From an optimization exercise on the open Yosys and OpenROAD flow, aimed at small area; shortcuts taken in it are not production practice. RTL that was checked went through simulation tests only; none was proved equivalent to the original. Not every run is shown, and edits may drop behaviour that the tests do not exercise. Only the layout flow was run in run 2; the RTL was not checked for function there.

==> design.v <==
module Adder #
(
	parameter data_width = 32
)
(
	output reg [data_width-1:0] out,
	input wire [data_width-1:0] A,B
);
	always @(A or B) begin
		out <= A + B;
	end
endmodule
module Multiplier #
(
	parameter data_width = 32
)
(
	output reg [data_width-1:0] out,
	input wire [data_width-1:0] A,B
);
	always @(A or B) begin
		out <= A * B;
	end
endmodule
module RTL_Register #(
	parameter data_width = 8
)
(
	input wire clk,load,rst,
	input wire [data_width-1:0] d,
	output reg [data_width-1:0] q
);
	always @(posedge clk or posedge rst) begin
		if (rst) q <= 0;
		else if (load) q <= d;
	end
endmodule
module Datapath #(
	parameter a = 2,
	parameter b = 4,
	parameter c = 6,
	parameter data_width = 16
)
(
	output wire [data_width-1:0] y,
	input wire clk,rst,
	input wire load0,load1,load2,
	input wire [data_width-1:0] x
);
	wire [data_width-1:0] x_rtl;
	RTL_Register #(data_width) rtl0 (.clk(clk),.load(load0),.rst(rst),.d(x),.q(x_rtl));
	wire [data_width-1:0] ax;
	wire [data_width-1:0] x1,y1;
	wire [data_width-1:0] x1_rtl,y1_rtl;
	Multiplier #(data_width) mult1(.out(ax),.A(a),.B(x_rtl));						 
	Adder #(data_width) adder1(.out(y1),.A(ax),.B(b));									 
	RTL_Register #(data_width) rtlx1 (.clk(clk),.load(load1),.rst(rst),.d(x_rtl),.q(x1_rtl));
	RTL_Register #(data_width) rtly1 (.clk(clk),.load(load1),.rst(rst),.d(y1),.q(y1_rtl));
	wire [data_width-1:0] x1y1;
	wire [data_width-1:0] y_wire;
	Multiplier #(data_width) mult2(.out(x1y1),.A(x1_rtl),.B(y1_rtl));				 
	Adder #(data_width) adder2(.out(y_wire),.A(x1y1),.B(c));							 
	RTL_Register #(data_width) rtly (.clk(clk),.load(load2),.rst(rst),.d(y_wire),.q(y));
endmodule
module Controller(
	input wire clk,rst,in_valid,
	output reg load0,load1,load2,out_valid,
	output reg [1:0] state
);
	parameter state0 = 2'd0;	 
	parameter state1 = 2'd1;	 
	parameter state2 = 2'd2;	 
	parameter on = 1'd1;
	parameter off = 1'd0;
	always @(posedge clk) begin
		if (rst) begin
			state <= state0;
			load0 <= on;
			load1 <= off;
			load2 <= off;
			out_valid <= off;
		end
		else begin
			case(state)
				state0: begin
						load0 <= on;
						load1 <= off;
						load2 <= off;
						out_valid <= off;
					if (in_valid) begin
						state <= state1;
						load1 <= on;
					end
				end
				state1: begin
					load0 <= on;
					load1 <= on;
					load2 <= off;
					out_valid <= off;
					if (in_valid) begin
						state <= state2;
						load2 <= on;
					end
					else begin
						state <= state0;
					end
				end
				state2: begin
					load0 <= on;
					load1 <= on;
					load2 <= on;
					out_valid <= on;
					if (in_valid) begin
						state <= state2;
					end
					else begin
						state <= state0;
						out_valid <= off;
					end
				end
			endcase
		end
	end
endmodule
module poly_top #(
	parameter a = 2,
	parameter b = 4,
	parameter c = 6,
	parameter data_width = 32
)
(
	input wire clk,rst,
	input wire [data_width-1:0] x,
	input wire in_valid,
	output wire [data_width-1:0] y,
	output wire out_valid,
	output wire [1:0] state
);
	wire load0,load1,load2;
	Controller ctrl(.clk(clk),.rst(rst),.in_valid(in_valid),.load0(load0),.load1(load1),.load2(load2),.out_valid(out_valid),.state(state));
	Datapath #(a,b,c,data_width) dtp(.clk(clk),.rst(rst),.load0(load0),.load1(load1),.load2(load2),.x(x),.y(y));
endmodule
==> run.sh <==
#!/bin/bash
# synth_recipe.tcl (not shown) runs the flow's synth.tcl, then flattens the netlist and writes it again
# the make line also repeats each setting of config.mk as NAME=value (left out here)
make -C /OpenROAD-flow-scripts/flow DESIGN_CONFIG=/design/flow/config.mk WORK_HOME=/design/flow/orfs CLKGATE_MAP_FILE= SYNTH_SCRIPT=/design/flow/synth_recipe.tcl finish
==> config.mk <==
export PLATFORM = sky130hd
export DESIGN_NAME = poly_top
export DESIGN_NICKNAME = poly_top
export VERILOG_FILES = /design/flow/design.v
export SDC_FILE = /design/flow/constraint.sdc
export NUM_CORES = 4
export LEC_CHECK = 0
export CAP_MARGIN = 20
export CORE_MARGIN = 2
export CORE_UTILIZATION = 40
export SLEW_MARGIN = 20
==> constraint.sdc <==
create_clock -name core_clock -period 9.0 [get_ports {clk}]
set_input_delay 1.8000 -clock core_clock [delete_from_list [all_inputs] [get_ports {clk}]]
set_output_delay 1.8000 -clock core_clock [all_outputs]
set_load 0.01 [all_outputs]
==> results.json, run 1 <==
{
  "run_status": "no timing/DRC/antenna violations",
  "gp_congestion": 0.857,
  "area_growth_pct": 9.87,
  "tightest_slew_ns": 0.962,
  "r2r_end": "dtp.rtly.q[31]",
  "drc_errors": 0,
  "tns_ns": 0,
  "netlist_area_um2": 20500,
  "clock_sinks": 128,
  "final_area_um2": 22500,
  "htreeDepth": 4,
  "finish.utilization_pct": 44.7,
  "cts_tree": "yes",
  "synth_cell_type_count": 57,
  "drt-wirelength-per-cell_um": 17.2,
  "seq_area_um2": 3180,
  "cts_setup_buffers": 0,
  "postPlaceCellArea_um2": 21900,
  "hpwl_um": 40000,
  "critical_path.endpoint": "dtp.rtly.q[31]",
  "finalNonFillerCells": 2879,
  "grtUsageTotal_pct": 20.0,
  "start_util_pct": 40.7,
  "antenna_cells": 0,
  "first_global_vias": 15129,
  "syn_avg_cell_area_um2": 9.40,
  "fp.dieW_um": 230,
  "ys_top_cells_by_count": "500 x inv_1, 381 x fa_1, 271 x and2_1, 261 x nand2_1, 153 x ha_1",
  "drt_pass1_iterations": 5,
  "hold_depth": 1,
  "reg2regPathDepth": 25,
  "post-route-period-util_pct": 83.3,
  "buffers": 96,
  "multi_input_area_share_pct": 66.8,
  "r2r-start": "dtp.rtly1.q[8]",
  "clockBufferCount": 17,
  "path_max_fanout": 16,
  "ys.flop_type": "dfrtp_1",
  "muxShareOfSynthArea_pct": 2.85,
  "taps": 672,
  "drive_above_1_share_pct": 5.80,
  "final_common_cell": "inv_1",
  "clk_latency_ns": 0.46,
  "rrSetupSlack_ns": 1.51,
  "drt_iter0_markers": 775,
  "layout_common_cells": "499 x inv_1, 381 x fa_1, 271 x and2_1",
  "ys.warnings.count": 4,
  "die_h_um": 230,
  "ys_ff_latch": 128,
  "pre_cts_slack_ns": 1.44,
  "yosysSeqAreaShare_pct": 15.5,
  "die_area_um2": 53100,
  "synth_compound_gate_area_share_pct": 3.83,
  "nets": 2763
}
## run 1: flip-flops by register name (all words and copies together) (netlist names)
name            flops
dtp.rtl0.q         31
dtp.rtlx1.q        31
dtp.rtly.q         31
dtp.rtly1.q        30
ctrl.state          2
ctrl.load1          1
ctrl.load2          1
ctrl.out_valid      1
## run 1: routing by layer
| layer | track usage [%] | share of wire [%] | up-vias |
|---|---|---|---|
| li1 | - | - | 6428 |
| met1 | 28.2 | 47 | 7082 |
| met2 | 32.4 | 46 | 329 |
| met3 | 2.79 | 4.9 | 54 |
| met4 | 5.04 | 2.1 | 0 |
| met5 | 0 | 0 | - |
## run 1: worst max-delay path, cell delays in order, from the launching register on
cell      delay [ns]
dfrtp_1         0.81
nand2_1         0.18
fa_1            0.44
inv_1           0.07
fa_1            0.43
fa_1            0.51
inv_1           0.05
fa_1            0.49
inv_1           0.06
fa_1            0.50
inv_1           0.05
fa_1            0.53
inv_1           0.05
fa_1            0.47
inv_1           0.05
fa_1            0.47
inv_1           0.04
ha_1            0.36
a211oi_2        0.21
nor2_1          0.09
or4_4           0.46
a311oi_4        0.31
a21oi_2         0.14
o311ai_4        0.31
and3_1          0.21
o31ai_2         0.06
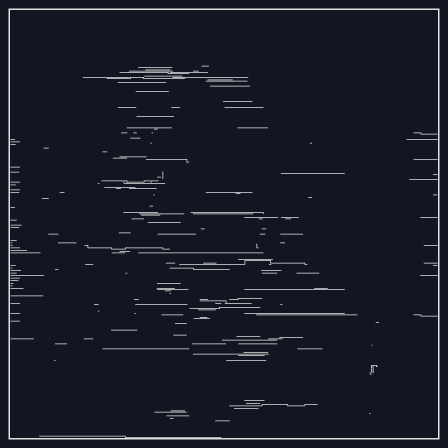
**Above:** run 1 (M3 wires).
share of all routed wire: 4.9%
nets with wire on the layer: 131
wire length on this layer: 2410 um
longest straight run: 67.2 um
Via Count: 13893
final wirelength: 49600 um
met3 usage: 2.79%

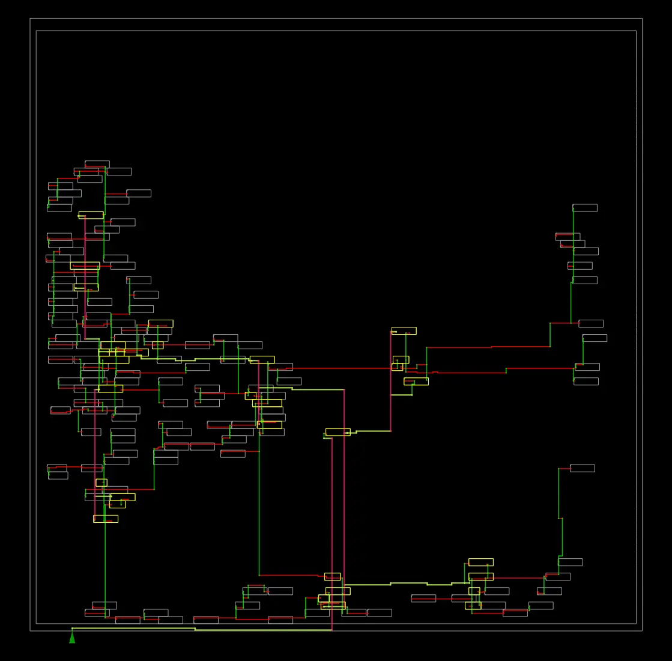
**Above:** run 1 (clock routing).
cts bufs inserted: 17
skew final: 0.0127 ns

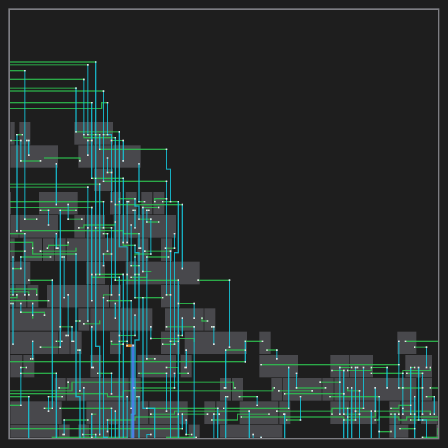
**Above:** run 1 (close-up of the layout).
Window x 148 to 198, y 148 to 198 um. Cells in grey, sequential cells in the stronger grey; small squares are vias.
[blue] metal 4
[orange] metal 3
[cyan] metal 2
[green] metal 1
cells with their middle in the window: 80
most frequent: inv_1 (27), fa_1 (16)
sequential cells in the window: 0

**Run 1: sequential cells coloured by netlist name**

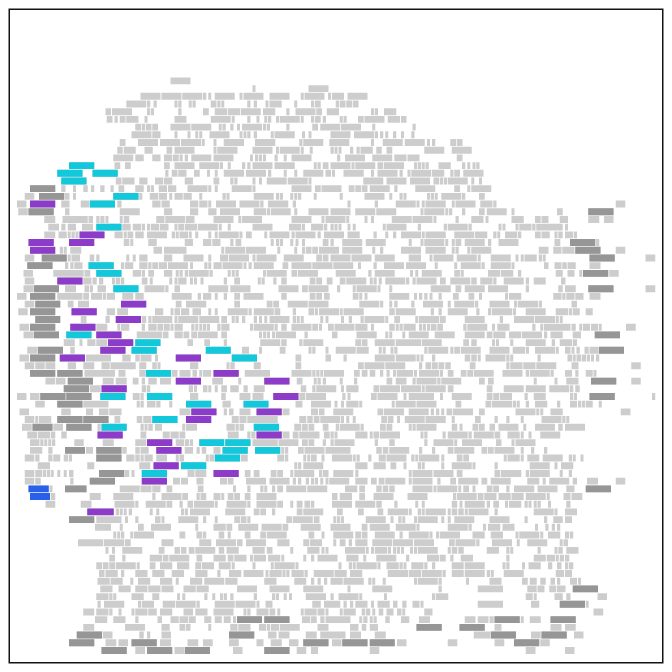

--- run 2 (changed files replaced; the others as in run 1) ---
==> design.v <==
module Multiplier (
	input wire [29:0] u,
	output wire [30:0] sq
);
	wire n1 = u[1] & ~u[0];
	wire n2 = u[0] & u[1];
	wire n3 = u[2] & ~u[1];
	wire n4 = u[1] & u[2];
	wire n5 = u[3] & ~u[2];
	wire n6 = u[2] & u[3];
	wire n7 = u[4] & ~u[3];
	wire n8 = u[3] & u[4];
	wire n9 = u[5] & ~u[4];
	wire n10 = u[4] & u[5];
	wire n11 = u[6] & ~u[5];
	wire n12 = u[5] & u[6];
	wire n13 = u[7] & ~u[6];
	wire n14 = u[6] & u[7];
	wire n15 = u[8] & ~u[7];
	wire n16 = u[7] & u[8];
	wire n17 = u[9] & ~u[8];
	wire n18 = u[8] & u[9];
	wire n19 = u[10] & ~u[9];
	wire n20 = u[9] & u[10];
	wire n21 = u[11] & ~u[10];
	wire n22 = u[10] & u[11];
	wire n23 = u[12] & ~u[11];
	wire n24 = u[11] & u[12];
	wire n25 = u[13] & ~u[12];
	wire n26 = u[12] & u[13];
	wire n27 = u[14] & ~u[13];
	wire n28 = u[13] & u[14];
	wire n29 = u[15] & ~u[14];
	wire n30 = u[0] & u[2];
	wire n31 = u[0] & u[3];
	wire n32 = u[0] & u[4];
	wire n33 = u[0] & u[5];
	wire n34 = u[0] & u[6];
	wire n35 = u[0] & u[7];
	wire n36 = u[0] & u[8];
	wire n37 = u[0] & u[9];
	wire n38 = u[0] & u[10];
	wire n39 = u[0] & u[11];
	wire n40 = u[0] & u[12];
	wire n41 = u[0] & u[13];
	wire n42 = u[0] & u[14];
	wire n43 = u[0] & u[15];
	wire n44 = u[0] & u[16];
	wire n45 = u[0] & u[17];
	wire n46 = u[0] & u[18];
	wire n47 = u[0] & u[19];
	wire n48 = u[0] & u[20];
	wire n49 = u[0] & u[21];
	wire n50 = u[0] & u[22];
	wire n51 = u[0] & u[23];
	wire n52 = u[0] & u[24];
	wire n53 = u[0] & u[25];
	wire n54 = u[0] & u[26];
	wire n55 = u[0] & u[27];
	wire n56 = u[0] & u[28];
	wire n57 = u[0] & u[29];
	wire n58 = u[1] & u[3];
	wire n59 = u[1] & u[4];
	wire n60 = u[1] & u[5];
	wire n61 = u[1] & u[6];
	wire n62 = u[1] & u[7];
	wire n63 = u[1] & u[8];
	wire n64 = u[1] & u[9];
	wire n65 = u[1] & u[10];
	wire n66 = u[1] & u[11];
	wire n67 = u[1] & u[12];
	wire n68 = u[1] & u[13];
	wire n69 = u[1] & u[14];
	wire n70 = u[1] & u[15];
	wire n71 = u[1] & u[16];
	wire n72 = u[1] & u[17];
	wire n73 = u[1] & u[18];
	wire n74 = u[1] & u[19];
	wire n75 = u[1] & u[20];
	wire n76 = u[1] & u[21];
	wire n77 = u[1] & u[22];
	wire n78 = u[1] & u[23];
	wire n79 = u[1] & u[24];
	wire n80 = u[1] & u[25];
	wire n81 = u[1] & u[26];
	wire n82 = u[1] & u[27];
	wire n83 = u[1] & u[28];
	wire n84 = u[2] & u[4];
	wire n85 = u[2] & u[5];
	wire n86 = u[2] & u[6];
	wire n87 = u[2] & u[7];
	wire n88 = u[2] & u[8];
	wire n89 = u[2] & u[9];
	wire n90 = u[2] & u[10];
	wire n91 = u[2] & u[11];
	wire n92 = u[2] & u[12];
	wire n93 = u[2] & u[13];
	wire n94 = u[2] & u[14];
	wire n95 = u[2] & u[15];
	wire n96 = u[2] & u[16];
	wire n97 = u[2] & u[17];
	wire n98 = u[2] & u[18];
	wire n99 = u[2] & u[19];
	wire n100 = u[2] & u[20];
	wire n101 = u[2] & u[21];
	wire n102 = u[2] & u[22];
	wire n103 = u[2] & u[23];
	wire n104 = u[2] & u[24];
	wire n105 = u[2] & u[25];
	wire n106 = u[2] & u[26];
	wire n107 = u[2] & u[27];
	wire n108 = u[3] & u[5];
	wire n109 = u[3] & u[6];
	wire n110 = u[3] & u[7];
	wire n111 = u[3] & u[8];
	wire n112 = u[3] & u[9];
	wire n113 = u[3] & u[10];
	wire n114 = u[3] & u[11];
	wire n115 = u[3] & u[12];
	wire n116 = u[3] & u[13];
	wire n117 = u[3] & u[14];
	wire n118 = u[3] & u[15];
	wire n119 = u[3] & u[16];
	wire n120 = u[3] & u[17];
	wire n121 = u[3] & u[18];
	wire n122 = u[3] & u[19];
	wire n123 = u[3] & u[20];
	wire n124 = u[3] & u[21];
	wire n125 = u[3] & u[22];
	wire n126 = u[3] & u[23];
	wire n127 = u[3] & u[24];
	wire n128 = u[3] & u[25];
	wire n129 = u[3] & u[26];
	wire n130 = u[4] & u[6];
	wire n131 = u[4] & u[7];
	wire n132 = u[4] & u[8];
	wire n133 = u[4] & u[9];
	wire n134 = u[4] & u[10];
	wire n135 = u[4] & u[11];
	wire n136 = u[4] & u[12];
	wire n137 = u[4] & u[13];
	wire n138 = u[4] & u[14];
	wire n139 = u[4] & u[15];
	wire n140 = u[4] & u[16];
	wire n141 = u[4] & u[17];
	wire n142 = u[4] & u[18];
	wire n143 = u[4] & u[19];
	wire n144 = u[4] & u[20];
	wire n145 = u[4] & u[21];
	wire n146 = u[4] & u[22];
	wire n147 = u[4] & u[23];
	wire n148 = u[4] & u[24];
	wire n149 = u[4] & u[25];
	wire n150 = u[5] & u[7];
	wire n151 = u[5] & u[8];
	wire n152 = u[5] & u[9];
	wire n153 = u[5] & u[10];
	wire n154 = u[5] & u[11];
	wire n155 = u[5] & u[12];
	wire n156 = u[5] & u[13];
	wire n157 = u[5] & u[14];
	wire n158 = u[5] & u[15];
	wire n159 = u[5] & u[16];
	wire n160 = u[5] & u[17];
	wire n161 = u[5] & u[18];
	wire n162 = u[5] & u[19];
	wire n163 = u[5] & u[20];
	wire n164 = u[5] & u[21];
	wire n165 = u[5] & u[22];
	wire n166 = u[5] & u[23];
	wire n167 = u[5] & u[24];
	wire n168 = u[6] & u[8];
	wire n169 = u[6] & u[9];
	wire n170 = u[6] & u[10];
	wire n171 = u[6] & u[11];
	wire n172 = u[6] & u[12];
	wire n173 = u[6] & u[13];
	wire n174 = u[6] & u[14];
	wire n175 = u[6] & u[15];
	wire n176 = u[6] & u[16];
	wire n177 = u[6] & u[17];
	wire n178 = u[6] & u[18];
	wire n179 = u[6] & u[19];
	wire n180 = u[6] & u[20];
	wire n181 = u[6] & u[21];
	wire n182 = u[6] & u[22];
	wire n183 = u[6] & u[23];
	wire n184 = u[7] & u[9];
	wire n185 = u[7] & u[10];
	wire n186 = u[7] & u[11];
	wire n187 = u[7] & u[12];
	wire n188 = u[7] & u[13];
	wire n189 = u[7] & u[14];
	wire n190 = u[7] & u[15];
	wire n191 = u[7] & u[16];
	wire n192 = u[7] & u[17];
	wire n193 = u[7] & u[18];
	wire n194 = u[7] & u[19];
	wire n195 = u[7] & u[20];
	wire n196 = u[7] & u[21];
	wire n197 = u[7] & u[22];
	wire n198 = u[8] & u[10];
	wire n199 = u[8] & u[11];
	wire n200 = u[8] & u[12];
	wire n201 = u[8] & u[13];
	wire n202 = u[8] & u[14];
	wire n203 = u[8] & u[15];
	wire n204 = u[8] & u[16];
	wire n205 = u[8] & u[17];
	wire n206 = u[8] & u[18];
	wire n207 = u[8] & u[19];
	wire n208 = u[8] & u[20];
	wire n209 = u[8] & u[21];
	wire n210 = u[9] & u[11];
	wire n211 = u[9] & u[12];
	wire n212 = u[9] & u[13];
	wire n213 = u[9] & u[14];
	wire n214 = u[9] & u[15];
	wire n215 = u[9] & u[16];
	wire n216 = u[9] & u[17];
	wire n217 = u[9] & u[18];
	wire n218 = u[9] & u[19];
	wire n219 = u[9] & u[20];
	wire n220 = u[10] & u[12];
	wire n221 = u[10] & u[13];
	wire n222 = u[10] & u[14];
	wire n223 = u[10] & u[15];
	wire n224 = u[10] & u[16];
	wire n225 = u[10] & u[17];
	wire n226 = u[10] & u[18];
	wire n227 = u[10] & u[19];
	wire n228 = u[11] & u[13];
	wire n229 = u[11] & u[14];
	wire n230 = u[11] & u[15];
	wire n231 = u[11] & u[16];
	wire n232 = u[11] & u[17];
	wire n233 = u[11] & u[18];
	wire n234 = u[12] & u[14];
	wire n235 = u[12] & u[15];
	wire n236 = u[12] & u[16];
	wire n237 = u[12] & u[17];
	wire n238 = u[13] & u[15];
	wire n239 = u[13] & u[16];
	wire s240 = n26 ^ n54;
	wire c241 = n26 & n54;
	wire s242 = n27 ^ n55 ^ n81;
	wire c243 = (n27 & n55) | (n27 & n81) | (n55 & n81);
	wire s244 = n28 ^ n56 ^ n82;
	wire c245 = (n28 & n56) | (n28 & n82) | (n56 & n82);
	wire s246 = n106 ^ n128;
	wire c247 = n106 & n128;
	wire s248 = n29 ^ n57 ^ n83;
	wire c249 = (n29 & n57) | (n29 & n83) | (n57 & n83);
	wire s250 = n107 ^ n129 ^ n149;
	wire c251 = (n107 & n129) | (n107 & n149) | (n129 & n149);
	wire s252 = n18 ^ n46;
	wire c253 = n18 & n46;
	wire s254 = n19 ^ n47 ^ n73;
	wire c255 = (n19 & n47) | (n19 & n73) | (n47 & n73);
	wire s256 = n20 ^ n48 ^ n74;
	wire c257 = (n20 & n48) | (n20 & n74) | (n48 & n74);
	wire s258 = n98 ^ n120;
	wire c259 = n98 & n120;
	wire s260 = n21 ^ n49 ^ n75;
	wire c261 = (n21 & n49) | (n21 & n75) | (n49 & n75);
	wire s262 = n99 ^ n121 ^ n141;
	wire c263 = (n99 & n121) | (n99 & n141) | (n121 & n141);
	wire s264 = n22 ^ n50 ^ n76;
	wire c265 = (n22 & n50) | (n22 & n76) | (n50 & n76);
	wire s266 = n100 ^ n122 ^ n142;
	wire c267 = (n100 & n122) | (n100 & n142) | (n122 & n142);
	wire s268 = n160 ^ n176;
	wire c269 = n160 & n176;
	wire s270 = n23 ^ n51 ^ n77;
	wire c271 = (n23 & n51) | (n23 & n77) | (n51 & n77);
	wire s272 = n101 ^ n123 ^ n143;
	wire c273 = (n101 & n123) | (n101 & n143) | (n123 & n143);
	wire s274 = n161 ^ n177 ^ n191;
	wire c275 = (n161 & n177) | (n161 & n191) | (n177 & n191);
	wire s276 = n24 ^ n52 ^ n78;
	wire c277 = (n24 & n52) | (n24 & n78) | (n52 & n78);
	wire s278 = n102 ^ n124 ^ n144;
	wire c279 = (n102 & n124) | (n102 & n144) | (n124 & n144);
	wire s280 = n162 ^ n178 ^ n192;
	wire c281 = (n162 & n178) | (n162 & n192) | (n178 & n192);
	wire s282 = n204 ^ n214;
	wire c283 = n204 & n214;
	wire s284 = n25 ^ n53 ^ n79;
	wire c285 = (n25 & n53) | (n25 & n79) | (n53 & n79);
	wire s286 = n103 ^ n125 ^ n145;
	wire c287 = (n103 & n125) | (n103 & n145) | (n125 & n145);
	wire s288 = n163 ^ n179 ^ n193;
	wire c289 = (n163 & n179) | (n163 & n193) | (n179 & n193);
	wire s290 = n205 ^ n215 ^ n223;
	wire c291 = (n205 & n215) | (n205 & n223) | (n215 & n223);
	wire s292 = n80 ^ n104 ^ n126;
	wire c293 = (n80 & n104) | (n80 & n126) | (n104 & n126);
	wire s294 = n146 ^ n164 ^ n180;
	wire c295 = (n146 & n164) | (n146 & n180) | (n164 & n180);
	wire s296 = n194 ^ n206 ^ n216;
	wire c297 = (n194 & n206) | (n194 & n216) | (n206 & n216);
	wire s298 = n224 ^ n230 ^ n234;
	wire c299 = (n224 & n230) | (n224 & n234) | (n230 & n234);
	wire s300 = n105 ^ n127 ^ n147;
	wire c301 = (n105 & n127) | (n105 & n147) | (n127 & n147);
	wire s302 = n165 ^ n181 ^ n195;
	wire c303 = (n165 & n181) | (n165 & n195) | (n181 & n195);
	wire s304 = n207 ^ n217 ^ n225;
	wire c305 = (n207 & n217) | (n207 & n225) | (n217 & n225);
	wire s306 = n231 ^ n235 ^ c241;
	wire c307 = (n231 & n235) | (n231 & c241) | (n235 & c241);
	wire s308 = n148 ^ n166 ^ n182;
	wire c309 = (n148 & n166) | (n148 & n182) | (n166 & n182);
	wire s310 = n196 ^ n208 ^ n218;
	wire c311 = (n196 & n208) | (n196 & n218) | (n208 & n218);
	wire s312 = n226 ^ n232 ^ n236;
	wire c313 = (n226 & n232) | (n226 & n236) | (n232 & n236);
	wire s314 = n238 ^ c243 ^ s244;
	wire c315 = (n238 & c243) | (n238 & s244) | (c243 & s244);
	wire s316 = n167 ^ n183 ^ n197;
	wire c317 = (n167 & n183) | (n167 & n197) | (n183 & n197);
	wire s318 = n209 ^ n219 ^ n227;
	wire c319 = (n209 & n219) | (n209 & n227) | (n219 & n227);
	wire s320 = n233 ^ n237 ^ n239;
	wire c321 = (n233 & n237) | (n233 & n239) | (n237 & n239);
	wire s322 = c245 ^ c247 ^ s248;
	wire c323 = (c245 & c247) | (c245 & s248) | (c247 & s248);
	wire s324 = n12 ^ n40;
	wire c325 = n12 & n40;
	wire s326 = n13 ^ n41 ^ n67;
	wire c327 = (n13 & n41) | (n13 & n67) | (n41 & n67);
	wire s328 = n14 ^ n42 ^ n68;
	wire c329 = (n14 & n42) | (n14 & n68) | (n42 & n68);
	wire s330 = n92 ^ n114;
	wire c331 = n92 & n114;
	wire s332 = n15 ^ n43 ^ n69;
	wire c333 = (n15 & n43) | (n15 & n69) | (n43 & n69);
	wire s334 = n93 ^ n115 ^ n135;
	wire c335 = (n93 & n115) | (n93 & n135) | (n115 & n135);
	wire s336 = n16 ^ n44 ^ n70;
	wire c337 = (n16 & n44) | (n16 & n70) | (n44 & n70);
	wire s338 = n94 ^ n116 ^ n136;
	wire c339 = (n94 & n116) | (n94 & n136) | (n116 & n136);
	wire s340 = n154 ^ n170;
	wire c341 = n154 & n170;
	wire s342 = n17 ^ n45 ^ n71;
	wire c343 = (n17 & n45) | (n17 & n71) | (n45 & n71);
	wire s344 = n95 ^ n117 ^ n137;
	wire c345 = (n95 & n117) | (n95 & n137) | (n117 & n137);
	wire s346 = n155 ^ n171 ^ n185;
	wire c347 = (n155 & n171) | (n155 & n185) | (n171 & n185);
	wire s348 = n72 ^ n96 ^ n118;
	wire c349 = (n72 & n96) | (n72 & n118) | (n96 & n118);
	wire s350 = n138 ^ n156 ^ n172;
	wire c351 = (n138 & n156) | (n138 & n172) | (n156 & n172);
	wire s352 = n186 ^ n198 ^ s252;
	wire c353 = (n186 & n198) | (n186 & s252) | (n198 & s252);
	wire s354 = n97 ^ n119 ^ n139;
	wire c355 = (n97 & n119) | (n97 & n139) | (n119 & n139);
	wire s356 = n157 ^ n173 ^ n187;
	wire c357 = (n157 & n173) | (n157 & n187) | (n173 & n187);
	wire s358 = n199 ^ c253 ^ s254;
	wire c359 = (n199 & c253) | (n199 & s254) | (c253 & s254);
	wire s360 = n140 ^ n158 ^ n174;
	wire c361 = (n140 & n158) | (n140 & n174) | (n158 & n174);
	wire s362 = n188 ^ n200 ^ n210;
	wire c363 = (n188 & n200) | (n188 & n210) | (n200 & n210);
	wire s364 = c255 ^ s256 ^ s258;
	wire c365 = (c255 & s256) | (c255 & s258) | (s256 & s258);
	wire s366 = n159 ^ n175 ^ n189;
	wire c367 = (n159 & n175) | (n159 & n189) | (n175 & n189);
	wire s368 = n201 ^ n211 ^ c257;
	wire c369 = (n201 & n211) | (n201 & c257) | (n211 & c257);
	wire s370 = c259 ^ s260 ^ s262;
	wire c371 = (c259 & s260) | (c259 & s262) | (s260 & s262);
	wire s372 = n190 ^ n202 ^ n212;
	wire c373 = (n190 & n202) | (n190 & n212) | (n202 & n212);
	wire s374 = n220 ^ c261 ^ c263;
	wire c375 = (n220 & c261) | (n220 & c263) | (c261 & c263);
	wire s376 = s264 ^ s266 ^ s268;
	wire c377 = (s264 & s266) | (s264 & s268) | (s266 & s268);
	wire s378 = n203 ^ n213 ^ n221;
	wire c379 = (n203 & n213) | (n203 & n221) | (n213 & n221);
	wire s380 = c265 ^ c267 ^ c269;
	wire c381 = (c265 & c267) | (c265 & c269) | (c267 & c269);
	wire s382 = s270 ^ s272 ^ s274;
	wire c383 = (s270 & s272) | (s270 & s274) | (s272 & s274);
	wire s384 = n222 ^ n228 ^ c271;
	wire c385 = (n222 & n228) | (n222 & c271) | (n228 & c271);
	wire s386 = c273 ^ c275 ^ s276;
	wire c387 = (c273 & c275) | (c273 & s276) | (c275 & s276);
	wire s388 = s278 ^ s280 ^ s282;
	wire c389 = (s278 & s280) | (s278 & s282) | (s280 & s282);
	wire s390 = n229 ^ c277 ^ c279;
	wire c391 = (n229 & c277) | (n229 & c279) | (c277 & c279);
	wire s392 = c281 ^ c283 ^ s284;
	wire c393 = (c281 & c283) | (c281 & s284) | (c283 & s284);
	wire s394 = s286 ^ s288 ^ s290;
	wire c395 = (s286 & s288) | (s286 & s290) | (s288 & s290);
	wire s396 = s240 ^ c285 ^ c287;
	wire c397 = (s240 & c285) | (s240 & c287) | (c285 & c287);
	wire s398 = c289 ^ c291 ^ s292;
	wire c399 = (c289 & c291) | (c289 & s292) | (c291 & s292);
	wire s400 = s294 ^ s296 ^ s298;
	wire c401 = (s294 & s296) | (s294 & s298) | (s296 & s298);
	wire s402 = s242 ^ c293 ^ c295;
	wire c403 = (s242 & c293) | (s242 & c295) | (c293 & c295);
	wire s404 = c297 ^ c299 ^ s300;
	wire c405 = (c297 & c299) | (c297 & s300) | (c299 & s300);
	wire s406 = s302 ^ s304 ^ s306;
	wire c407 = (s302 & s304) | (s302 & s306) | (s304 & s306);
	wire s408 = s246 ^ c301 ^ c303;
	wire c409 = (s246 & c301) | (s246 & c303) | (c301 & c303);
	wire s410 = c305 ^ c307 ^ s308;
	wire c411 = (c305 & c307) | (c305 & s308) | (c307 & s308);
	wire s412 = s310 ^ s312 ^ s314;
	wire c413 = (s310 & s312) | (s310 & s314) | (s312 & s314);
	wire s414 = s250 ^ c309 ^ c311;
	wire c415 = (s250 & c309) | (s250 & c311) | (c309 & c311);
	wire s416 = c313 ^ c315 ^ s316;
	wire c417 = (c313 & c315) | (c313 & s316) | (c315 & s316);
	wire s418 = s318 ^ s320 ^ s322;
	wire c419 = (s318 & s320) | (s318 & s322) | (s320 & s322);
	wire s420 = n8 ^ n36;
	wire c421 = n8 & n36;
	wire s422 = n9 ^ n37 ^ n63;
	wire c423 = (n9 & n37) | (n9 & n63) | (n37 & n63);
	wire s424 = n10 ^ n38 ^ n64;
	wire c425 = (n10 & n38) | (n10 & n64) | (n38 & n64);
	wire s426 = n88 ^ n110;
	wire c427 = n88 & n110;
	wire s428 = n11 ^ n39 ^ n65;
	wire c429 = (n11 & n39) | (n11 & n65) | (n39 & n65);
	wire s430 = n89 ^ n111 ^ n131;
	wire c431 = (n89 & n111) | (n89 & n131) | (n111 & n131);
	wire s432 = n66 ^ n90 ^ n112;
	wire c433 = (n66 & n90) | (n66 & n112) | (n90 & n112);
	wire s434 = n132 ^ n150 ^ s324;
	wire c435 = (n132 & n150) | (n132 & s324) | (n150 & s324);
	wire s436 = n91 ^ n113 ^ n133;
	wire c437 = (n91 & n113) | (n91 & n133) | (n113 & n133);
	wire s438 = n151 ^ c325 ^ s326;
	wire c439 = (n151 & c325) | (n151 & s326) | (c325 & s326);
	wire s440 = n134 ^ n152 ^ n168;
	wire c441 = (n134 & n152) | (n134 & n168) | (n152 & n168);
	wire s442 = c327 ^ s328 ^ s330;
	wire c443 = (c327 & s328) | (c327 & s330) | (s328 & s330);
	wire s444 = n153 ^ n169 ^ c329;
	wire c445 = (n153 & n169) | (n153 & c329) | (n169 & c329);
	wire s446 = c331 ^ s332 ^ s334;
	wire c447 = (c331 & s332) | (c331 & s334) | (s332 & s334);
	wire s448 = n184 ^ c333 ^ c335;
	wire c449 = (n184 & c333) | (n184 & c335) | (c333 & c335);
	wire s450 = s336 ^ s338 ^ s340;
	wire c451 = (s336 & s338) | (s336 & s340) | (s338 & s340);
	wire s452 = c337 ^ c339 ^ c341;
	wire c453 = (c337 & c339) | (c337 & c341) | (c339 & c341);
	wire s454 = s342 ^ s344 ^ s346;
	wire c455 = (s342 & s344) | (s342 & s346) | (s344 & s346);
	wire s456 = c343 ^ c345 ^ c347;
	wire c457 = (c343 & c345) | (c343 & c347) | (c345 & c347);
	wire s458 = s348 ^ s350 ^ s352;
	wire c459 = (s348 & s350) | (s348 & s352) | (s350 & s352);
	wire s460 = c349 ^ c351 ^ c353;
	wire c461 = (c349 & c351) | (c349 & c353) | (c351 & c353);
	wire s462 = s354 ^ s356 ^ s358;
	wire c463 = (s354 & s356) | (s354 & s358) | (s356 & s358);
	wire s464 = c355 ^ c357 ^ c359;
	wire c465 = (c355 & c357) | (c355 & c359) | (c357 & c359);
	wire s466 = s360 ^ s362 ^ s364;
	wire c467 = (s360 & s362) | (s360 & s364) | (s362 & s364);
	wire s468 = c361 ^ c363 ^ c365;
	wire c469 = (c361 & c363) | (c361 & c365) | (c363 & c365);
	wire s470 = s366 ^ s368 ^ s370;
	wire c471 = (s366 & s368) | (s366 & s370) | (s368 & s370);
	wire s472 = c367 ^ c369 ^ c371;
	wire c473 = (c367 & c369) | (c367 & c371) | (c369 & c371);
	wire s474 = s372 ^ s374 ^ s376;
	wire c475 = (s372 & s374) | (s372 & s376) | (s374 & s376);
	wire s476 = c373 ^ c375 ^ c377;
	wire c477 = (c373 & c375) | (c373 & c377) | (c375 & c377);
	wire s478 = s378 ^ s380 ^ s382;
	wire c479 = (s378 & s380) | (s378 & s382) | (s380 & s382);
	wire s480 = c379 ^ c381 ^ c383;
	wire c481 = (c379 & c381) | (c379 & c383) | (c381 & c383);
	wire s482 = s384 ^ s386 ^ s388;
	wire c483 = (s384 & s386) | (s384 & s388) | (s386 & s388);
	wire s484 = c385 ^ c387 ^ c389;
	wire c485 = (c385 & c387) | (c385 & c389) | (c387 & c389);
	wire s486 = s390 ^ s392 ^ s394;
	wire c487 = (s390 & s392) | (s390 & s394) | (s392 & s394);
	wire s488 = c391 ^ c393 ^ c395;
	wire c489 = (c391 & c393) | (c391 & c395) | (c393 & c395);
	wire s490 = s396 ^ s398 ^ s400;
	wire c491 = (s396 & s398) | (s396 & s400) | (s398 & s400);
	wire s492 = c397 ^ c399 ^ c401;
	wire c493 = (c397 & c399) | (c397 & c401) | (c399 & c401);
	wire s494 = s402 ^ s404 ^ s406;
	wire c495 = (s402 & s404) | (s402 & s406) | (s404 & s406);
	wire s496 = c403 ^ c405 ^ c407;
	wire c497 = (c403 & c405) | (c403 & c407) | (c405 & c407);
	wire s498 = s408 ^ s410 ^ s412;
	wire c499 = (s408 & s410) | (s408 & s412) | (s410 & s412);
	wire s500 = c409 ^ c411 ^ c413;
	wire c501 = (c409 & c411) | (c409 & c413) | (c411 & c413);
	wire s502 = s414 ^ s416 ^ s418;
	wire c503 = (s414 & s416) | (s414 & s418) | (s416 & s418);
	wire s504 = n6 ^ n34;
	wire c505 = n6 & n34;
	wire s506 = n7 ^ n35 ^ n61;
	wire c507 = (n7 & n35) | (n7 & n61) | (n35 & n61);
	wire s508 = n62 ^ n86 ^ n108;
	wire c509 = (n62 & n86) | (n62 & n108) | (n86 & n108);
	wire s510 = n87 ^ n109 ^ c421;
	wire c511 = (n87 & n109) | (n87 & c421) | (n109 & c421);
	wire s512 = n130 ^ c423 ^ s424;
	wire c513 = (n130 & c423) | (n130 & s424) | (c423 & s424);
	wire s514 = c425 ^ c427 ^ s428;
	wire c515 = (c425 & c427) | (c425 & s428) | (c427 & s428);
	wire s516 = c429 ^ c431 ^ s432;
	wire c517 = (c429 & c431) | (c429 & s432) | (c431 & s432);
	wire s518 = c433 ^ c435 ^ s436;
	wire c519 = (c433 & c435) | (c433 & s436) | (c435 & s436);
	wire s520 = c437 ^ c439 ^ s440;
	wire c521 = (c437 & c439) | (c437 & s440) | (c439 & s440);
	wire s522 = c441 ^ c443 ^ s444;
	wire c523 = (c441 & c443) | (c441 & s444) | (c443 & s444);
	wire s524 = c445 ^ c447 ^ s448;
	wire c525 = (c445 & c447) | (c445 & s448) | (c447 & s448);
	wire s526 = c449 ^ c451 ^ s452;
	wire c527 = (c449 & c451) | (c449 & s452) | (c451 & s452);
	wire s528 = c453 ^ c455 ^ s456;
	wire c529 = (c453 & c455) | (c453 & s456) | (c455 & s456);
	wire s530 = c457 ^ c459 ^ s460;
	wire c531 = (c457 & c459) | (c457 & s460) | (c459 & s460);
	wire s532 = c461 ^ c463 ^ s464;
	wire c533 = (c461 & c463) | (c461 & s464) | (c463 & s464);
	wire s534 = c465 ^ c467 ^ s468;
	wire c535 = (c465 & c467) | (c465 & s468) | (c467 & s468);
	wire s536 = c469 ^ c471 ^ s472;
	wire c537 = (c469 & c471) | (c469 & s472) | (c471 & s472);
	wire s538 = c473 ^ c475 ^ s476;
	wire c539 = (c473 & c475) | (c473 & s476) | (c475 & s476);
	wire s540 = c477 ^ c479 ^ s480;
	wire c541 = (c477 & c479) | (c477 & s480) | (c479 & s480);
	wire s542 = c481 ^ c483 ^ s484;
	wire c543 = (c481 & c483) | (c481 & s484) | (c483 & s484);
	wire s544 = c485 ^ c487 ^ s488;
	wire c545 = (c485 & c487) | (c485 & s488) | (c487 & s488);
	wire s546 = c489 ^ c491 ^ s492;
	wire c547 = (c489 & c491) | (c489 & s492) | (c491 & s492);
	wire s548 = c493 ^ c495 ^ s496;
	wire c549 = (c493 & c495) | (c493 & s496) | (c495 & s496);
	wire s550 = c497 ^ c499 ^ s500;
	wire c551 = (c497 & c499) | (c497 & s500) | (c499 & s500);
	wire s552 = n4 ^ n32;
	wire c553 = n4 & n32;
	wire s554 = n5 ^ n33 ^ n59;
	wire c555 = (n5 & n33) | (n5 & n59) | (n33 & n59);
	wire s556 = n60 ^ n84 ^ s504;
	wire c557 = (n60 & n84) | (n60 & s504) | (n84 & s504);
	wire s558 = n85 ^ c505 ^ s506;
	wire c559 = (n85 & c505) | (n85 & s506) | (c505 & s506);
	wire s560 = s420 ^ c507 ^ s508;
	wire c561 = (s420 & c507) | (s420 & s508) | (c507 & s508);
	wire s562 = s422 ^ c509 ^ s510;
	wire c563 = (s422 & c509) | (s422 & s510) | (c509 & s510);
	wire s564 = s426 ^ c511 ^ s512;
	wire c565 = (s426 & c511) | (s426 & s512) | (c511 & s512);
	wire s566 = s430 ^ c513 ^ s514;
	wire c567 = (s430 & c513) | (s430 & s514) | (c513 & s514);
	wire s568 = s434 ^ c515 ^ s516;
	wire c569 = (s434 & c515) | (s434 & s516) | (c515 & s516);
	wire s570 = s438 ^ c517 ^ s518;
	wire c571 = (s438 & c517) | (s438 & s518) | (c517 & s518);
	wire s572 = s442 ^ c519 ^ s520;
	wire c573 = (s442 & c519) | (s442 & s520) | (c519 & s520);
	wire s574 = s446 ^ c521 ^ s522;
	wire c575 = (s446 & c521) | (s446 & s522) | (c521 & s522);
	wire s576 = s450 ^ c523 ^ s524;
	wire c577 = (s450 & c523) | (s450 & s524) | (c523 & s524);
	wire s578 = s454 ^ c525 ^ s526;
	wire c579 = (s454 & c525) | (s454 & s526) | (c525 & s526);
	wire s580 = s458 ^ c527 ^ s528;
	wire c581 = (s458 & c527) | (s458 & s528) | (c527 & s528);
	wire s582 = s462 ^ c529 ^ s530;
	wire c583 = (s462 & c529) | (s462 & s530) | (c529 & s530);
	wire s584 = s466 ^ c531 ^ s532;
	wire c585 = (s466 & c531) | (s466 & s532) | (c531 & s532);
	wire s586 = s470 ^ c533 ^ s534;
	wire c587 = (s470 & c533) | (s470 & s534) | (c533 & s534);
	wire s588 = s474 ^ c535 ^ s536;
	wire c589 = (s474 & c535) | (s474 & s536) | (c535 & s536);
	wire s590 = s478 ^ c537 ^ s538;
	wire c591 = (s478 & c537) | (s478 & s538) | (c537 & s538);
	wire s592 = s482 ^ c539 ^ s540;
	wire c593 = (s482 & c539) | (s482 & s540) | (c539 & s540);
	wire s594 = s486 ^ c541 ^ s542;
	wire c595 = (s486 & c541) | (s486 & s542) | (c541 & s542);
	wire s596 = s490 ^ c543 ^ s544;
	wire c597 = (s490 & c543) | (s490 & s544) | (c543 & s544);
	wire s598 = s494 ^ c545 ^ s546;
	wire c599 = (s494 & c545) | (s494 & s546) | (c545 & s546);
	wire s600 = s498 ^ c547 ^ s548;
	wire c601 = (s498 & c547) | (s498 & s548) | (c547 & s548);
	wire s602 = s502 ^ c549 ^ s550;
	wire c603 = (s502 & c549) | (s502 & s550) | (c549 & s550);
	wire s604 = n2 ^ n30;
	wire c605 = n2 & n30;
	wire s606 = n3 ^ n31 ^ c605;
	wire c607 = (n3 & n31) | (n3 & c605) | (n31 & c605);
	wire s608 = n58 ^ s552 ^ c607;
	wire c609 = (n58 & s552) | (n58 & c607) | (s552 & c607);
	wire s610 = c553 ^ s554 ^ c609;
	wire c611 = (c553 & s554) | (c553 & c609) | (s554 & c609);
	wire s612 = c555 ^ s556 ^ c611;
	wire c613 = (c555 & s556) | (c555 & c611) | (s556 & c611);
	wire s614 = c557 ^ s558 ^ c613;
	wire c615 = (c557 & s558) | (c557 & c613) | (s558 & c613);
	wire s616 = c559 ^ s560 ^ c615;
	wire c617 = (c559 & s560) | (c559 & c615) | (s560 & c615);
	wire s618 = c561 ^ s562 ^ c617;
	wire c619 = (c561 & s562) | (c561 & c617) | (s562 & c617);
	wire s620 = c563 ^ s564 ^ c619;
	wire c621 = (c563 & s564) | (c563 & c619) | (s564 & c619);
	wire s622 = c565 ^ s566 ^ c621;
	wire c623 = (c565 & s566) | (c565 & c621) | (s566 & c621);
	wire s624 = c567 ^ s568 ^ c623;
	wire c625 = (c567 & s568) | (c567 & c623) | (s568 & c623);
	wire s626 = c569 ^ s570 ^ c625;
	wire c627 = (c569 & s570) | (c569 & c625) | (s570 & c625);
	wire s628 = c571 ^ s572 ^ c627;
	wire c629 = (c571 & s572) | (c571 & c627) | (s572 & c627);
	wire s630 = c573 ^ s574 ^ c629;
	wire c631 = (c573 & s574) | (c573 & c629) | (s574 & c629);
	wire s632 = c575 ^ s576 ^ c631;
	wire c633 = (c575 & s576) | (c575 & c631) | (s576 & c631);
	wire s634 = c577 ^ s578 ^ c633;
	wire c635 = (c577 & s578) | (c577 & c633) | (s578 & c633);
	wire s636 = c579 ^ s580 ^ c635;
	wire c637 = (c579 & s580) | (c579 & c635) | (s580 & c635);
	wire s638 = c581 ^ s582 ^ c637;
	wire c639 = (c581 & s582) | (c581 & c637) | (s582 & c637);
	wire s640 = c583 ^ s584 ^ c639;
	wire c641 = (c583 & s584) | (c583 & c639) | (s584 & c639);
	wire s642 = c585 ^ s586 ^ c641;
	wire c643 = (c585 & s586) | (c585 & c641) | (s586 & c641);
	wire s644 = c587 ^ s588 ^ c643;
	wire c645 = (c587 & s588) | (c587 & c643) | (s588 & c643);
	wire s646 = c589 ^ s590 ^ c645;
	wire c647 = (c589 & s590) | (c589 & c645) | (s590 & c645);
	wire s648 = c591 ^ s592 ^ c647;
	wire c649 = (c591 & s592) | (c591 & c647) | (s592 & c647);
	wire s650 = c593 ^ s594 ^ c649;
	wire c651 = (c593 & s594) | (c593 & c649) | (s594 & c649);
	wire s652 = c595 ^ s596 ^ c651;
	wire c653 = (c595 & s596) | (c595 & c651) | (s596 & c651);
	wire s654 = c597 ^ s598 ^ c653;
	wire c655 = (c597 & s598) | (c597 & c653) | (s598 & c653);
	wire s656 = c599 ^ s600 ^ c655;
	wire c657 = (c599 & s600) | (c599 & c655) | (s600 & c655);
	wire s658 = c601 ^ s602 ^ c657;
	wire c659 = (c601 & s602) | (c601 & c657) | (s602 & c657);
	assign sq = {s658, s656, s654, s652, s650, s648, s646, s644, s642, s640, s638, s636, s634, s632, s630, s628, s626, s624, s622, s620, s618, s616, s614, s612, s610, s608, s606, s604, n1, 1'b0, u[0]};
endmodule
module Datapath (
	input wire clk,
	input wire [29:0] x,
	output wire [31:0] y
);
	reg [29:0] u0, u1;
	reg [29:0] r;
	wire [30:0] sq;
	Multiplier sqr (.u(u1), .sq(sq));
	always @(posedge clk) begin
		u0 <= x + 30'd1;
		u1 <= u0;
		r <= {sq[30:2], sq[0]};
	end
	assign y = {r[29:1], 1'b1, r[0], 1'b0};
endmodule
module Controller (
	input wire clk, rst, in_valid,
	output wire out_valid,
	output wire [1:0] state
);
	reg [1:0] q;
	always @(posedge clk) begin
		if (rst | ~in_valid) q <= 2'b00;
		else q <= {q[1] | q[0], q[1] | ~q[0]};
	end
	assign state = {q[1], q[0] & ~q[1]};
	assign out_valid = q[1] & q[0];
endmodule
module poly_top #(
	parameter a = 2,
	parameter b = 4,
	parameter c = 6,
	parameter data_width = 32
)
(
	input wire clk,rst,
	input wire [data_width-1:0] x,
	input wire in_valid,
	output wire [data_width-1:0] y,
	output wire out_valid,
	output wire [1:0] state
);
	Controller ctrl (.clk(clk), .rst(rst), .in_valid(in_valid), .out_valid(out_valid), .state(state));
	Datapath dtp (.clk(clk), .x(x[29:0]), .y(y));
endmodule
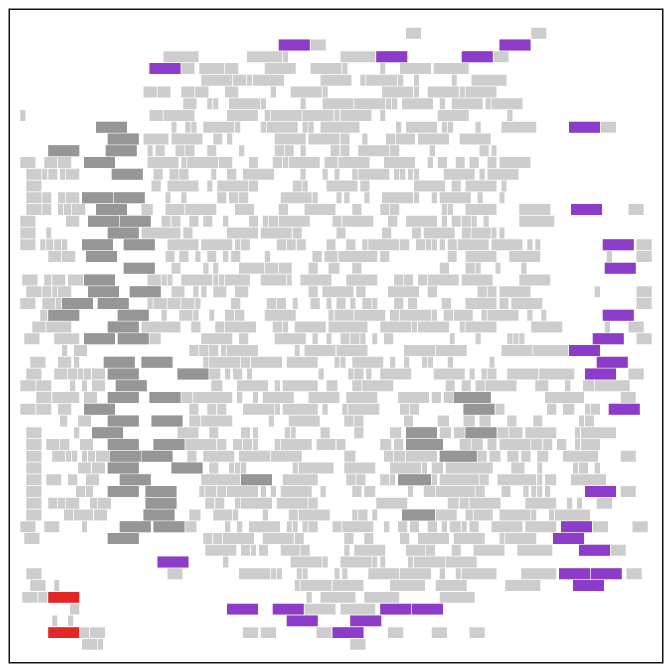
**Above:** run 2 (sequential cells coloured by netlist name).
[red] ctrl.q | flops: 2
[purple] dtp.r | flops: 30
not coloured: 60
sequential cell area share: 18.3%
Core Util, Final: 48.0%
register area: 1860 um^2

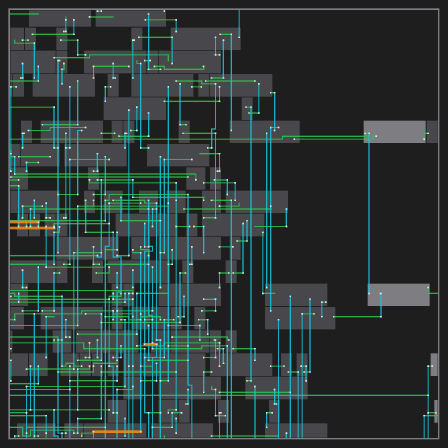
**Above:** run 2 (close-up of the layout).
Window x 88 to 138, y 88 to 138 um. Cells in grey, sequential cells in the stronger grey; small squares are vias.
[green] metal 1
[cyan] metal 2
[orange] metal 3
most frequent: inv_1 (30), fa_1 (30), and2_1 (21)
cells with their middle in the window: 102
sequential cells in the window: 2
netlist names of flops here include: dtp.r (2)

==> run 2 against run 1 <==
  * The layout now fails its checks (negative setup slack)
  * Largest cell class unchanged
  * Routed wire length decreased by 62%
  * Cell area decreased by 55%
  * Maximum frequency decreased by 29%
  * Synthesized area decreased by 58%
  * Critical path depth increased by 8
  * First-iteration DRC count decreased by 63%
  * Die area decreased by 57%
  * Non-clock buffer count unchanged
  * Register-to-register slack got worse by 3.0 ns
  * Worst setup slack got worse by 3.0 ns
  * Count of clock-buffer cells in the layout decreased by 5
==> results.json, run 2 <==
{
  "wl_um": 18600,
  "via_count": 5454,
  "top_usage_layer": "met2",
  "drt-wirelength-per-cell_um": 15.7,
  "check.faults": "negative setup slack",
  "hpwl_um": 14000,
  "ys_top_cells_by_count": "182 x fa_1, 167 x and2_1, 164 x inv_1, 92 x dfxtp_1, 67 x nand2_1",
  "pre_cts_slack_ns": -1.70,
  "start_util_pct": 40.9,
  "run_status": "failed layout checks",
  "drc_errors": 0,
  "cts_buffers": 9,
  "wl_met3_um": 863,
  "drive_above_1_share_pct": 10.6,
  "use_met2_pct": 30.0,
  "final_area_um2": 10100,
  "grtUsageTotal_pct": 18.2,
  "r2r-start": "dtp.u1[0]",
  "first_global_vias": 5883,
  "ys.warnings.count": 2,
  "finalSetupViolations": 3,
  "path_max_fanout": 8,
  "met1_usage_pct": 24.7,
  "final_common_cell": "and2_1",
  "r2r_end": "dtp.r[29]",
  "antenna_cells": 0,
  "die_area_um2": 22800,
  "critPathBufInv": 2,
  "drt_pass1_iterations": 5,
  "layout_common_cells": "164 x and2_1, 161 x inv_1, 156 x fa_1",
  "critPathMostFrequentCell": "fa_2",
  "reg2regPathDepth": 33,
  "cts_setup_buffers": 3,
  "post-route-period-util_pct": 117,
  "ys_ff_latch": 92,
  "slowest_stage": "fa_1",
  "clk_latency_ns": 0.36,
  "drt_iter0_markers": 284,
  "area_growth_pct": 17.4,
  "skew_ns": 0.0131,
  "hold_depth": 0,
  "netlist_area_um2": 8630,
  "muxShareOfSynthArea_pct": 0,
  "tns_ns": -2.55,
  "wl_met2_um": 8880,
  "finalNonFillerCells": 1186,
  "setup_ws_ns": -1.50,
  "top_layer_used": "met4",
  "syn_avg_cell_area_um2": 10.3,
  "synth_compound_gate_area_share_pct": 0,
  "top_regs": "dtp.r: 30 flops, dtp.u0: 30 flops, dtp.u1: 30 flops",
  "postPlaceCellArea_um2": 9760,
  "clock_sinks": 92,
  "cts_tree": "yes"
}
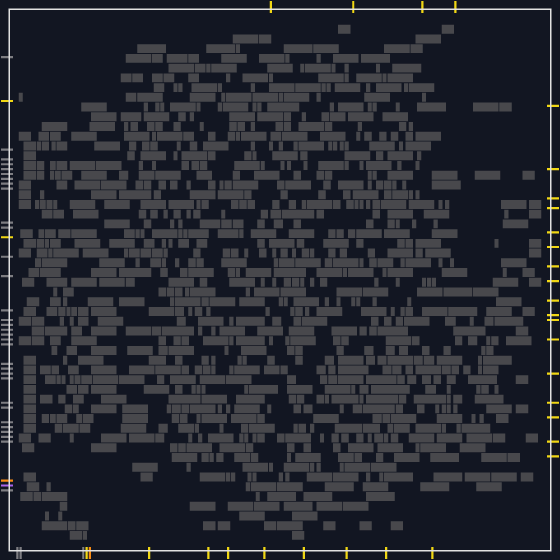
**Above:** run 2 (ports around the boundary).
Pins as bars across the die edge, other pins in grey.
[yellow] y | pins: 32 | direction: output | edge: 17 east, 9 south, 4 north, 2 west
[orange] state | pins: 2 | direction: output | edge: 1 west, 1 south
[purple] rst | pins: 1 | direction: input | edge: west
Die Y: 151 um
die width: 151 um
port buffer count: 65

[run 2: cell types whose count changed after synthesis, moves of 20 or more]
cell,before,now
a21oi_1,49,0
and2_1,271,167
clkbuf_1,101,34
dfrtp_1,123,0
dfxtp_1,5,92
fa_1,381,182
ha_1,153,15
inv_1,500,164
mux2_2,51,0
nand2_1,261,67
nor2_1,60,7
xnor2_1,73,40
xor2_1,30,10
[run 2: final cells by class]
class	count	share of cell area, %
clock buffers	12	2.53
clock inverters	4	0.543
inverters	164	6.08
multi-input cells	543	60.4
flip-flops and latches	92	18.3
well taps	275	3.40
repair buffers	96	8.70
[run 2: worst max path at each step]
| stage | startpoint | end | depth (start not counted) |
|---|---|---|---|
| final | dtp.u1[0] | dtp.r[29] | 33 |
| after global placement | dtp.u1[3] | dtp.r[29] | 32 |
| after detailed placement | dtp.u1[0] | dtp.r[29] | 33 |
| after global routing | dtp.u1[3] | dtp.r[29] | 35 |
| after CTS | dtp.u1[0] | dtp.r[29] | 33 |
| after floorplan | dtp.u1[2] | dtp.r[29] | 35 |
[run 2: logic make-up after synthesis]
logic type               Yosys count
flip-flops                        92
adder cells (fa/ha/maj)          197
AND/OR/NAND/NOR                  289
XOR/XNOR                          55
buffers and inverters            202
other                              2
**Run 2: clock routing**

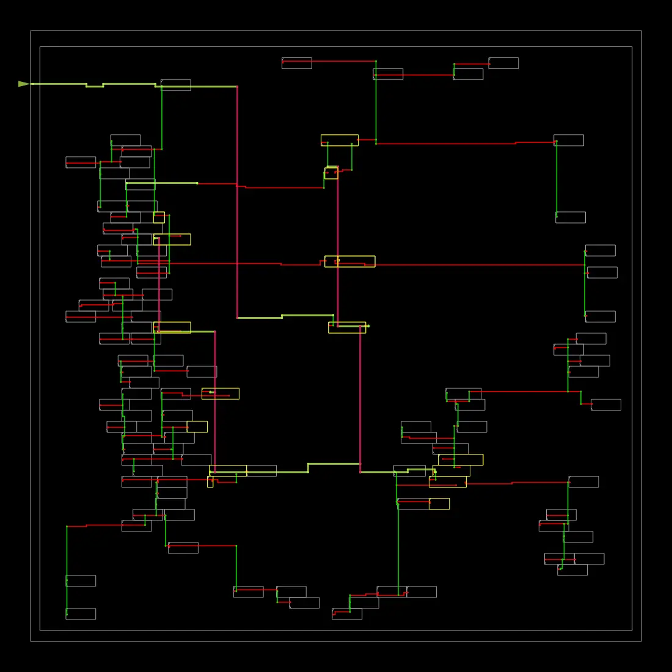

--- run 3 (changed files replaced; the others as in run 2) ---
==> design.v <==
module FA (
	input wire a, b, c,
	output wire s, co
);
	assign s = a ^ b ^ c;
	assign co = (a & b) | (a & c) | (b & c);
endmodule
module HA (
	input wire a, b,
	output wire s, co
);
	assign s = a ^ b;
	assign co = a & b;
endmodule
module Multiplier (
	input wire [29:0] x,
	output wire [18:0] lo,
	output wire [11:0] hi,
	output wire ck
);
	wire [29:0] un = ~x;
	wire u0 = un[0];
	wire u1 = un[1];
	wire u2 = un[2];
	wire u3 = un[3];
	wire u4 = un[4];
	wire u5 = un[5];
	wire u6 = un[6];
	wire u7 = un[7];
	wire u8 = un[8];
	wire u9 = un[9];
	wire u10 = un[10];
	wire u11 = un[11];
	wire u12 = un[12];
	wire u13 = un[13];
	wire u14 = un[14];
	wire u15 = un[15];
	wire u16 = un[16];
	wire u17 = un[17];
	wire u18 = un[18];
	wire u19 = un[19];
	wire u20 = un[20];
	wire u21 = un[21];
	wire u22 = un[22];
	wire u23 = un[23];
	wire u24 = un[24];
	wire u25 = un[25];
	wire u26 = un[26];
	wire u27 = un[27];
	wire u28 = un[28];
	wire u29 = un[29];
	wire p1 = u1 & ~u0;
	wire p2 = u0 & u1;
	wire p3 = u2 & ~u1;
	wire p4 = u1 & u2;
	wire p5 = u3 & ~u2;
	wire p6 = u2 & u3;
	wire p7 = u4 & ~u3;
	wire p8 = u3 & u4;
	wire p9 = u5 & ~u4;
	wire p10 = u4 & u5;
	wire p11 = u6 & ~u5;
	wire p12 = u5 & u6;
	wire p13 = u7 & ~u6;
	wire p14 = u6 & u7;
	wire p15 = u8 & ~u7;
	wire p16 = u7 & u8;
	wire p17 = u9 & ~u8;
	wire p18 = u8 & u9;
	wire p19 = u10 & ~u9;
	wire p20 = u9 & u10;
	wire p21 = u11 & ~u10;
	wire p22 = u10 & u11;
	wire p23 = u12 & ~u11;
	wire p24 = u11 & u12;
	wire p25 = u13 & ~u12;
	wire p26 = u12 & u13;
	wire p27 = u14 & ~u13;
	wire p28 = u13 & u14;
	wire p29 = u15 & ~u14;
	wire p30 = u0 & u2;
	wire p31 = u0 & u3;
	wire p32 = u0 & u4;
	wire p33 = u0 & u5;
	wire p34 = u0 & u6;
	wire p35 = u0 & u7;
	wire p36 = u0 & u8;
	wire p37 = u0 & u9;
	wire p38 = u0 & u10;
	wire p39 = u0 & u11;
	wire p40 = u0 & u12;
	wire p41 = u0 & u13;
	wire p42 = u0 & u14;
	wire p43 = u0 & u15;
	wire p44 = u0 & u16;
	wire p45 = u0 & u17;
	wire p46 = u0 & u18;
	wire p47 = u0 & u19;
	wire p48 = u0 & u20;
	wire p49 = u0 & u21;
	wire p50 = u0 & u22;
	wire p51 = u0 & u23;
	wire p52 = u0 & u24;
	wire p53 = u0 & u25;
	wire p54 = u0 & u26;
	wire p55 = u0 & u27;
	wire p56 = u0 & u28;
	wire p57 = u0 & u29;
	wire p58 = u1 & u3;
	wire p59 = u1 & u4;
	wire p60 = u1 & u5;
	wire p61 = u1 & u6;
	wire p62 = u1 & u7;
	wire p63 = u1 & u8;
	wire p64 = u1 & u9;
	wire p65 = u1 & u10;
	wire p66 = u1 & u11;
	wire p67 = u1 & u12;
	wire p68 = u1 & u13;
	wire p69 = u1 & u14;
	wire p70 = u1 & u15;
	wire p71 = u1 & u16;
	wire p72 = u1 & u17;
	wire p73 = u1 & u18;
	wire p74 = u1 & u19;
	wire p75 = u1 & u20;
	wire p76 = u1 & u21;
	wire p77 = u1 & u22;
	wire p78 = u1 & u23;
	wire p79 = u1 & u24;
	wire p80 = u1 & u25;
	wire p81 = u1 & u26;
	wire p82 = u1 & u27;
	wire p83 = u1 & u28;
	wire p84 = u2 & u4;
	wire p85 = u2 & u5;
	wire p86 = u2 & u6;
	wire p87 = u2 & u7;
	wire p88 = u2 & u8;
	wire p89 = u2 & u9;
	wire p90 = u2 & u10;
	wire p91 = u2 & u11;
	wire p92 = u2 & u12;
	wire p93 = u2 & u13;
	wire p94 = u2 & u14;
	wire p95 = u2 & u15;
	wire p96 = u2 & u16;
	wire p97 = u2 & u17;
	wire p98 = u2 & u18;
	wire p99 = u2 & u19;
	wire p100 = u2 & u20;
	wire p101 = u2 & u21;
	wire p102 = u2 & u22;
	wire p103 = u2 & u23;
	wire p104 = u2 & u24;
	wire p105 = u2 & u25;
	wire p106 = u2 & u26;
	wire p107 = u2 & u27;
	wire p108 = u3 & u5;
	wire p109 = u3 & u6;
	wire p110 = u3 & u7;
	wire p111 = u3 & u8;
	wire p112 = u3 & u9;
	wire p113 = u3 & u10;
	wire p114 = u3 & u11;
	wire p115 = u3 & u12;
	wire p116 = u3 & u13;
	wire p117 = u3 & u14;
	wire p118 = u3 & u15;
	wire p119 = u3 & u16;
	wire p120 = u3 & u17;
	wire p121 = u3 & u18;
	wire p122 = u3 & u19;
	wire p123 = u3 & u20;
	wire p124 = u3 & u21;
	wire p125 = u3 & u22;
	wire p126 = u3 & u23;
	wire p127 = u3 & u24;
	wire p128 = u3 & u25;
	wire p129 = u3 & u26;
	wire p130 = u4 & u6;
	wire p131 = u4 & u7;
	wire p132 = u4 & u8;
	wire p133 = u4 & u9;
	wire p134 = u4 & u10;
	wire p135 = u4 & u11;
	wire p136 = u4 & u12;
	wire p137 = u4 & u13;
	wire p138 = u4 & u14;
	wire p139 = u4 & u15;
	wire p140 = u4 & u16;
	wire p141 = u4 & u17;
	wire p142 = u4 & u18;
	wire p143 = u4 & u19;
	wire p144 = u4 & u20;
	wire p145 = u4 & u21;
	wire p146 = u4 & u22;
	wire p147 = u4 & u23;
	wire p148 = u4 & u24;
	wire p149 = u4 & u25;
	wire p150 = u5 & u7;
	wire p151 = u5 & u8;
	wire p152 = u5 & u9;
	wire p153 = u5 & u10;
	wire p154 = u5 & u11;
	wire p155 = u5 & u12;
	wire p156 = u5 & u13;
	wire p157 = u5 & u14;
	wire p158 = u5 & u15;
	wire p159 = u5 & u16;
	wire p160 = u5 & u17;
	wire p161 = u5 & u18;
	wire p162 = u5 & u19;
	wire p163 = u5 & u20;
	wire p164 = u5 & u21;
	wire p165 = u5 & u22;
	wire p166 = u5 & u23;
	wire p167 = u5 & u24;
	wire p168 = u6 & u8;
	wire p169 = u6 & u9;
	wire p170 = u6 & u10;
	wire p171 = u6 & u11;
	wire p172 = u6 & u12;
	wire p173 = u6 & u13;
	wire p174 = u6 & u14;
	wire p175 = u6 & u15;
	wire p176 = u6 & u16;
	wire p177 = u6 & u17;
	wire p178 = u6 & u18;
	wire p179 = u6 & u19;
	wire p180 = u6 & u20;
	wire p181 = u6 & u21;
	wire p182 = u6 & u22;
	wire p183 = u6 & u23;
	wire p184 = u7 & u9;
	wire p185 = u7 & u10;
	wire p186 = u7 & u11;
	wire p187 = u7 & u12;
	wire p188 = u7 & u13;
	wire p189 = u7 & u14;
	wire p190 = u7 & u15;
	wire p191 = u7 & u16;
	wire p192 = u7 & u17;
	wire p193 = u7 & u18;
	wire p194 = u7 & u19;
	wire p195 = u7 & u20;
	wire p196 = u7 & u21;
	wire p197 = u7 & u22;
	wire p198 = u8 & u10;
	wire p199 = u8 & u11;
	wire p200 = u8 & u12;
	wire p201 = u8 & u13;
	wire p202 = u8 & u14;
	wire p203 = u8 & u15;
	wire p204 = u8 & u16;
	wire p205 = u8 & u17;
	wire p206 = u8 & u18;
	wire p207 = u8 & u19;
	wire p208 = u8 & u20;
	wire p209 = u8 & u21;
	wire p210 = u9 & u11;
	wire p211 = u9 & u12;
	wire p212 = u9 & u13;
	wire p213 = u9 & u14;
	wire p214 = u9 & u15;
	wire p215 = u9 & u16;
	wire p216 = u9 & u17;
	wire p217 = u9 & u18;
	wire p218 = u9 & u19;
	wire p219 = u9 & u20;
	wire p220 = u10 & u12;
	wire p221 = u10 & u13;
	wire p222 = u10 & u14;
	wire p223 = u10 & u15;
	wire p224 = u10 & u16;
	wire p225 = u10 & u17;
	wire p226 = u10 & u18;
	wire p227 = u10 & u19;
	wire p228 = u11 & u13;
	wire p229 = u11 & u14;
	wire p230 = u11 & u15;
	wire p231 = u11 & u16;
	wire p232 = u11 & u17;
	wire p233 = u11 & u18;
	wire p234 = u12 & u14;
	wire p235 = u12 & u15;
	wire p236 = u12 & u16;
	wire p237 = u12 & u17;
	wire p238 = u13 & u15;
	wire p239 = u13 & u16;
	wire s240, c241;
	HA hs240 (.a(p26), .b(p54), .s(s240), .co(c241));
	wire s242, c243;
	FA fs242 (.a(p27), .b(p55), .c(p81), .s(s242), .co(c243));
	wire s244, c245;
	FA fs244 (.a(p28), .b(p56), .c(p82), .s(s244), .co(c245));
	wire s246, c247;
	HA hs246 (.a(p106), .b(p128), .s(s246), .co(c247));
	wire s248 = p29 ^ p57 ^ p83;
	wire s249 = p107 ^ p129 ^ p149;
	wire s250, c251;
	HA hs250 (.a(p18), .b(p46), .s(s250), .co(c251));
	wire s252, c253;
	FA fs252 (.a(p19), .b(p47), .c(p73), .s(s252), .co(c253));
	wire s254, c255;
	FA fs254 (.a(p20), .b(p48), .c(p74), .s(s254), .co(c255));
	wire s256, c257;
	HA hs256 (.a(p98), .b(p120), .s(s256), .co(c257));
	wire s258, c259;
	FA fs258 (.a(p21), .b(p49), .c(p75), .s(s258), .co(c259));
	wire s260, c261;
	FA fs260 (.a(p99), .b(p121), .c(p141), .s(s260), .co(c261));
	wire s262, c263;
	FA fs262 (.a(p22), .b(p50), .c(p76), .s(s262), .co(c263));
	wire s264, c265;
	FA fs264 (.a(p100), .b(p122), .c(p142), .s(s264), .co(c265));
	wire s266, c267;
	HA hs266 (.a(p160), .b(p176), .s(s266), .co(c267));
	wire s268, c269;
	FA fs268 (.a(p23), .b(p51), .c(p77), .s(s268), .co(c269));
	wire s270, c271;
	FA fs270 (.a(p101), .b(p123), .c(p143), .s(s270), .co(c271));
	wire s272, c273;
	FA fs272 (.a(p161), .b(p177), .c(p191), .s(s272), .co(c273));
	wire s274, c275;
	FA fs274 (.a(p24), .b(p52), .c(p78), .s(s274), .co(c275));
	wire s276, c277;
	FA fs276 (.a(p102), .b(p124), .c(p144), .s(s276), .co(c277));
	wire s278, c279;
	FA fs278 (.a(p162), .b(p178), .c(p192), .s(s278), .co(c279));
	wire s280, c281;
	HA hs280 (.a(p204), .b(p214), .s(s280), .co(c281));
	wire s282, c283;
	FA fs282 (.a(p25), .b(p53), .c(p79), .s(s282), .co(c283));
	wire s284, c285;
	FA fs284 (.a(p103), .b(p125), .c(p145), .s(s284), .co(c285));
	wire s286, c287;
	FA fs286 (.a(p163), .b(p179), .c(p193), .s(s286), .co(c287));
	wire s288, c289;
	FA fs288 (.a(p205), .b(p215), .c(p223), .s(s288), .co(c289));
	wire s290, c291;
	FA fs290 (.a(p80), .b(p104), .c(p126), .s(s290), .co(c291));
	wire s292, c293;
	FA fs292 (.a(p146), .b(p164), .c(p180), .s(s292), .co(c293));
	wire s294, c295;
	FA fs294 (.a(p194), .b(p206), .c(p216), .s(s294), .co(c295));
	wire s296, c297;
	FA fs296 (.a(p224), .b(p230), .c(p234), .s(s296), .co(c297));
	wire s298, c299;
	FA fs298 (.a(p105), .b(p127), .c(p147), .s(s298), .co(c299));
	wire s300, c301;
	FA fs300 (.a(p165), .b(p181), .c(p195), .s(s300), .co(c301));
	wire s302, c303;
	FA fs302 (.a(p207), .b(p217), .c(p225), .s(s302), .co(c303));
	wire s304, c305;
	FA fs304 (.a(p231), .b(p235), .c(c241), .s(s304), .co(c305));
	wire s306, c307;
	FA fs306 (.a(p148), .b(p166), .c(p182), .s(s306), .co(c307));
	wire s308, c309;
	FA fs308 (.a(p196), .b(p208), .c(p218), .s(s308), .co(c309));
	wire s310, c311;
	FA fs310 (.a(p226), .b(p232), .c(p236), .s(s310), .co(c311));
	wire s312, c313;
	FA fs312 (.a(p238), .b(c243), .c(s244), .s(s312), .co(c313));
	wire s314 = p167 ^ p183 ^ p197;
	wire s315 = p209 ^ p219 ^ p227;
	wire s316 = p233 ^ p237 ^ p239;
	wire s317 = c245 ^ c247 ^ s248;
	wire s318, c319;
	HA hs318 (.a(p12), .b(p40), .s(s318), .co(c319));
	wire s320, c321;
	FA fs320 (.a(p13), .b(p41), .c(p67), .s(s320), .co(c321));
	wire s322, c323;
	FA fs322 (.a(p14), .b(p42), .c(p68), .s(s322), .co(c323));
	wire s324, c325;
	HA hs324 (.a(p92), .b(p114), .s(s324), .co(c325));
	wire s326, c327;
	FA fs326 (.a(p15), .b(p43), .c(p69), .s(s326), .co(c327));
	wire s328, c329;
	FA fs328 (.a(p93), .b(p115), .c(p135), .s(s328), .co(c329));
	wire s330, c331;
	FA fs330 (.a(p16), .b(p44), .c(p70), .s(s330), .co(c331));
	wire s332, c333;
	FA fs332 (.a(p94), .b(p116), .c(p136), .s(s332), .co(c333));
	wire s334, c335;
	HA hs334 (.a(p154), .b(p170), .s(s334), .co(c335));
	wire s336, c337;
	FA fs336 (.a(p17), .b(p45), .c(p71), .s(s336), .co(c337));
	wire s338, c339;
	FA fs338 (.a(p95), .b(p117), .c(p137), .s(s338), .co(c339));
	wire s340, c341;
	FA fs340 (.a(p155), .b(p171), .c(p185), .s(s340), .co(c341));
	wire s342, c343;
	FA fs342 (.a(p72), .b(p96), .c(p118), .s(s342), .co(c343));
	wire s344, c345;
	FA fs344 (.a(p138), .b(p156), .c(p172), .s(s344), .co(c345));
	wire s346, c347;
	FA fs346 (.a(p186), .b(p198), .c(s250), .s(s346), .co(c347));
	wire s348, c349;
	FA fs348 (.a(p97), .b(p119), .c(p139), .s(s348), .co(c349));
	wire s350, c351;
	FA fs350 (.a(p157), .b(p173), .c(p187), .s(s350), .co(c351));
	wire s352, c353;
	FA fs352 (.a(p199), .b(c251), .c(s252), .s(s352), .co(c353));
	wire s354, c355;
	FA fs354 (.a(p140), .b(p158), .c(p174), .s(s354), .co(c355));
	wire s356, c357;
	FA fs356 (.a(p188), .b(p200), .c(p210), .s(s356), .co(c357));
	wire s358, c359;
	FA fs358 (.a(c253), .b(s254), .c(s256), .s(s358), .co(c359));
	wire s360, c361;
	FA fs360 (.a(p159), .b(p175), .c(p189), .s(s360), .co(c361));
	wire s362, c363;
	FA fs362 (.a(p201), .b(p211), .c(c255), .s(s362), .co(c363));
	wire s364, c365;
	FA fs364 (.a(c257), .b(s258), .c(s260), .s(s364), .co(c365));
	wire s366, c367;
	FA fs366 (.a(p190), .b(p202), .c(p212), .s(s366), .co(c367));
	wire s368, c369;
	FA fs368 (.a(p220), .b(c259), .c(c261), .s(s368), .co(c369));
	wire s370, c371;
	FA fs370 (.a(s262), .b(s264), .c(s266), .s(s370), .co(c371));
	wire s372, c373;
	FA fs372 (.a(p203), .b(p213), .c(p221), .s(s372), .co(c373));
	wire s374, c375;
	FA fs374 (.a(c263), .b(c265), .c(c267), .s(s374), .co(c375));
	wire s376, c377;
	FA fs376 (.a(s268), .b(s270), .c(s272), .s(s376), .co(c377));
	wire s378, c379;
	FA fs378 (.a(p222), .b(p228), .c(c269), .s(s378), .co(c379));
	wire s380, c381;
	FA fs380 (.a(c271), .b(c273), .c(s274), .s(s380), .co(c381));
	wire s382, c383;
	FA fs382 (.a(s276), .b(s278), .c(s280), .s(s382), .co(c383));
	wire s384, c385;
	FA fs384 (.a(p229), .b(c275), .c(c277), .s(s384), .co(c385));
	wire s386, c387;
	FA fs386 (.a(c279), .b(c281), .c(s282), .s(s386), .co(c387));
	wire s388, c389;
	FA fs388 (.a(s284), .b(s286), .c(s288), .s(s388), .co(c389));
	wire s390, c391;
	FA fs390 (.a(s240), .b(c283), .c(c285), .s(s390), .co(c391));
	wire s392, c393;
	FA fs392 (.a(c287), .b(c289), .c(s290), .s(s392), .co(c393));
	wire s394, c395;
	FA fs394 (.a(s292), .b(s294), .c(s296), .s(s394), .co(c395));
	wire s396, c397;
	FA fs396 (.a(s242), .b(c291), .c(c293), .s(s396), .co(c397));
	wire s398, c399;
	FA fs398 (.a(c295), .b(c297), .c(s298), .s(s398), .co(c399));
	wire s400, c401;
	FA fs400 (.a(s300), .b(s302), .c(s304), .s(s400), .co(c401));
	wire s402, c403;
	FA fs402 (.a(s246), .b(c299), .c(c301), .s(s402), .co(c403));
	wire s404, c405;
	FA fs404 (.a(c303), .b(c305), .c(s306), .s(s404), .co(c405));
	wire s406, c407;
	FA fs406 (.a(s308), .b(s310), .c(s312), .s(s406), .co(c407));
	wire s408 = s249 ^ c307 ^ c309;
	wire s409 = c311 ^ c313 ^ s314;
	wire s410 = s315 ^ s316 ^ s317;
	wire s411, c412;
	HA hs411 (.a(p8), .b(p36), .s(s411), .co(c412));
	wire s413, c414;
	FA fs413 (.a(p9), .b(p37), .c(p63), .s(s413), .co(c414));
	wire s415, c416;
	FA fs415 (.a(p10), .b(p38), .c(p64), .s(s415), .co(c416));
	wire s417, c418;
	HA hs417 (.a(p88), .b(p110), .s(s417), .co(c418));
	wire s419, c420;
	FA fs419 (.a(p11), .b(p39), .c(p65), .s(s419), .co(c420));
	wire s421, c422;
	FA fs421 (.a(p89), .b(p111), .c(p131), .s(s421), .co(c422));
	wire s423, c424;
	FA fs423 (.a(p66), .b(p90), .c(p112), .s(s423), .co(c424));
	wire s425, c426;
	FA fs425 (.a(p132), .b(p150), .c(s318), .s(s425), .co(c426));
	wire s427, c428;
	FA fs427 (.a(p91), .b(p113), .c(p133), .s(s427), .co(c428));
	wire s429, c430;
	FA fs429 (.a(p151), .b(c319), .c(s320), .s(s429), .co(c430));
	wire s431, c432;
	FA fs431 (.a(p134), .b(p152), .c(p168), .s(s431), .co(c432));
	wire s433, c434;
	FA fs433 (.a(c321), .b(s322), .c(s324), .s(s433), .co(c434));
	wire s435, c436;
	FA fs435 (.a(p153), .b(p169), .c(c323), .s(s435), .co(c436));
	wire s437, c438;
	FA fs437 (.a(c325), .b(s326), .c(s328), .s(s437), .co(c438));
	wire s439, c440;
	FA fs439 (.a(p184), .b(c327), .c(c329), .s(s439), .co(c440));
	wire s441, c442;
	FA fs441 (.a(s330), .b(s332), .c(s334), .s(s441), .co(c442));
	wire s443, c444;
	FA fs443 (.a(c331), .b(c333), .c(c335), .s(s443), .co(c444));
	wire s445, c446;
	FA fs445 (.a(s336), .b(s338), .c(s340), .s(s445), .co(c446));
	wire s447, c448;
	FA fs447 (.a(c337), .b(c339), .c(c341), .s(s447), .co(c448));
	wire s449, c450;
	FA fs449 (.a(s342), .b(s344), .c(s346), .s(s449), .co(c450));
	wire s451, c452;
	FA fs451 (.a(c343), .b(c345), .c(c347), .s(s451), .co(c452));
	wire s453, c454;
	FA fs453 (.a(s348), .b(s350), .c(s352), .s(s453), .co(c454));
	wire s455, c456;
	FA fs455 (.a(c349), .b(c351), .c(c353), .s(s455), .co(c456));
	wire s457, c458;
	FA fs457 (.a(s354), .b(s356), .c(s358), .s(s457), .co(c458));
	wire s459, c460;
	FA fs459 (.a(c355), .b(c357), .c(c359), .s(s459), .co(c460));
	wire s461, c462;
	FA fs461 (.a(s360), .b(s362), .c(s364), .s(s461), .co(c462));
	wire s463, c464;
	FA fs463 (.a(c361), .b(c363), .c(c365), .s(s463), .co(c464));
	wire s465, c466;
	FA fs465 (.a(s366), .b(s368), .c(s370), .s(s465), .co(c466));
	wire s467, c468;
	FA fs467 (.a(c367), .b(c369), .c(c371), .s(s467), .co(c468));
	wire s469, c470;
	FA fs469 (.a(s372), .b(s374), .c(s376), .s(s469), .co(c470));
	wire s471, c472;
	FA fs471 (.a(c373), .b(c375), .c(c377), .s(s471), .co(c472));
	wire s473, c474;
	FA fs473 (.a(s378), .b(s380), .c(s382), .s(s473), .co(c474));
	wire s475, c476;
	FA fs475 (.a(c379), .b(c381), .c(c383), .s(s475), .co(c476));
	wire s477, c478;
	FA fs477 (.a(s384), .b(s386), .c(s388), .s(s477), .co(c478));
	wire s479, c480;
	FA fs479 (.a(c385), .b(c387), .c(c389), .s(s479), .co(c480));
	wire s481, c482;
	FA fs481 (.a(s390), .b(s392), .c(s394), .s(s481), .co(c482));
	wire s483, c484;
	FA fs483 (.a(c391), .b(c393), .c(c395), .s(s483), .co(c484));
	wire s485, c486;
	FA fs485 (.a(s396), .b(s398), .c(s400), .s(s485), .co(c486));
	wire s487, c488;
	FA fs487 (.a(c397), .b(c399), .c(c401), .s(s487), .co(c488));
	wire s489, c490;
	FA fs489 (.a(s402), .b(s404), .c(s406), .s(s489), .co(c490));
	wire s491 = c403 ^ c405 ^ c407;
	wire s492 = s408 ^ s409 ^ s410;
	wire s493, c494;
	HA hs493 (.a(p6), .b(p34), .s(s493), .co(c494));
	wire s495, c496;
	FA fs495 (.a(p7), .b(p35), .c(p61), .s(s495), .co(c496));
	wire s497, c498;
	FA fs497 (.a(p62), .b(p86), .c(p108), .s(s497), .co(c498));
	wire s499, c500;
	FA fs499 (.a(p87), .b(p109), .c(c412), .s(s499), .co(c500));
	wire s501, c502;
	FA fs501 (.a(p130), .b(c414), .c(s415), .s(s501), .co(c502));
	wire s503, c504;
	FA fs503 (.a(c416), .b(c418), .c(s419), .s(s503), .co(c504));
	wire s505, c506;
	FA fs505 (.a(c420), .b(c422), .c(s423), .s(s505), .co(c506));
	wire s507, c508;
	FA fs507 (.a(c424), .b(c426), .c(s427), .s(s507), .co(c508));
	wire s509, c510;
	FA fs509 (.a(c428), .b(c430), .c(s431), .s(s509), .co(c510));
	wire s511, c512;
	FA fs511 (.a(c432), .b(c434), .c(s435), .s(s511), .co(c512));
	wire s513, c514;
	FA fs513 (.a(c436), .b(c438), .c(s439), .s(s513), .co(c514));
	wire s515, c516;
	FA fs515 (.a(c440), .b(c442), .c(s443), .s(s515), .co(c516));
	wire s517, c518;
	FA fs517 (.a(c444), .b(c446), .c(s447), .s(s517), .co(c518));
	wire s519, c520;
	FA fs519 (.a(c448), .b(c450), .c(s451), .s(s519), .co(c520));
	wire s521, c522;
	FA fs521 (.a(c452), .b(c454), .c(s455), .s(s521), .co(c522));
	wire s523, c524;
	FA fs523 (.a(c456), .b(c458), .c(s459), .s(s523), .co(c524));
	wire s525, c526;
	FA fs525 (.a(c460), .b(c462), .c(s463), .s(s525), .co(c526));
	wire s527, c528;
	FA fs527 (.a(c464), .b(c466), .c(s467), .s(s527), .co(c528));
	wire s529, c530;
	FA fs529 (.a(c468), .b(c470), .c(s471), .s(s529), .co(c530));
	wire s531, c532;
	FA fs531 (.a(c472), .b(c474), .c(s475), .s(s531), .co(c532));
	wire s533, c534;
	FA fs533 (.a(c476), .b(c478), .c(s479), .s(s533), .co(c534));
	wire s535, c536;
	FA fs535 (.a(c480), .b(c482), .c(s483), .s(s535), .co(c536));
	wire s537, c538;
	FA fs537 (.a(c484), .b(c486), .c(s487), .s(s537), .co(c538));
	wire s539 = c488 ^ c490 ^ s491;
	wire s540, c541;
	HA hs540 (.a(p4), .b(p32), .s(s540), .co(c541));
	wire s542, c543;
	FA fs542 (.a(p5), .b(p33), .c(p59), .s(s542), .co(c543));
	wire s544, c545;
	FA fs544 (.a(p60), .b(p84), .c(s493), .s(s544), .co(c545));
	wire s546, c547;
	FA fs546 (.a(p85), .b(c494), .c(s495), .s(s546), .co(c547));
	wire s548, c549;
	FA fs548 (.a(s411), .b(c496), .c(s497), .s(s548), .co(c549));
	wire s550, c551;
	FA fs550 (.a(s413), .b(c498), .c(s499), .s(s550), .co(c551));
	wire s552, c553;
	FA fs552 (.a(s417), .b(c500), .c(s501), .s(s552), .co(c553));
	wire s554, c555;
	FA fs554 (.a(s421), .b(c502), .c(s503), .s(s554), .co(c555));
	wire s556, c557;
	FA fs556 (.a(s425), .b(c504), .c(s505), .s(s556), .co(c557));
	wire s558, c559;
	FA fs558 (.a(s429), .b(c506), .c(s507), .s(s558), .co(c559));
	wire s560, c561;
	FA fs560 (.a(s433), .b(c508), .c(s509), .s(s560), .co(c561));
	wire s562, c563;
	FA fs562 (.a(s437), .b(c510), .c(s511), .s(s562), .co(c563));
	wire s564, c565;
	FA fs564 (.a(s441), .b(c512), .c(s513), .s(s564), .co(c565));
	wire s566, c567;
	FA fs566 (.a(s445), .b(c514), .c(s515), .s(s566), .co(c567));
	wire s568, c569;
	FA fs568 (.a(s449), .b(c516), .c(s517), .s(s568), .co(c569));
	wire s570, c571;
	FA fs570 (.a(s453), .b(c518), .c(s519), .s(s570), .co(c571));
	wire s572, c573;
	FA fs572 (.a(s457), .b(c520), .c(s521), .s(s572), .co(c573));
	wire s574, c575;
	FA fs574 (.a(s461), .b(c522), .c(s523), .s(s574), .co(c575));
	wire s576, c577;
	FA fs576 (.a(s465), .b(c524), .c(s525), .s(s576), .co(c577));
	wire s578, c579;
	FA fs578 (.a(s469), .b(c526), .c(s527), .s(s578), .co(c579));
	wire s580, c581;
	FA fs580 (.a(s473), .b(c528), .c(s529), .s(s580), .co(c581));
	wire s582, c583;
	FA fs582 (.a(s477), .b(c530), .c(s531), .s(s582), .co(c583));
	wire s584, c585;
	FA fs584 (.a(s481), .b(c532), .c(s533), .s(s584), .co(c585));
	wire s586, c587;
	FA fs586 (.a(s485), .b(c534), .c(s535), .s(s586), .co(c587));
	wire s588, c589;
	FA fs588 (.a(s489), .b(c536), .c(s537), .s(s588), .co(c589));
	wire s590 = s492 ^ c538 ^ s539;
	wire s591, c592;
	HA hs591 (.a(p2), .b(p30), .s(s591), .co(c592));
	wire s593, c594;
	FA fs593 (.a(p3), .b(p31), .c(c592), .s(s593), .co(c594));
	wire s595, c596;
	FA fs595 (.a(p58), .b(s540), .c(c594), .s(s595), .co(c596));
	wire s597, c598;
	FA fs597 (.a(c541), .b(s542), .c(c596), .s(s597), .co(c598));
	wire s599, c600;
	FA fs599 (.a(c543), .b(s544), .c(c598), .s(s599), .co(c600));
	wire s601, c602;
	FA fs601 (.a(c545), .b(s546), .c(c600), .s(s601), .co(c602));
	wire s603, c604;
	FA fs603 (.a(c547), .b(s548), .c(c602), .s(s603), .co(c604));
	wire s605, c606;
	FA fs605 (.a(c549), .b(s550), .c(c604), .s(s605), .co(c606));
	wire s607, c608;
	FA fs607 (.a(c551), .b(s552), .c(c606), .s(s607), .co(c608));
	wire s609, c610;
	FA fs609 (.a(c553), .b(s554), .c(c608), .s(s609), .co(c610));
	wire s611, c612;
	FA fs611 (.a(c555), .b(s556), .c(c610), .s(s611), .co(c612));
	wire s613, c614;
	FA fs613 (.a(c557), .b(s558), .c(c612), .s(s613), .co(c614));
	wire s615, c616;
	FA fs615 (.a(c559), .b(s560), .c(c614), .s(s615), .co(c616));
	wire s617, c618;
	FA fs617 (.a(c561), .b(s562), .c(c616), .s(s617), .co(c618));
	wire s619, c620;
	FA fs619 (.a(c563), .b(s564), .c(c618), .s(s619), .co(c620));
	wire s621, c622;
	FA fs621 (.a(c565), .b(s566), .c(c620), .s(s621), .co(c622));
	wire s623, c624;
	HA hs623 (.a(c567), .b(s568), .s(s623), .co(c624));
	wire s625, c626;
	FA fs625 (.a(c569), .b(s570), .c(c624), .s(s625), .co(c626));
	wire s627, c628;
	FA fs627 (.a(c571), .b(s572), .c(c626), .s(s627), .co(c628));
	wire s629, c630;
	FA fs629 (.a(c573), .b(s574), .c(c628), .s(s629), .co(c630));
	wire s631, c632;
	FA fs631 (.a(c575), .b(s576), .c(c630), .s(s631), .co(c632));
	wire s633, c634;
	FA fs633 (.a(c577), .b(s578), .c(c632), .s(s633), .co(c634));
	wire s635, c636;
	FA fs635 (.a(c579), .b(s580), .c(c634), .s(s635), .co(c636));
	wire s637, c638;
	FA fs637 (.a(c581), .b(s582), .c(c636), .s(s637), .co(c638));
	wire s639, c640;
	FA fs639 (.a(c583), .b(s584), .c(c638), .s(s639), .co(c640));
	wire s641, c642;
	FA fs641 (.a(c585), .b(s586), .c(c640), .s(s641), .co(c642));
	wire s643, c644;
	FA fs643 (.a(c587), .b(s588), .c(c642), .s(s643), .co(c644));
	wire s645 = c589 ^ s590 ^ c644;
	assign lo = {s621, s619, s617, s615, s613, s611, s609, s607, s605, s603, s601, s599, s597, s595, s593, s591, p1, 1'b0, u0};
	assign hi = {s645, s643, s641, s639, s637, s635, s633, s631, s629, s627, s625, s623};
	assign ck = c622;
endmodule
module poly_top #(
	parameter a = 2,
	parameter b = 4,
	parameter c = 6,
	parameter data_width = 32
)
(
	input wire clk,rst,
	input wire [data_width-1:0] x,
	input wire in_valid,
	output wire [data_width-1:0] y,
	output wire out_valid,
	output wire [1:0] state
);
	localparam K = 19;
	reg [1:0] q;
	always @(posedge clk) begin
		if (rst | ~in_valid) q <= 2'b00;
		else q <= {q[1] | q[0], q[1] | ~q[0]};
	end
	assign state = {q[1], q[0] & ~q[1]};
	assign out_valid = q[1] & q[0];
	reg [29:0] x0, x1;
	reg [K-1:0] rlo;
	reg [30-K:0] rhi;
	reg rck;
	wire [K-1:0] lo;
	wire [30-K:0] hi;
	wire ck;
	Multiplier sqr (.x(x1), .lo(lo), .hi(hi), .ck(ck));
	always @(posedge clk) begin
		x0 <= x[29:0];
		x1 <= x0;
		rlo <= lo;
		rhi <= hi;
		rck <= ck;
	end
	wire [30-K:0] shi = rhi + rck;
	assign y = {shi, rlo[K-1:2], 1'b1, rlo[0], 1'b0};
endmodule
==> config.mk <==
export PLATFORM = sky130hd
export DESIGN_NAME = poly_top
export DESIGN_NICKNAME = poly_top
export VERILOG_FILES = /design/flow/design.v
export SDC_FILE = /design/flow/constraint.sdc
export NUM_CORES = 4
export LEC_CHECK = 0
export CAP_MARGIN = 0
export CORE_MARGIN = 2
export CORE_UTILIZATION = 60
export CTS_BUF_LIST = sky130_fd_sc_hd__clkbuf_8
export CTS_CLUSTER_SIZE = 20
export GPL_TIMING_DRIVEN = 0
export SLEW_MARGIN = 0
export SYNTH_HIERARCHICAL = 1
export SYNTH_MINIMUM_KEEP_SIZE = 0
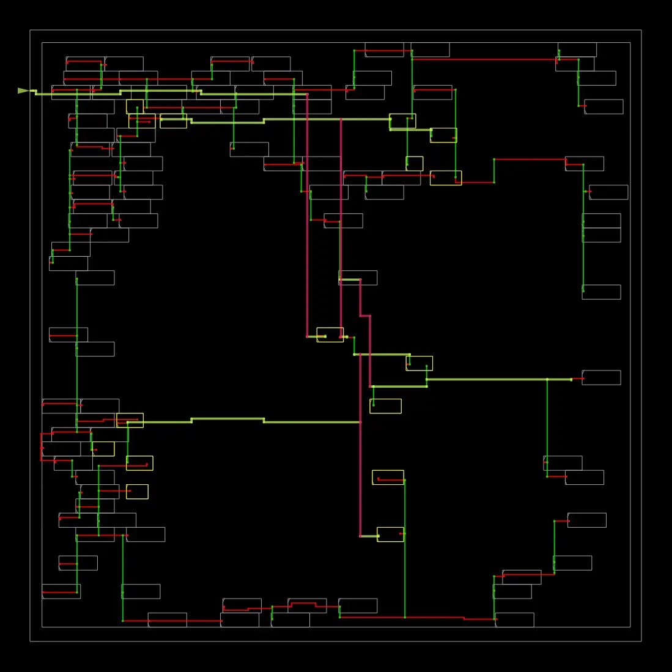
**Above:** run 3 (clock routing).
worst skew pair latency: 0.39 ns

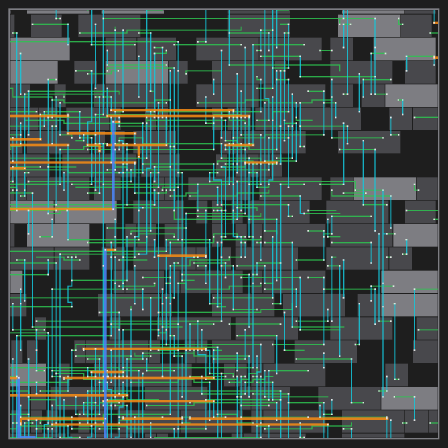
**Above:** run 3 (close-up of the layout).
Window x 62 to 112, y 62 to 112 um. Cells in grey, sequential cells in the stronger grey; small squares are vias.
[blue] metal 4
[orange] metal 3
[cyan] metal 2
[green] metal 1
sequential cells in the window: 15
cells with their middle in the window: 160
netlist names of flops here include: rlo (10), x1 (3), x0 (2)
most frequent: nor2_1 (55), fa_1 (44), dfxtp_1 (15)

==> run 3 against run 2 <==
  * Now clean on timing, DRC and antenna
  * Critical path depth shrank 10
  * Maximum frequency grew 21%
  * Critical path type unchanged
  * Synthesized cell count shrank 20%
  * Global-route usage grew 8.3 points
  * Cell area shrank 14%
  * Synthesized area shrank 12%
  * Count of clock-buffer cells in the layout shrank 3
  * Worst setup slack gained 1.8 ns
  * Hold slack gained 0.019 ns
==> results.json, run 3 <==
{
  "use_met2_pct": 42.7,
  "wl_um": 16000,
  "run_status": "no timing/DRC/antenna violations",
  "tightest_slew_ns": 0.637,
  "antenna_cells": 0,
  "htreeDepth": 3,
  "cts_setup_buffers": 0,
  "hpwl_um": 12700,
  "clock_sinks": 93,
  "drt_iter0_markers": 296,
  "first_global_vias": 5261,
  "layout_common_cells": "226 x nor2_1, 181 x fa_1, 92 x dfxtp_1",
  "cts_resized": 0,
  "skew_ns": 0.0127,
  "top_usage_layer": "met2",
  "grtUsageTotal_pct": 26.5,
  "drt-wirelength-per-cell_um": 17.5,
  "post-route-period-util_pct": 96.3,
  "met1_usage_pct": 35.3,
  "antenna_found_initial": 0,
  "critPathBufInv": 2,
  "wl_met3_um": 1330,
  "nets": 975,
  "netlist_area_um2": 7610,
  "wl_met2_um": 7880,
  "critPathTopFamily": "adder cells",
  "path_max_fanout": 10,
  "finalNonFillerCells": 918,
  "met1_length_um": 6410,
  "ys.warnings.count": 7,
  "die_h_um": 117,
  "area_growth_pct": 14.1,
  "drt_pass1_iterations": 5,
  "via_count": 4889,
  "numPortBuffers": 65,
  "final_common_cell": "nor2_1",
  "die_area_um2": 13600,
  "crit_chain": "clkbuf_1 -> nor2_1 -> fa_1 -> fa_1 -> fa_1 -> fa_1 -> ha_1 -> fa_1 -> fa_1 -> fa_1 -> fa_1 -> fa_1 -> fa_1 -> fa_1 -> fa_1 -> fa_1 -> fa_1 -> xnor2_1 -> xnor2_1 -> xnor2_1 -> xnor2_1 -> xnor3_1 -> buf_4",
  "seq_area_um2": 1860,
  "cts_buffers": 9,
  "critPathKind": "flop to flop",
  "top_layer_used": "met4",
  "finalSetupViolations": 0,
  "syn_avg_cell_area_um2": 11.4,
  "gp_congestion": 0.920,
  "drive_above_1_share_pct": 9.92,
  "critPathMostFrequentCell": "fa_1",
  "cts_tree": "yes",
  "top_regs": "x0: 30 flops, x1: 30 flops, rlo: 18 flops",
  "use_met3_pct": 7.21
}
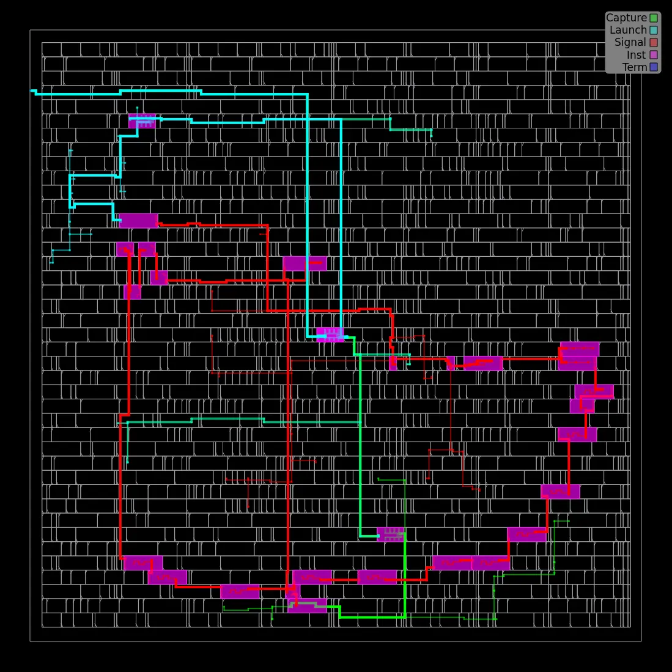
**Above:** run 3 (worst path highlighted).
Core Util, Final: 69.4%
setup ws final: 0.331 ns
TNS Setup: 0 ns
post-layout min period: 8.67 ns

-- run 3: metrics by stage --
step | cell area (um^2) | utilization (%) | setup WS (ns)
floorplan | 7610 | - | 0.987
global placement | 8480 | 67.7 | 0.0589
detailed placement | 8480 | 67.7 | 0.0330
CTS | 8690 | 69.4 | 0.000139
global route | 8680 | 69.4 | 0.00542
finish | 8680 | 69.4 | 0.331
-- run 3: final cells by class --
type | count | area share (%)
Tap cell | 172 | 2.48
Clock inverter | 7 | 1.02
Buffer | 71 | 4.83
Multi-Input combinational cell | 498 | 61.2
Sequential cell | 93 | 21.5
Inverter | 3 | 0.130
Clock buffer | 9 | 1.43
Timing Repair Buffer | 65 | 7.49
-- run 3: final timing paths --
path | from | cells past startpoint | slack (ns) | endpoint
worst max-delay path | x1[16] | 23 | 0.33 | rhi[11]
worst min-delay path | x0[26] | 0 | 0.33 | x1[26]
worst max register to register | x1[16] | 23 | 0.33 | rhi[11]
worst min register to register | x0[26] | 0 | 0.33 | x1[26]
**Run 3: sequential cells coloured by netlist name**

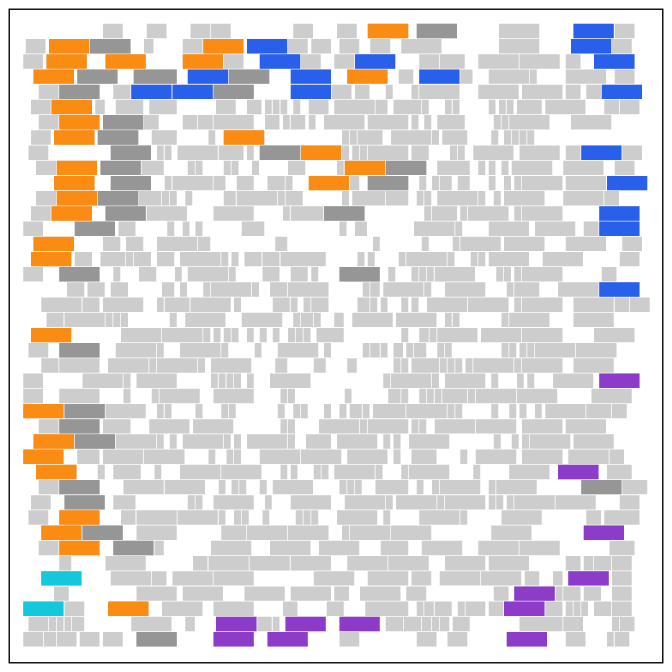

==> inputs of run 4 (changes only) <==
==> config.mk (replaced) <==
export PLATFORM = sky130hd
export DESIGN_NAME = poly_top
export DESIGN_NICKNAME = poly_top
export VERILOG_FILES = /design/flow/design.v
export SDC_FILE = /design/flow/constraint.sdc
export NUM_CORES = 4
export LEC_CHECK = 0
export CAP_MARGIN = 20
export CORE_MARGIN = 2
export CORE_UTILIZATION = 40
export SLEW_MARGIN = 20
export SYNTH_HIERARCHICAL = 1
export SYNTH_MINIMUM_KEEP_SIZE = 0
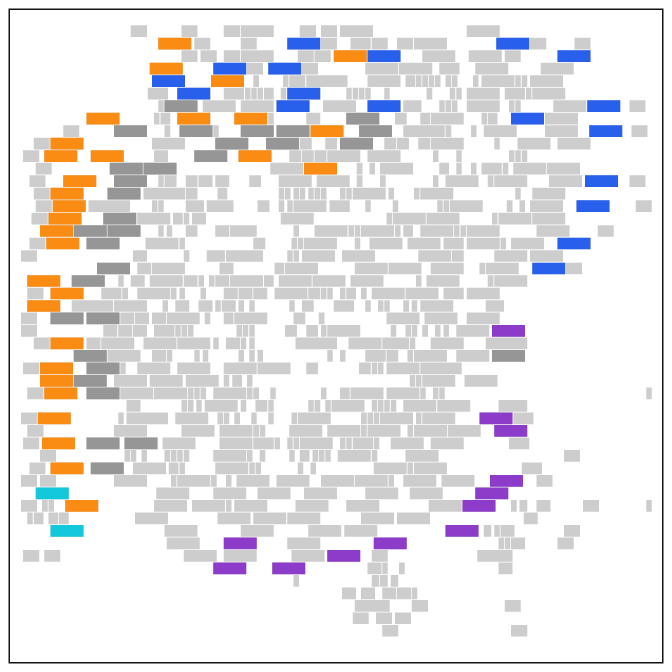
**Above:** run 4 (sequential cells coloured by netlist name).
[blue] rlo | flops: 18
[orange] x0 | flops: 30
[purple] rhi | flops: 12
[cyan] q | flops: 2
not coloured: 31
Core Util, Final: 46.1%
register area: 1860 um^2
sequential cell area share: 21.6%

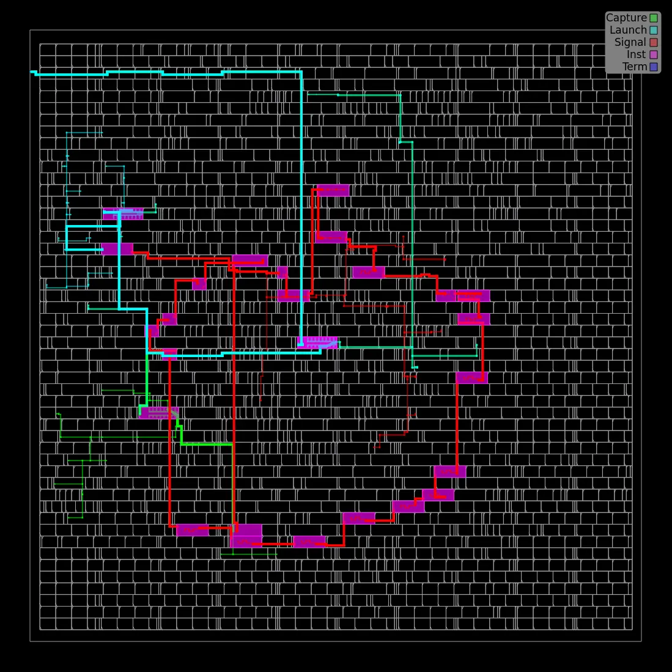
**Above:** run 4 (worst path highlighted).
Layout Cells excl Fill: 935
setup ws final: 0.632 ns

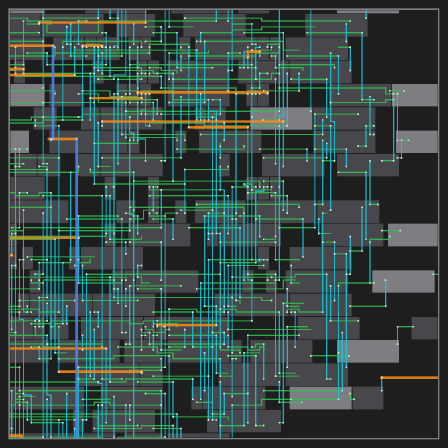
**Above:** run 4 (close-up of the layout).
Window x 81 to 131, y 81 to 131 um. Cells in grey, sequential cells in the stronger grey; small squares are vias.
[green] metal 1
[cyan] metal 2
[blue] metal 4
[orange] metal 3
sequential cells in the window: 8
netlist names of flops here include: rlo (8)
most frequent: nor2_1 (51), fa_1 (47), dfxtp_1 (8)
cells with their middle in the window: 124

==> run 4 against run 3 <==
  * Synthesized area is the same
  * Non-clock buffer count shrank 45
  * Synthesized cell count is the same
  * Largest cell class unchanged
  * Register-to-register slack gained 0.30 ns
  * Still clean on timing, DRC and antenna
==> results.json, run 4 <==
{
  "run_status": "no timing/DRC/antenna violations",
  "worst_hold_path.endpoint": "x1[24]",
  "cts_setup_buffers": 0,
  "numPortBuffers": 65,
  "critical_path.endpoint": "rhi[11]",
  "grtUsageTotal_pct": 18.2,
  "hold_depth": 0,
  "drt-wirelength-per-cell_um": 18.1,
  "tightest_slew_ns": 0.591,
  "via_count": 4757,
  "tns_ns": 0,
  "htreeDepth": 3,
  "drt_pass1_iterations": 5,
  "crit_cells": 21,
  "critPathBufInv": 0,
  "postPlaceCellArea_um2": 8320,
  "critPathTopFamily": "adder cells",
  "fp.dieW_um": 142,
  "die_h_um": 142,
  "clk_latency_ns": 0.36,
  "die_area_um2": 20200,
  "drc_errors": 0,
  "reg2regPathDepth": 21,
  "cts_resized": 0,
  "critPathMaxStageDelay_ns": 0.70,
  "crit_start": "x1[8]",
  "first_global_vias": 5353,
  "final_area_um2": 8620,
  "rrSetupSlack_ns": 0.63,
  "clock_sinks": 93,
  "finalSetupViolations": 0,
  "area_growth_pct": 13.2,
  "nets": 930,
  "cts_buffers": 9,
  "drt_iter0_markers": 375,
  "gp_congestion": 0.879,
  "hpwl_um": 13000,
  "slowest_stage": "dfxtp_1",
  "top_regs": "x0: 30 flops, x1: 30 flops, rlo: 18 flops",
  "antenna_found_initial": 0,
  "worstHoldStart": "x0[24]",
  "cts_tree": "yes",
  "r2r-start": "x1[8]",
  "ys.warnings.count": 7,
  "path_max_fanout": 12
}
## run 4: changes by cell type in the layout (fill, tap and decap cells not counted), moves of 3 or more
cell,change
clkbuf_1,-24
clkbuf_2,-8
buf_4,-7
clkbuf_16,+9
buf_2,-3
clkbuf_8,-9
## run 4: metal layers
layer	GRT usage [%]	wire length, um
met1	23.2	6830
met2	30.6	8410
met3	4.34	1220
met4	6.63	445
met5	0	0
## run 4: cell type report
| type | count | area, um^2 |
|---|---|---|
| well taps | 234 | 293 |
| inverters | 3 | 11.3 |
| flip-flops and latches | 93 | 1860 |
| clock inverters | 7 | 73.8 |
| multi-input cells | 498 | 5310 |
| repair buffers | 91 | 846 |
| clock buffers | 9 | 225 |
| fillers | 1695 | 10100 |
## run 4: worst reg2reg max path, cell delays in order, from the launching register on
cell and delay (ns):
dfxtp_1 0.70, nor2b_1 0.27, fa_1 0.46, fa_1 0.47
fa_1 0.55, fa_1 0.44, ha_1 0.21, fa_1 0.38
fa_1 0.41, fa_1 0.41, fa_1 0.39, fa_1 0.38
fa_1 0.39, fa_1 0.40, fa_1 0.39, fa_1 0.39
fa_1 0.42, xnor2_1 0.21, xnor2_1 0.11, xnor2_1 0.22
xnor2_1 0.16, xnor3_1 0.48
**Run 4: clock routing**

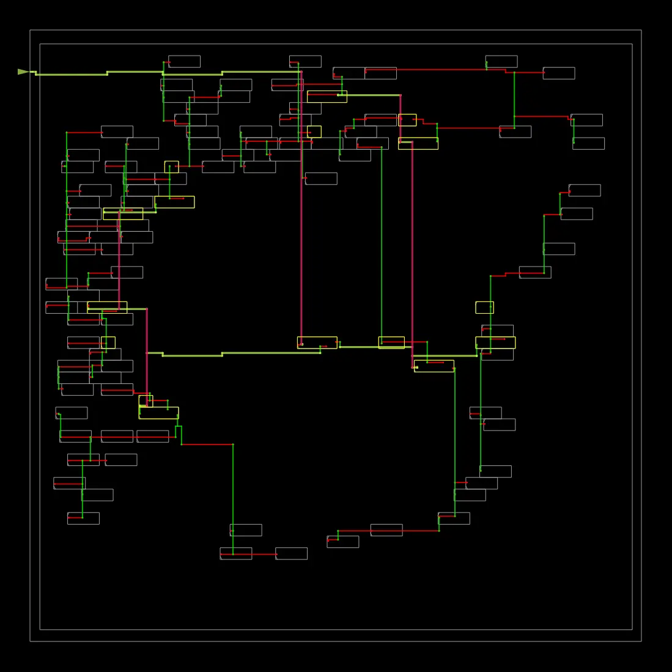

==> inputs of run 5 (changes only) <==
--- a/design.v
+++ b/design.v
@@ -737,3 +737,12 @@
 	end
-	wire [30-K:0] shi = rhi + rck;
+	wire [30-K:0] shi;
+	wire [31-K:0] inc;
+	assign inc[0] = rck;
+	genvar i;
+	generate
+		for (i = 0; i < 30 - K; i = i + 1) begin : incr
+			HA h (.a(rhi[i]), .b(inc[i]), .s(shi[i]), .co(inc[i+1]));
+		end
+	endgenerate
+	assign shi[30-K] = rhi[30-K] ^ inc[30-K];
 	assign y = {shi, rlo[K-1:2], 1'b1, rlo[0], 1'b0};
--- a/config.mk
+++ b/config.mk
@@ -7,6 +7,8 @@
 export LEC_CHECK = 0
-export CAP_MARGIN = 20
+export CAP_MARGIN = 0
 export CORE_MARGIN = 2
-export CORE_UTILIZATION = 40
-export SLEW_MARGIN = 20
+export CORE_UTILIZATION = 60
+export CTS_BUF_LIST = sky130_fd_sc_hd__clkbuf_8
+export CTS_CLUSTER_SIZE = 20
+export SLEW_MARGIN = 0
 export SYNTH_HIERARCHICAL = 1
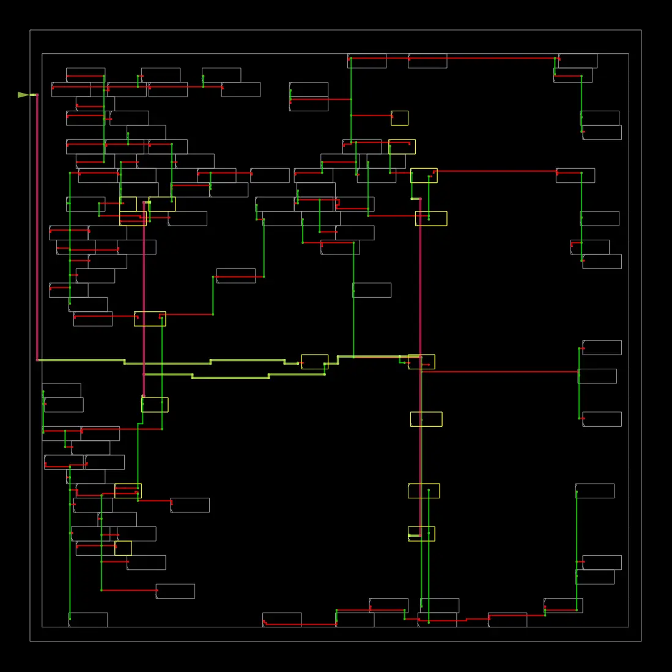
**Above:** run 5 (clock routing).
clk sinks: 93
clock buffer count: 9

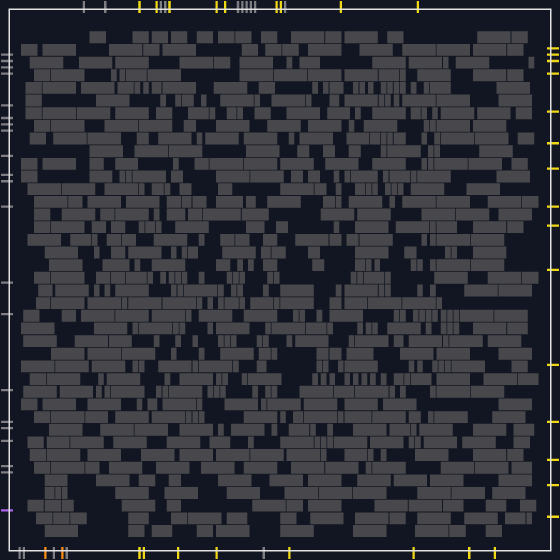
**Above:** run 5 (ports around the boundary).
Pins as bars across the die edge, other pins in grey.
[orange] state | pins: 2 | direction: output | edge: south
[purple] rst | pins: 1 | direction: input | edge: west
[yellow] y | pins: 32 | direction: output | edge: 15 east, 9 north, 8 south
Die Y: 116 um
die width: 116 um

==> run 5 against run 4 <==
  * Die area down 33%
  * Cell count down 9.0%
  * Synthesized area down 1.1%
  * Routed wire length down 8.2%
  * Register-to-register slack better by 0.19 ns
  * Global-route usage up 7.9 points
  * Synthesized cell count down 2.7%
  * Clock skew up 0.00093 ns
  * Still clean
==> results.json, run 5 <==
{
  "tightest_slew_ns": 0.663,
  "fillCellCount": 947,
  "postPlaceCellArea_um2": 8160,
  "slowest_stage": "dfxtp_1",
  "taps": 168,
  "finish.utilization_pct": 69.1,
  "buffers": 91,
  "netlist_area_um2": 7530,
  "final_common_cell": "nor2_1",
  "drt-wirelength-per-cell_um": 18.2,
  "seq_area_um2": 1860,
  "multi_input_gates": 482,
  "htreeDepth": 3,
  "worstHoldStart": "x0[3]",
  "use_met3_pct": 5.02,
  "inv_count": 1,
  "antenna_cells": 0,
  "nets": 920,
  "gp_congestion": 0.892,
  "first_global_vias": 5044,
  "pre_cts_slack_ns": 0.792,
  "critPathKind": "flop to flop",
  "n_sequential_cell": 93,
  "path_max_fanout": 14,
  "run_status": "no timing/DRC/antenna violations",
  "layout_common_cells": "222 x nor2_1, 181 x fa_1, 93 x dfxtp_1",
  "clk_latency_ns": 0.38,
  "worst_hold_path.endpoint": "x1[3]",
  "hpwl_um": 12300,
  "drc_errors": 0,
  "critPathBufInv": 0,
  "post-route-period-util_pct": 90.8,
  "syn_avg_cell_area_um2": 11.5,
  "r2r-start": "x1[1]",
  "tns_ns": 0
}
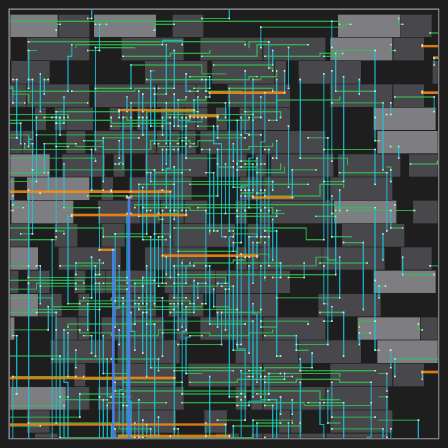
**Above:** run 5 (close-up of the layout).
Window x 62 to 112, y 62 to 112 um. Cells in grey, sequential cells in the stronger grey; small squares are vias.
[orange] metal 3
[green] metal 1
[blue] metal 4
[cyan] metal 2
most frequent: nor2_1 (50), fa_1 (45), dfxtp_1 (14)
sequential cells in the window: 14
netlist names of flops here include: rlo (10), x1 (3)
cells with their middle in the window: 143

==> run 5: cell types whose count changed in the layout (fill, tap and decap cells not counted), moves of 2 or more <==
| cell | delta |
|---|---|
| clkbuf_16 | -9 |
| clkbuf_8 | +9 |
| ha_1 | +8 |
| xor2_1 | -5 |
| nor2_1 | -4 |
| xnor2_1 | -4 |
| clkinv_8 | +3 |
| nand2_1 | -3 |
| nand3_1 | -3 |
| clkinv_4 | -2 |
| inv_1 | -2 |
| inv_8 | -2 |
| nor3_1 | -2 |
==> run 5: routing by layer <==
| metal | wire, um | share of wire [%] | vias to the layer above |
|---|---|---|---|
| met5 | 0 | 0 | - |
| met4 | 423 | 2.7 | 0 |
| met3 | 1200 | 7.8 | 29 |
| met2 | 7710 | 50 | 209 |
| met1 | 6190 | 40 | 2336 |
| li1 | - | - | 1961 |
**Run 5: sequential cells coloured by netlist name**

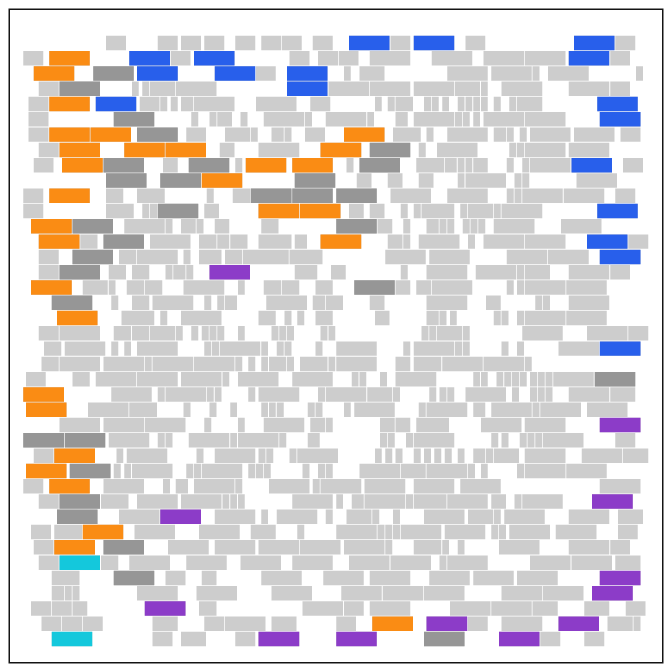

==> inputs of run 6 (changes only) <==
==> flow/run.sh (new file) <==
#!/bin/bash
# The standard layout (standard.sh, with the standard synthesis) with two changes:
# the port buffers use the smallest buffer cell, and clock tree synthesis adds no
# dummy loads.  Each make run's full output goes to its own log file here.
set -euo pipefail
bash standard.sh synth > synth.log 2>&1
bash standard.sh \
	"BUFFER_PORTS_ARGS=-buffer_cell sky130_fd_sc_hd__buf_1" \
	"CTS_ARGS=-sink_clustering_enable -repair_clock_nets -sink_clustering_size 30 -buf_list sky130_fd_sc_hd__clkbuf_8 -dont_use_dummy_load" \
	finish > layout.log 2>&1
==> standard.sh (new file) <==
#!/bin/bash
# synth_recipe.tcl (not shown) runs the flow's synth.tcl, then flattens the netlist and writes it again
# the make line also repeats each setting of config.mk as NAME=value (left out here)
make -C /OpenROAD-flow-scripts/flow DESIGN_CONFIG=/design/flow/config.mk WORK_HOME=/design/flow/orfs CLKGATE_MAP_FILE= SYNTH_SCRIPT=/design/flow/synth_recipe.tcl "${@:-finish}"
--- a/config.mk
+++ b/config.mk
@@ -9,3 +9,3 @@
 export CORE_MARGIN = 2
-export CORE_UTILIZATION = 60
+export CORE_UTILIZATION = 75
 export CTS_BUF_LIST = sky130_fd_sc_hd__clkbuf_8
removed: run.sh
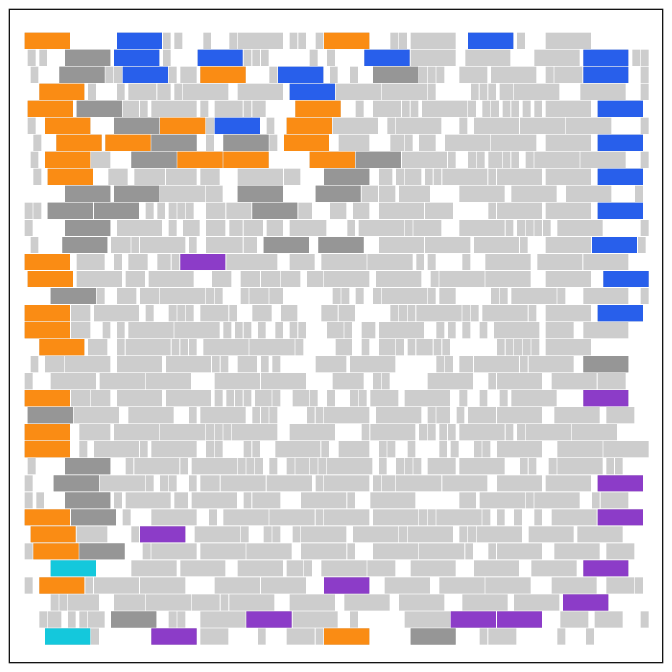
**Above:** run 6 (sequential cells coloured by netlist name).
[purple] rhi | flops: 12
[blue] rlo | flops: 18
[orange] x0 | flops: 30
[cyan] q | flops: 2
not coloured: 31
Core Util, Final: 80.0%
sequential cell area share: 23.8%

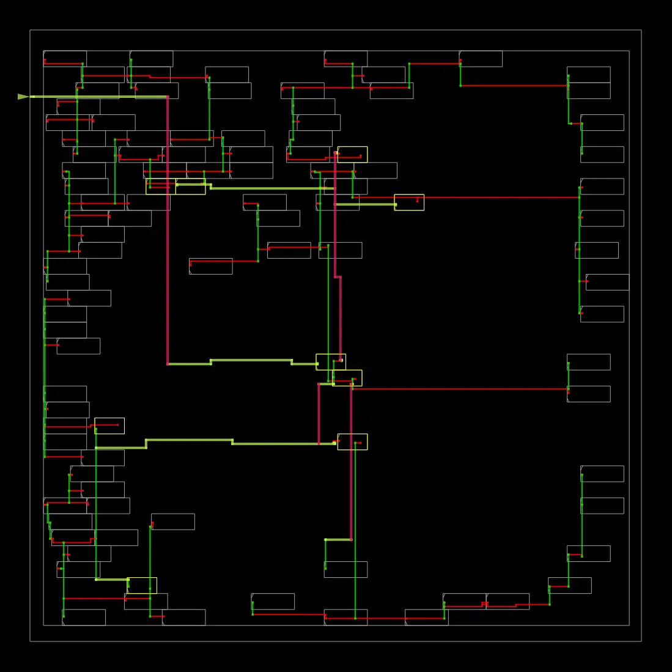
**Above:** run 6 (clock routing).
cts bufs inserted: 9

==> run 6 against run 5 <==
  * Critical path type unchanged
  * Cell count fell by 5.1%
  * Routed wire length rose by 1.1%
  * Sequential share of layout area rose by 1.6 points
  * Count of clock-buffer cells in the layout did not move
  * Worst setup slack got worse by 0.14 ns
==> results.json, run 6 <==
{
  "run_status": "no timing/DRC/antenna violations",
  "top_regs": "x0: 30 flops, x1: 30 flops, rlo: 18 flops",
  "syn_avg_cell_area_um2": 11.5,
  "finalSetupViolations": 0,
  "antenna_cells": 0,
  "via_count": 4713,
  "wl_um": 15700,
  "first_global_vias": 5452,
  "cts_tree": "yes",
  "netlist_area_um2": 7530,
  "critPathBufInv": 0,
  "met1_usage_pct": 41.1,
  "finalNonFillerCells": 808,
  "die_area_um2": 10900,
  "drt_pass1_iterations": 6,
  "wl_met2_um": 7870,
  "gp_congestion": 0.944,
  "drt-wirelength-per-cell_um": 19.4,
  "final_common_cell": "nor2_1",
  "crit_chain": "nor2_1 -> fa_1 -> fa_1 -> fa_1 -> fa_1 -> ha_1 -> fa_1 -> fa_1 -> fa_1 -> fa_1 -> fa_1 -> fa_1 -> fa_1 -> fa_1 -> fa_1 -> fa_1 -> xnor2_1 -> xnor2_1 -> xnor2_1 -> xnor2_1 -> xnor3_1",
  "drc_errors": 0,
  "slowest_stage": "dfxtp_1",
  "layout_common_cells": "222 x nor2_1, 181 x fa_1, 93 x dfxtp_1",
  "wl_met3_um": 1490,
  "grtUsageTotal_pct": 32.4,
  "numPortBuffers": 65,
  "tightest_slew_ns": 0.622,
  "ys.warnings.count": 7,
  "htreeDepth": 3,
  "clk_latency_ns": 0.35,
  "antenna_found_initial": 0,
  "skew_ns": 0.0247,
  "critPathTopFamily": "adder cells",
  "drt_iter0_markers": 286,
  "rows": 36,
  "critPathKind": "flop to flop",
  "start_util_pct": 77.0,
  "clock_sinks": 93,
  "fp.dieW_um": 104,
  "critPathMaxStageDelay_ns": 0.67,
  "path_max_fanout": 13,
  "use_met3_pct": 8.90,
  "post-route-period-util_pct": 92.4,
  "area_growth_pct": 3.89,
  "cts_setup_buffers": 0,
  "final_area_um2": 7820,
  "hpwl_um": 12300,
  "cts_resized": 0,
  "nets": 919,
  "fillCellCount": 636,
  "top_layer_used": "met4"
}
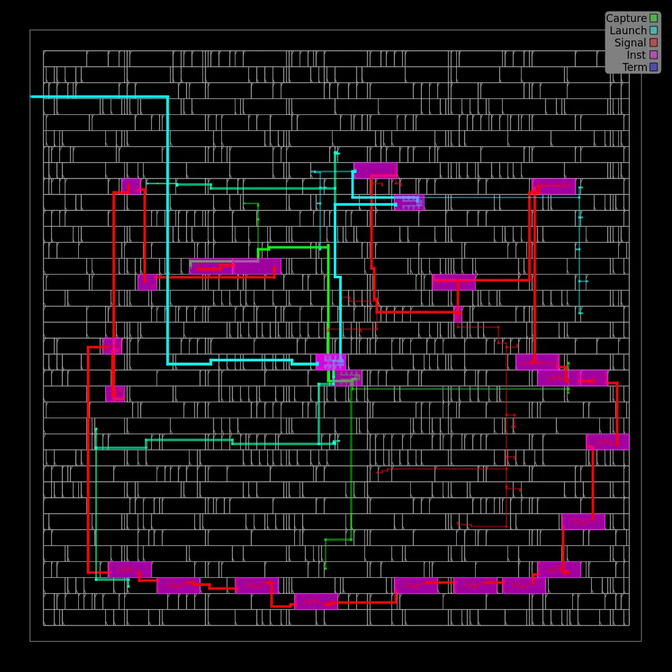
**Above:** run 6 (worst path highlighted).
setup ws final: 0.688 ns
post-layout min period: 8.31 ns

run 6: cell types whose count changed in the layout (fill, tap and decap cells not counted):
cell,previous run,this run
buf_1,0,65
buf_4,26,25
clkdlybuf4s50_1,65,0
clkinv_4,1,0
clkinv_8,4,0
inv_6,2,0
run 6: worst paths after layout:
path	from	endpoint	slack (ns)	depth (start not counted)
max	x1[7]	rhi[11]	0.69	21
max reg2reg	x1[7]	rhi[11]	0.69	21
min reg2reg	x0[23]	x1[23]	0.31	0
min	x0[23]	x1[23]	0.31	0
run 6: final cells by class:
| type | count | area (um^2) | area share, % |
|---|---|---|---|
| Multi-Input combinational cell | 482 | 5230 | 66.9 |
| Timing Repair Buffer | 90 | 432 | 5.52 |
| Inverter | 1 | 3.75 | 0.0480 |
| Tap cell | 133 | 166 | 2.13 |
| Sequential cell | 93 | 1860 | 23.8 |
| Clock buffer | 9 | 124 | 1.58 |

==> screenshots <==
Ports around the boundary.
Pins as bars across the die edge, other pins in grey.
shot_01.png
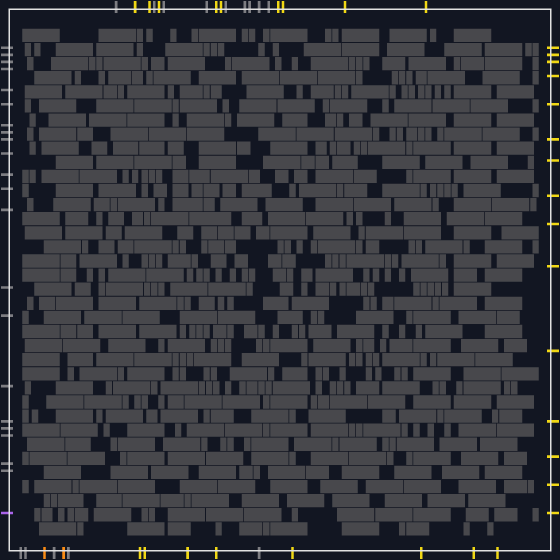
shot_02.png
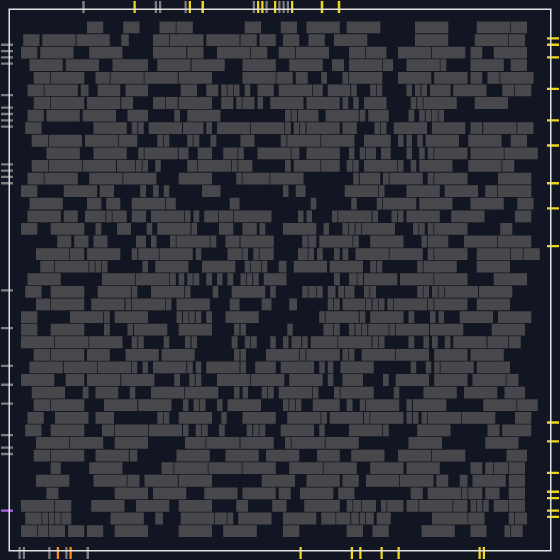
shot_03.png
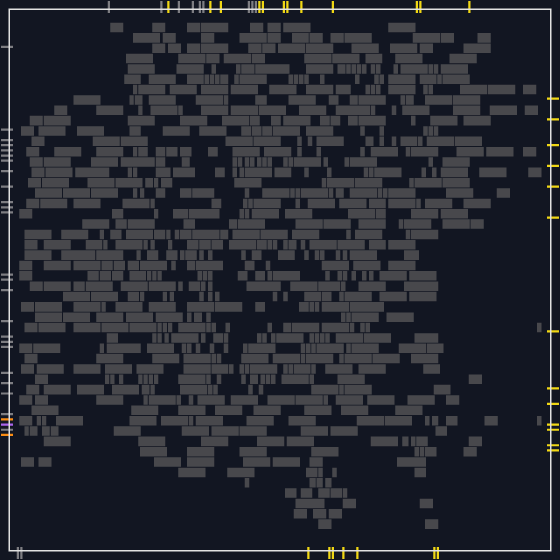
shot_04.png
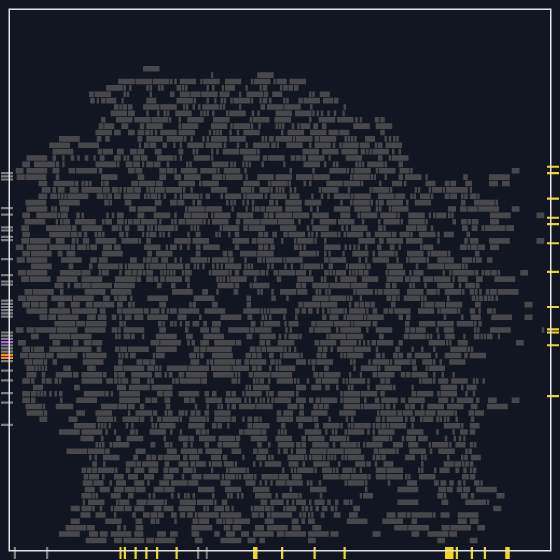
Run 1 is shot_04.png.
Run 4 is shot_03.png.
Run 3 is shot_02.png.
Run 6 is shot_01.png.

Key to shot_04.png:
[orange] state | pins: 2 | direction: output | edge: west
[yellow] y | pins: 32 | direction: output | edge: 20 south, 12 east
[purple] rst | pins: 1 | direction: input | edge: west


==> screenshots <==
Worst path highlighted.
Plate I
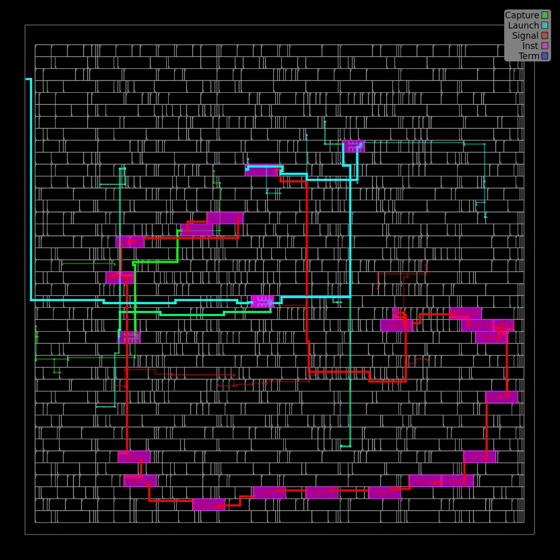
Plate II
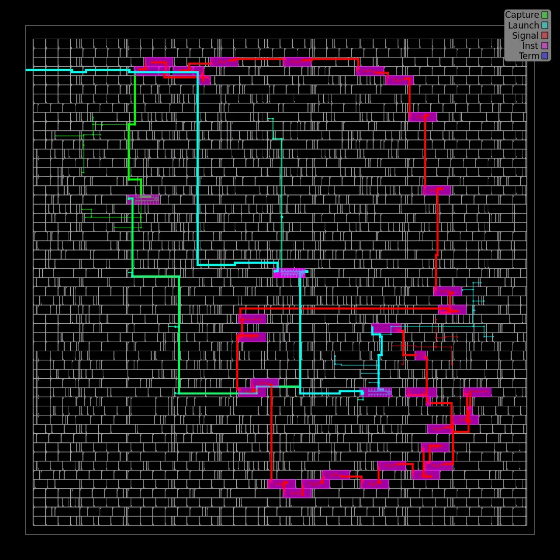
The one with the most cells is Plate II.
The one with the highest utilization is Plate I.
- run 2 = Plate II
- run 5 = Plate I

[what the ideal ports hide]
No port has a modelled driver above. Below, the same layouts with a new extraction and two added sets of constraints.
Step 1 (the two cells are an assumption about what drives the block):
set clk [get_ports {clk}]
set_driving_cell -lib_cell sky130_fd_sc_hd__clkbuf_16 $clk
set_driving_cell -lib_cell sky130_fd_sc_hd__buf_2 [delete_from_list [all_inputs] $clk]
Step 2 moves the port delays by t, midway between the first and last clock arrival at a register: inputs arrive t later, outputs are due t later. That takes back most of the time a late clock gives input paths.
Slacks: no drivers / after step 1 / after step 2; pairs: no drivers / after step 1.
| run | shift t [ns] | setup slack, ns | cell pins on the clock port's net |
|---|---|---|---|
| run 1 | 0.495 | 1.507 / 1.507 / 1.507 | 1 |
| run 2 | 0.399 | -1.498 / -1.498 / -1.498 | 1 |
| run 3 | 0.413 | 0.331 / 0.331 / 0.331 | 1 |
| run 4 | 0.395 | 0.632 / 0.632 / 0.632 | 1 |
| run 5 | 0.411 | 0.826 / 0.826 / 0.826 | 1 |
| run 6 | 0.383 | 0.688 / 0.688 / 0.688 | 1 |
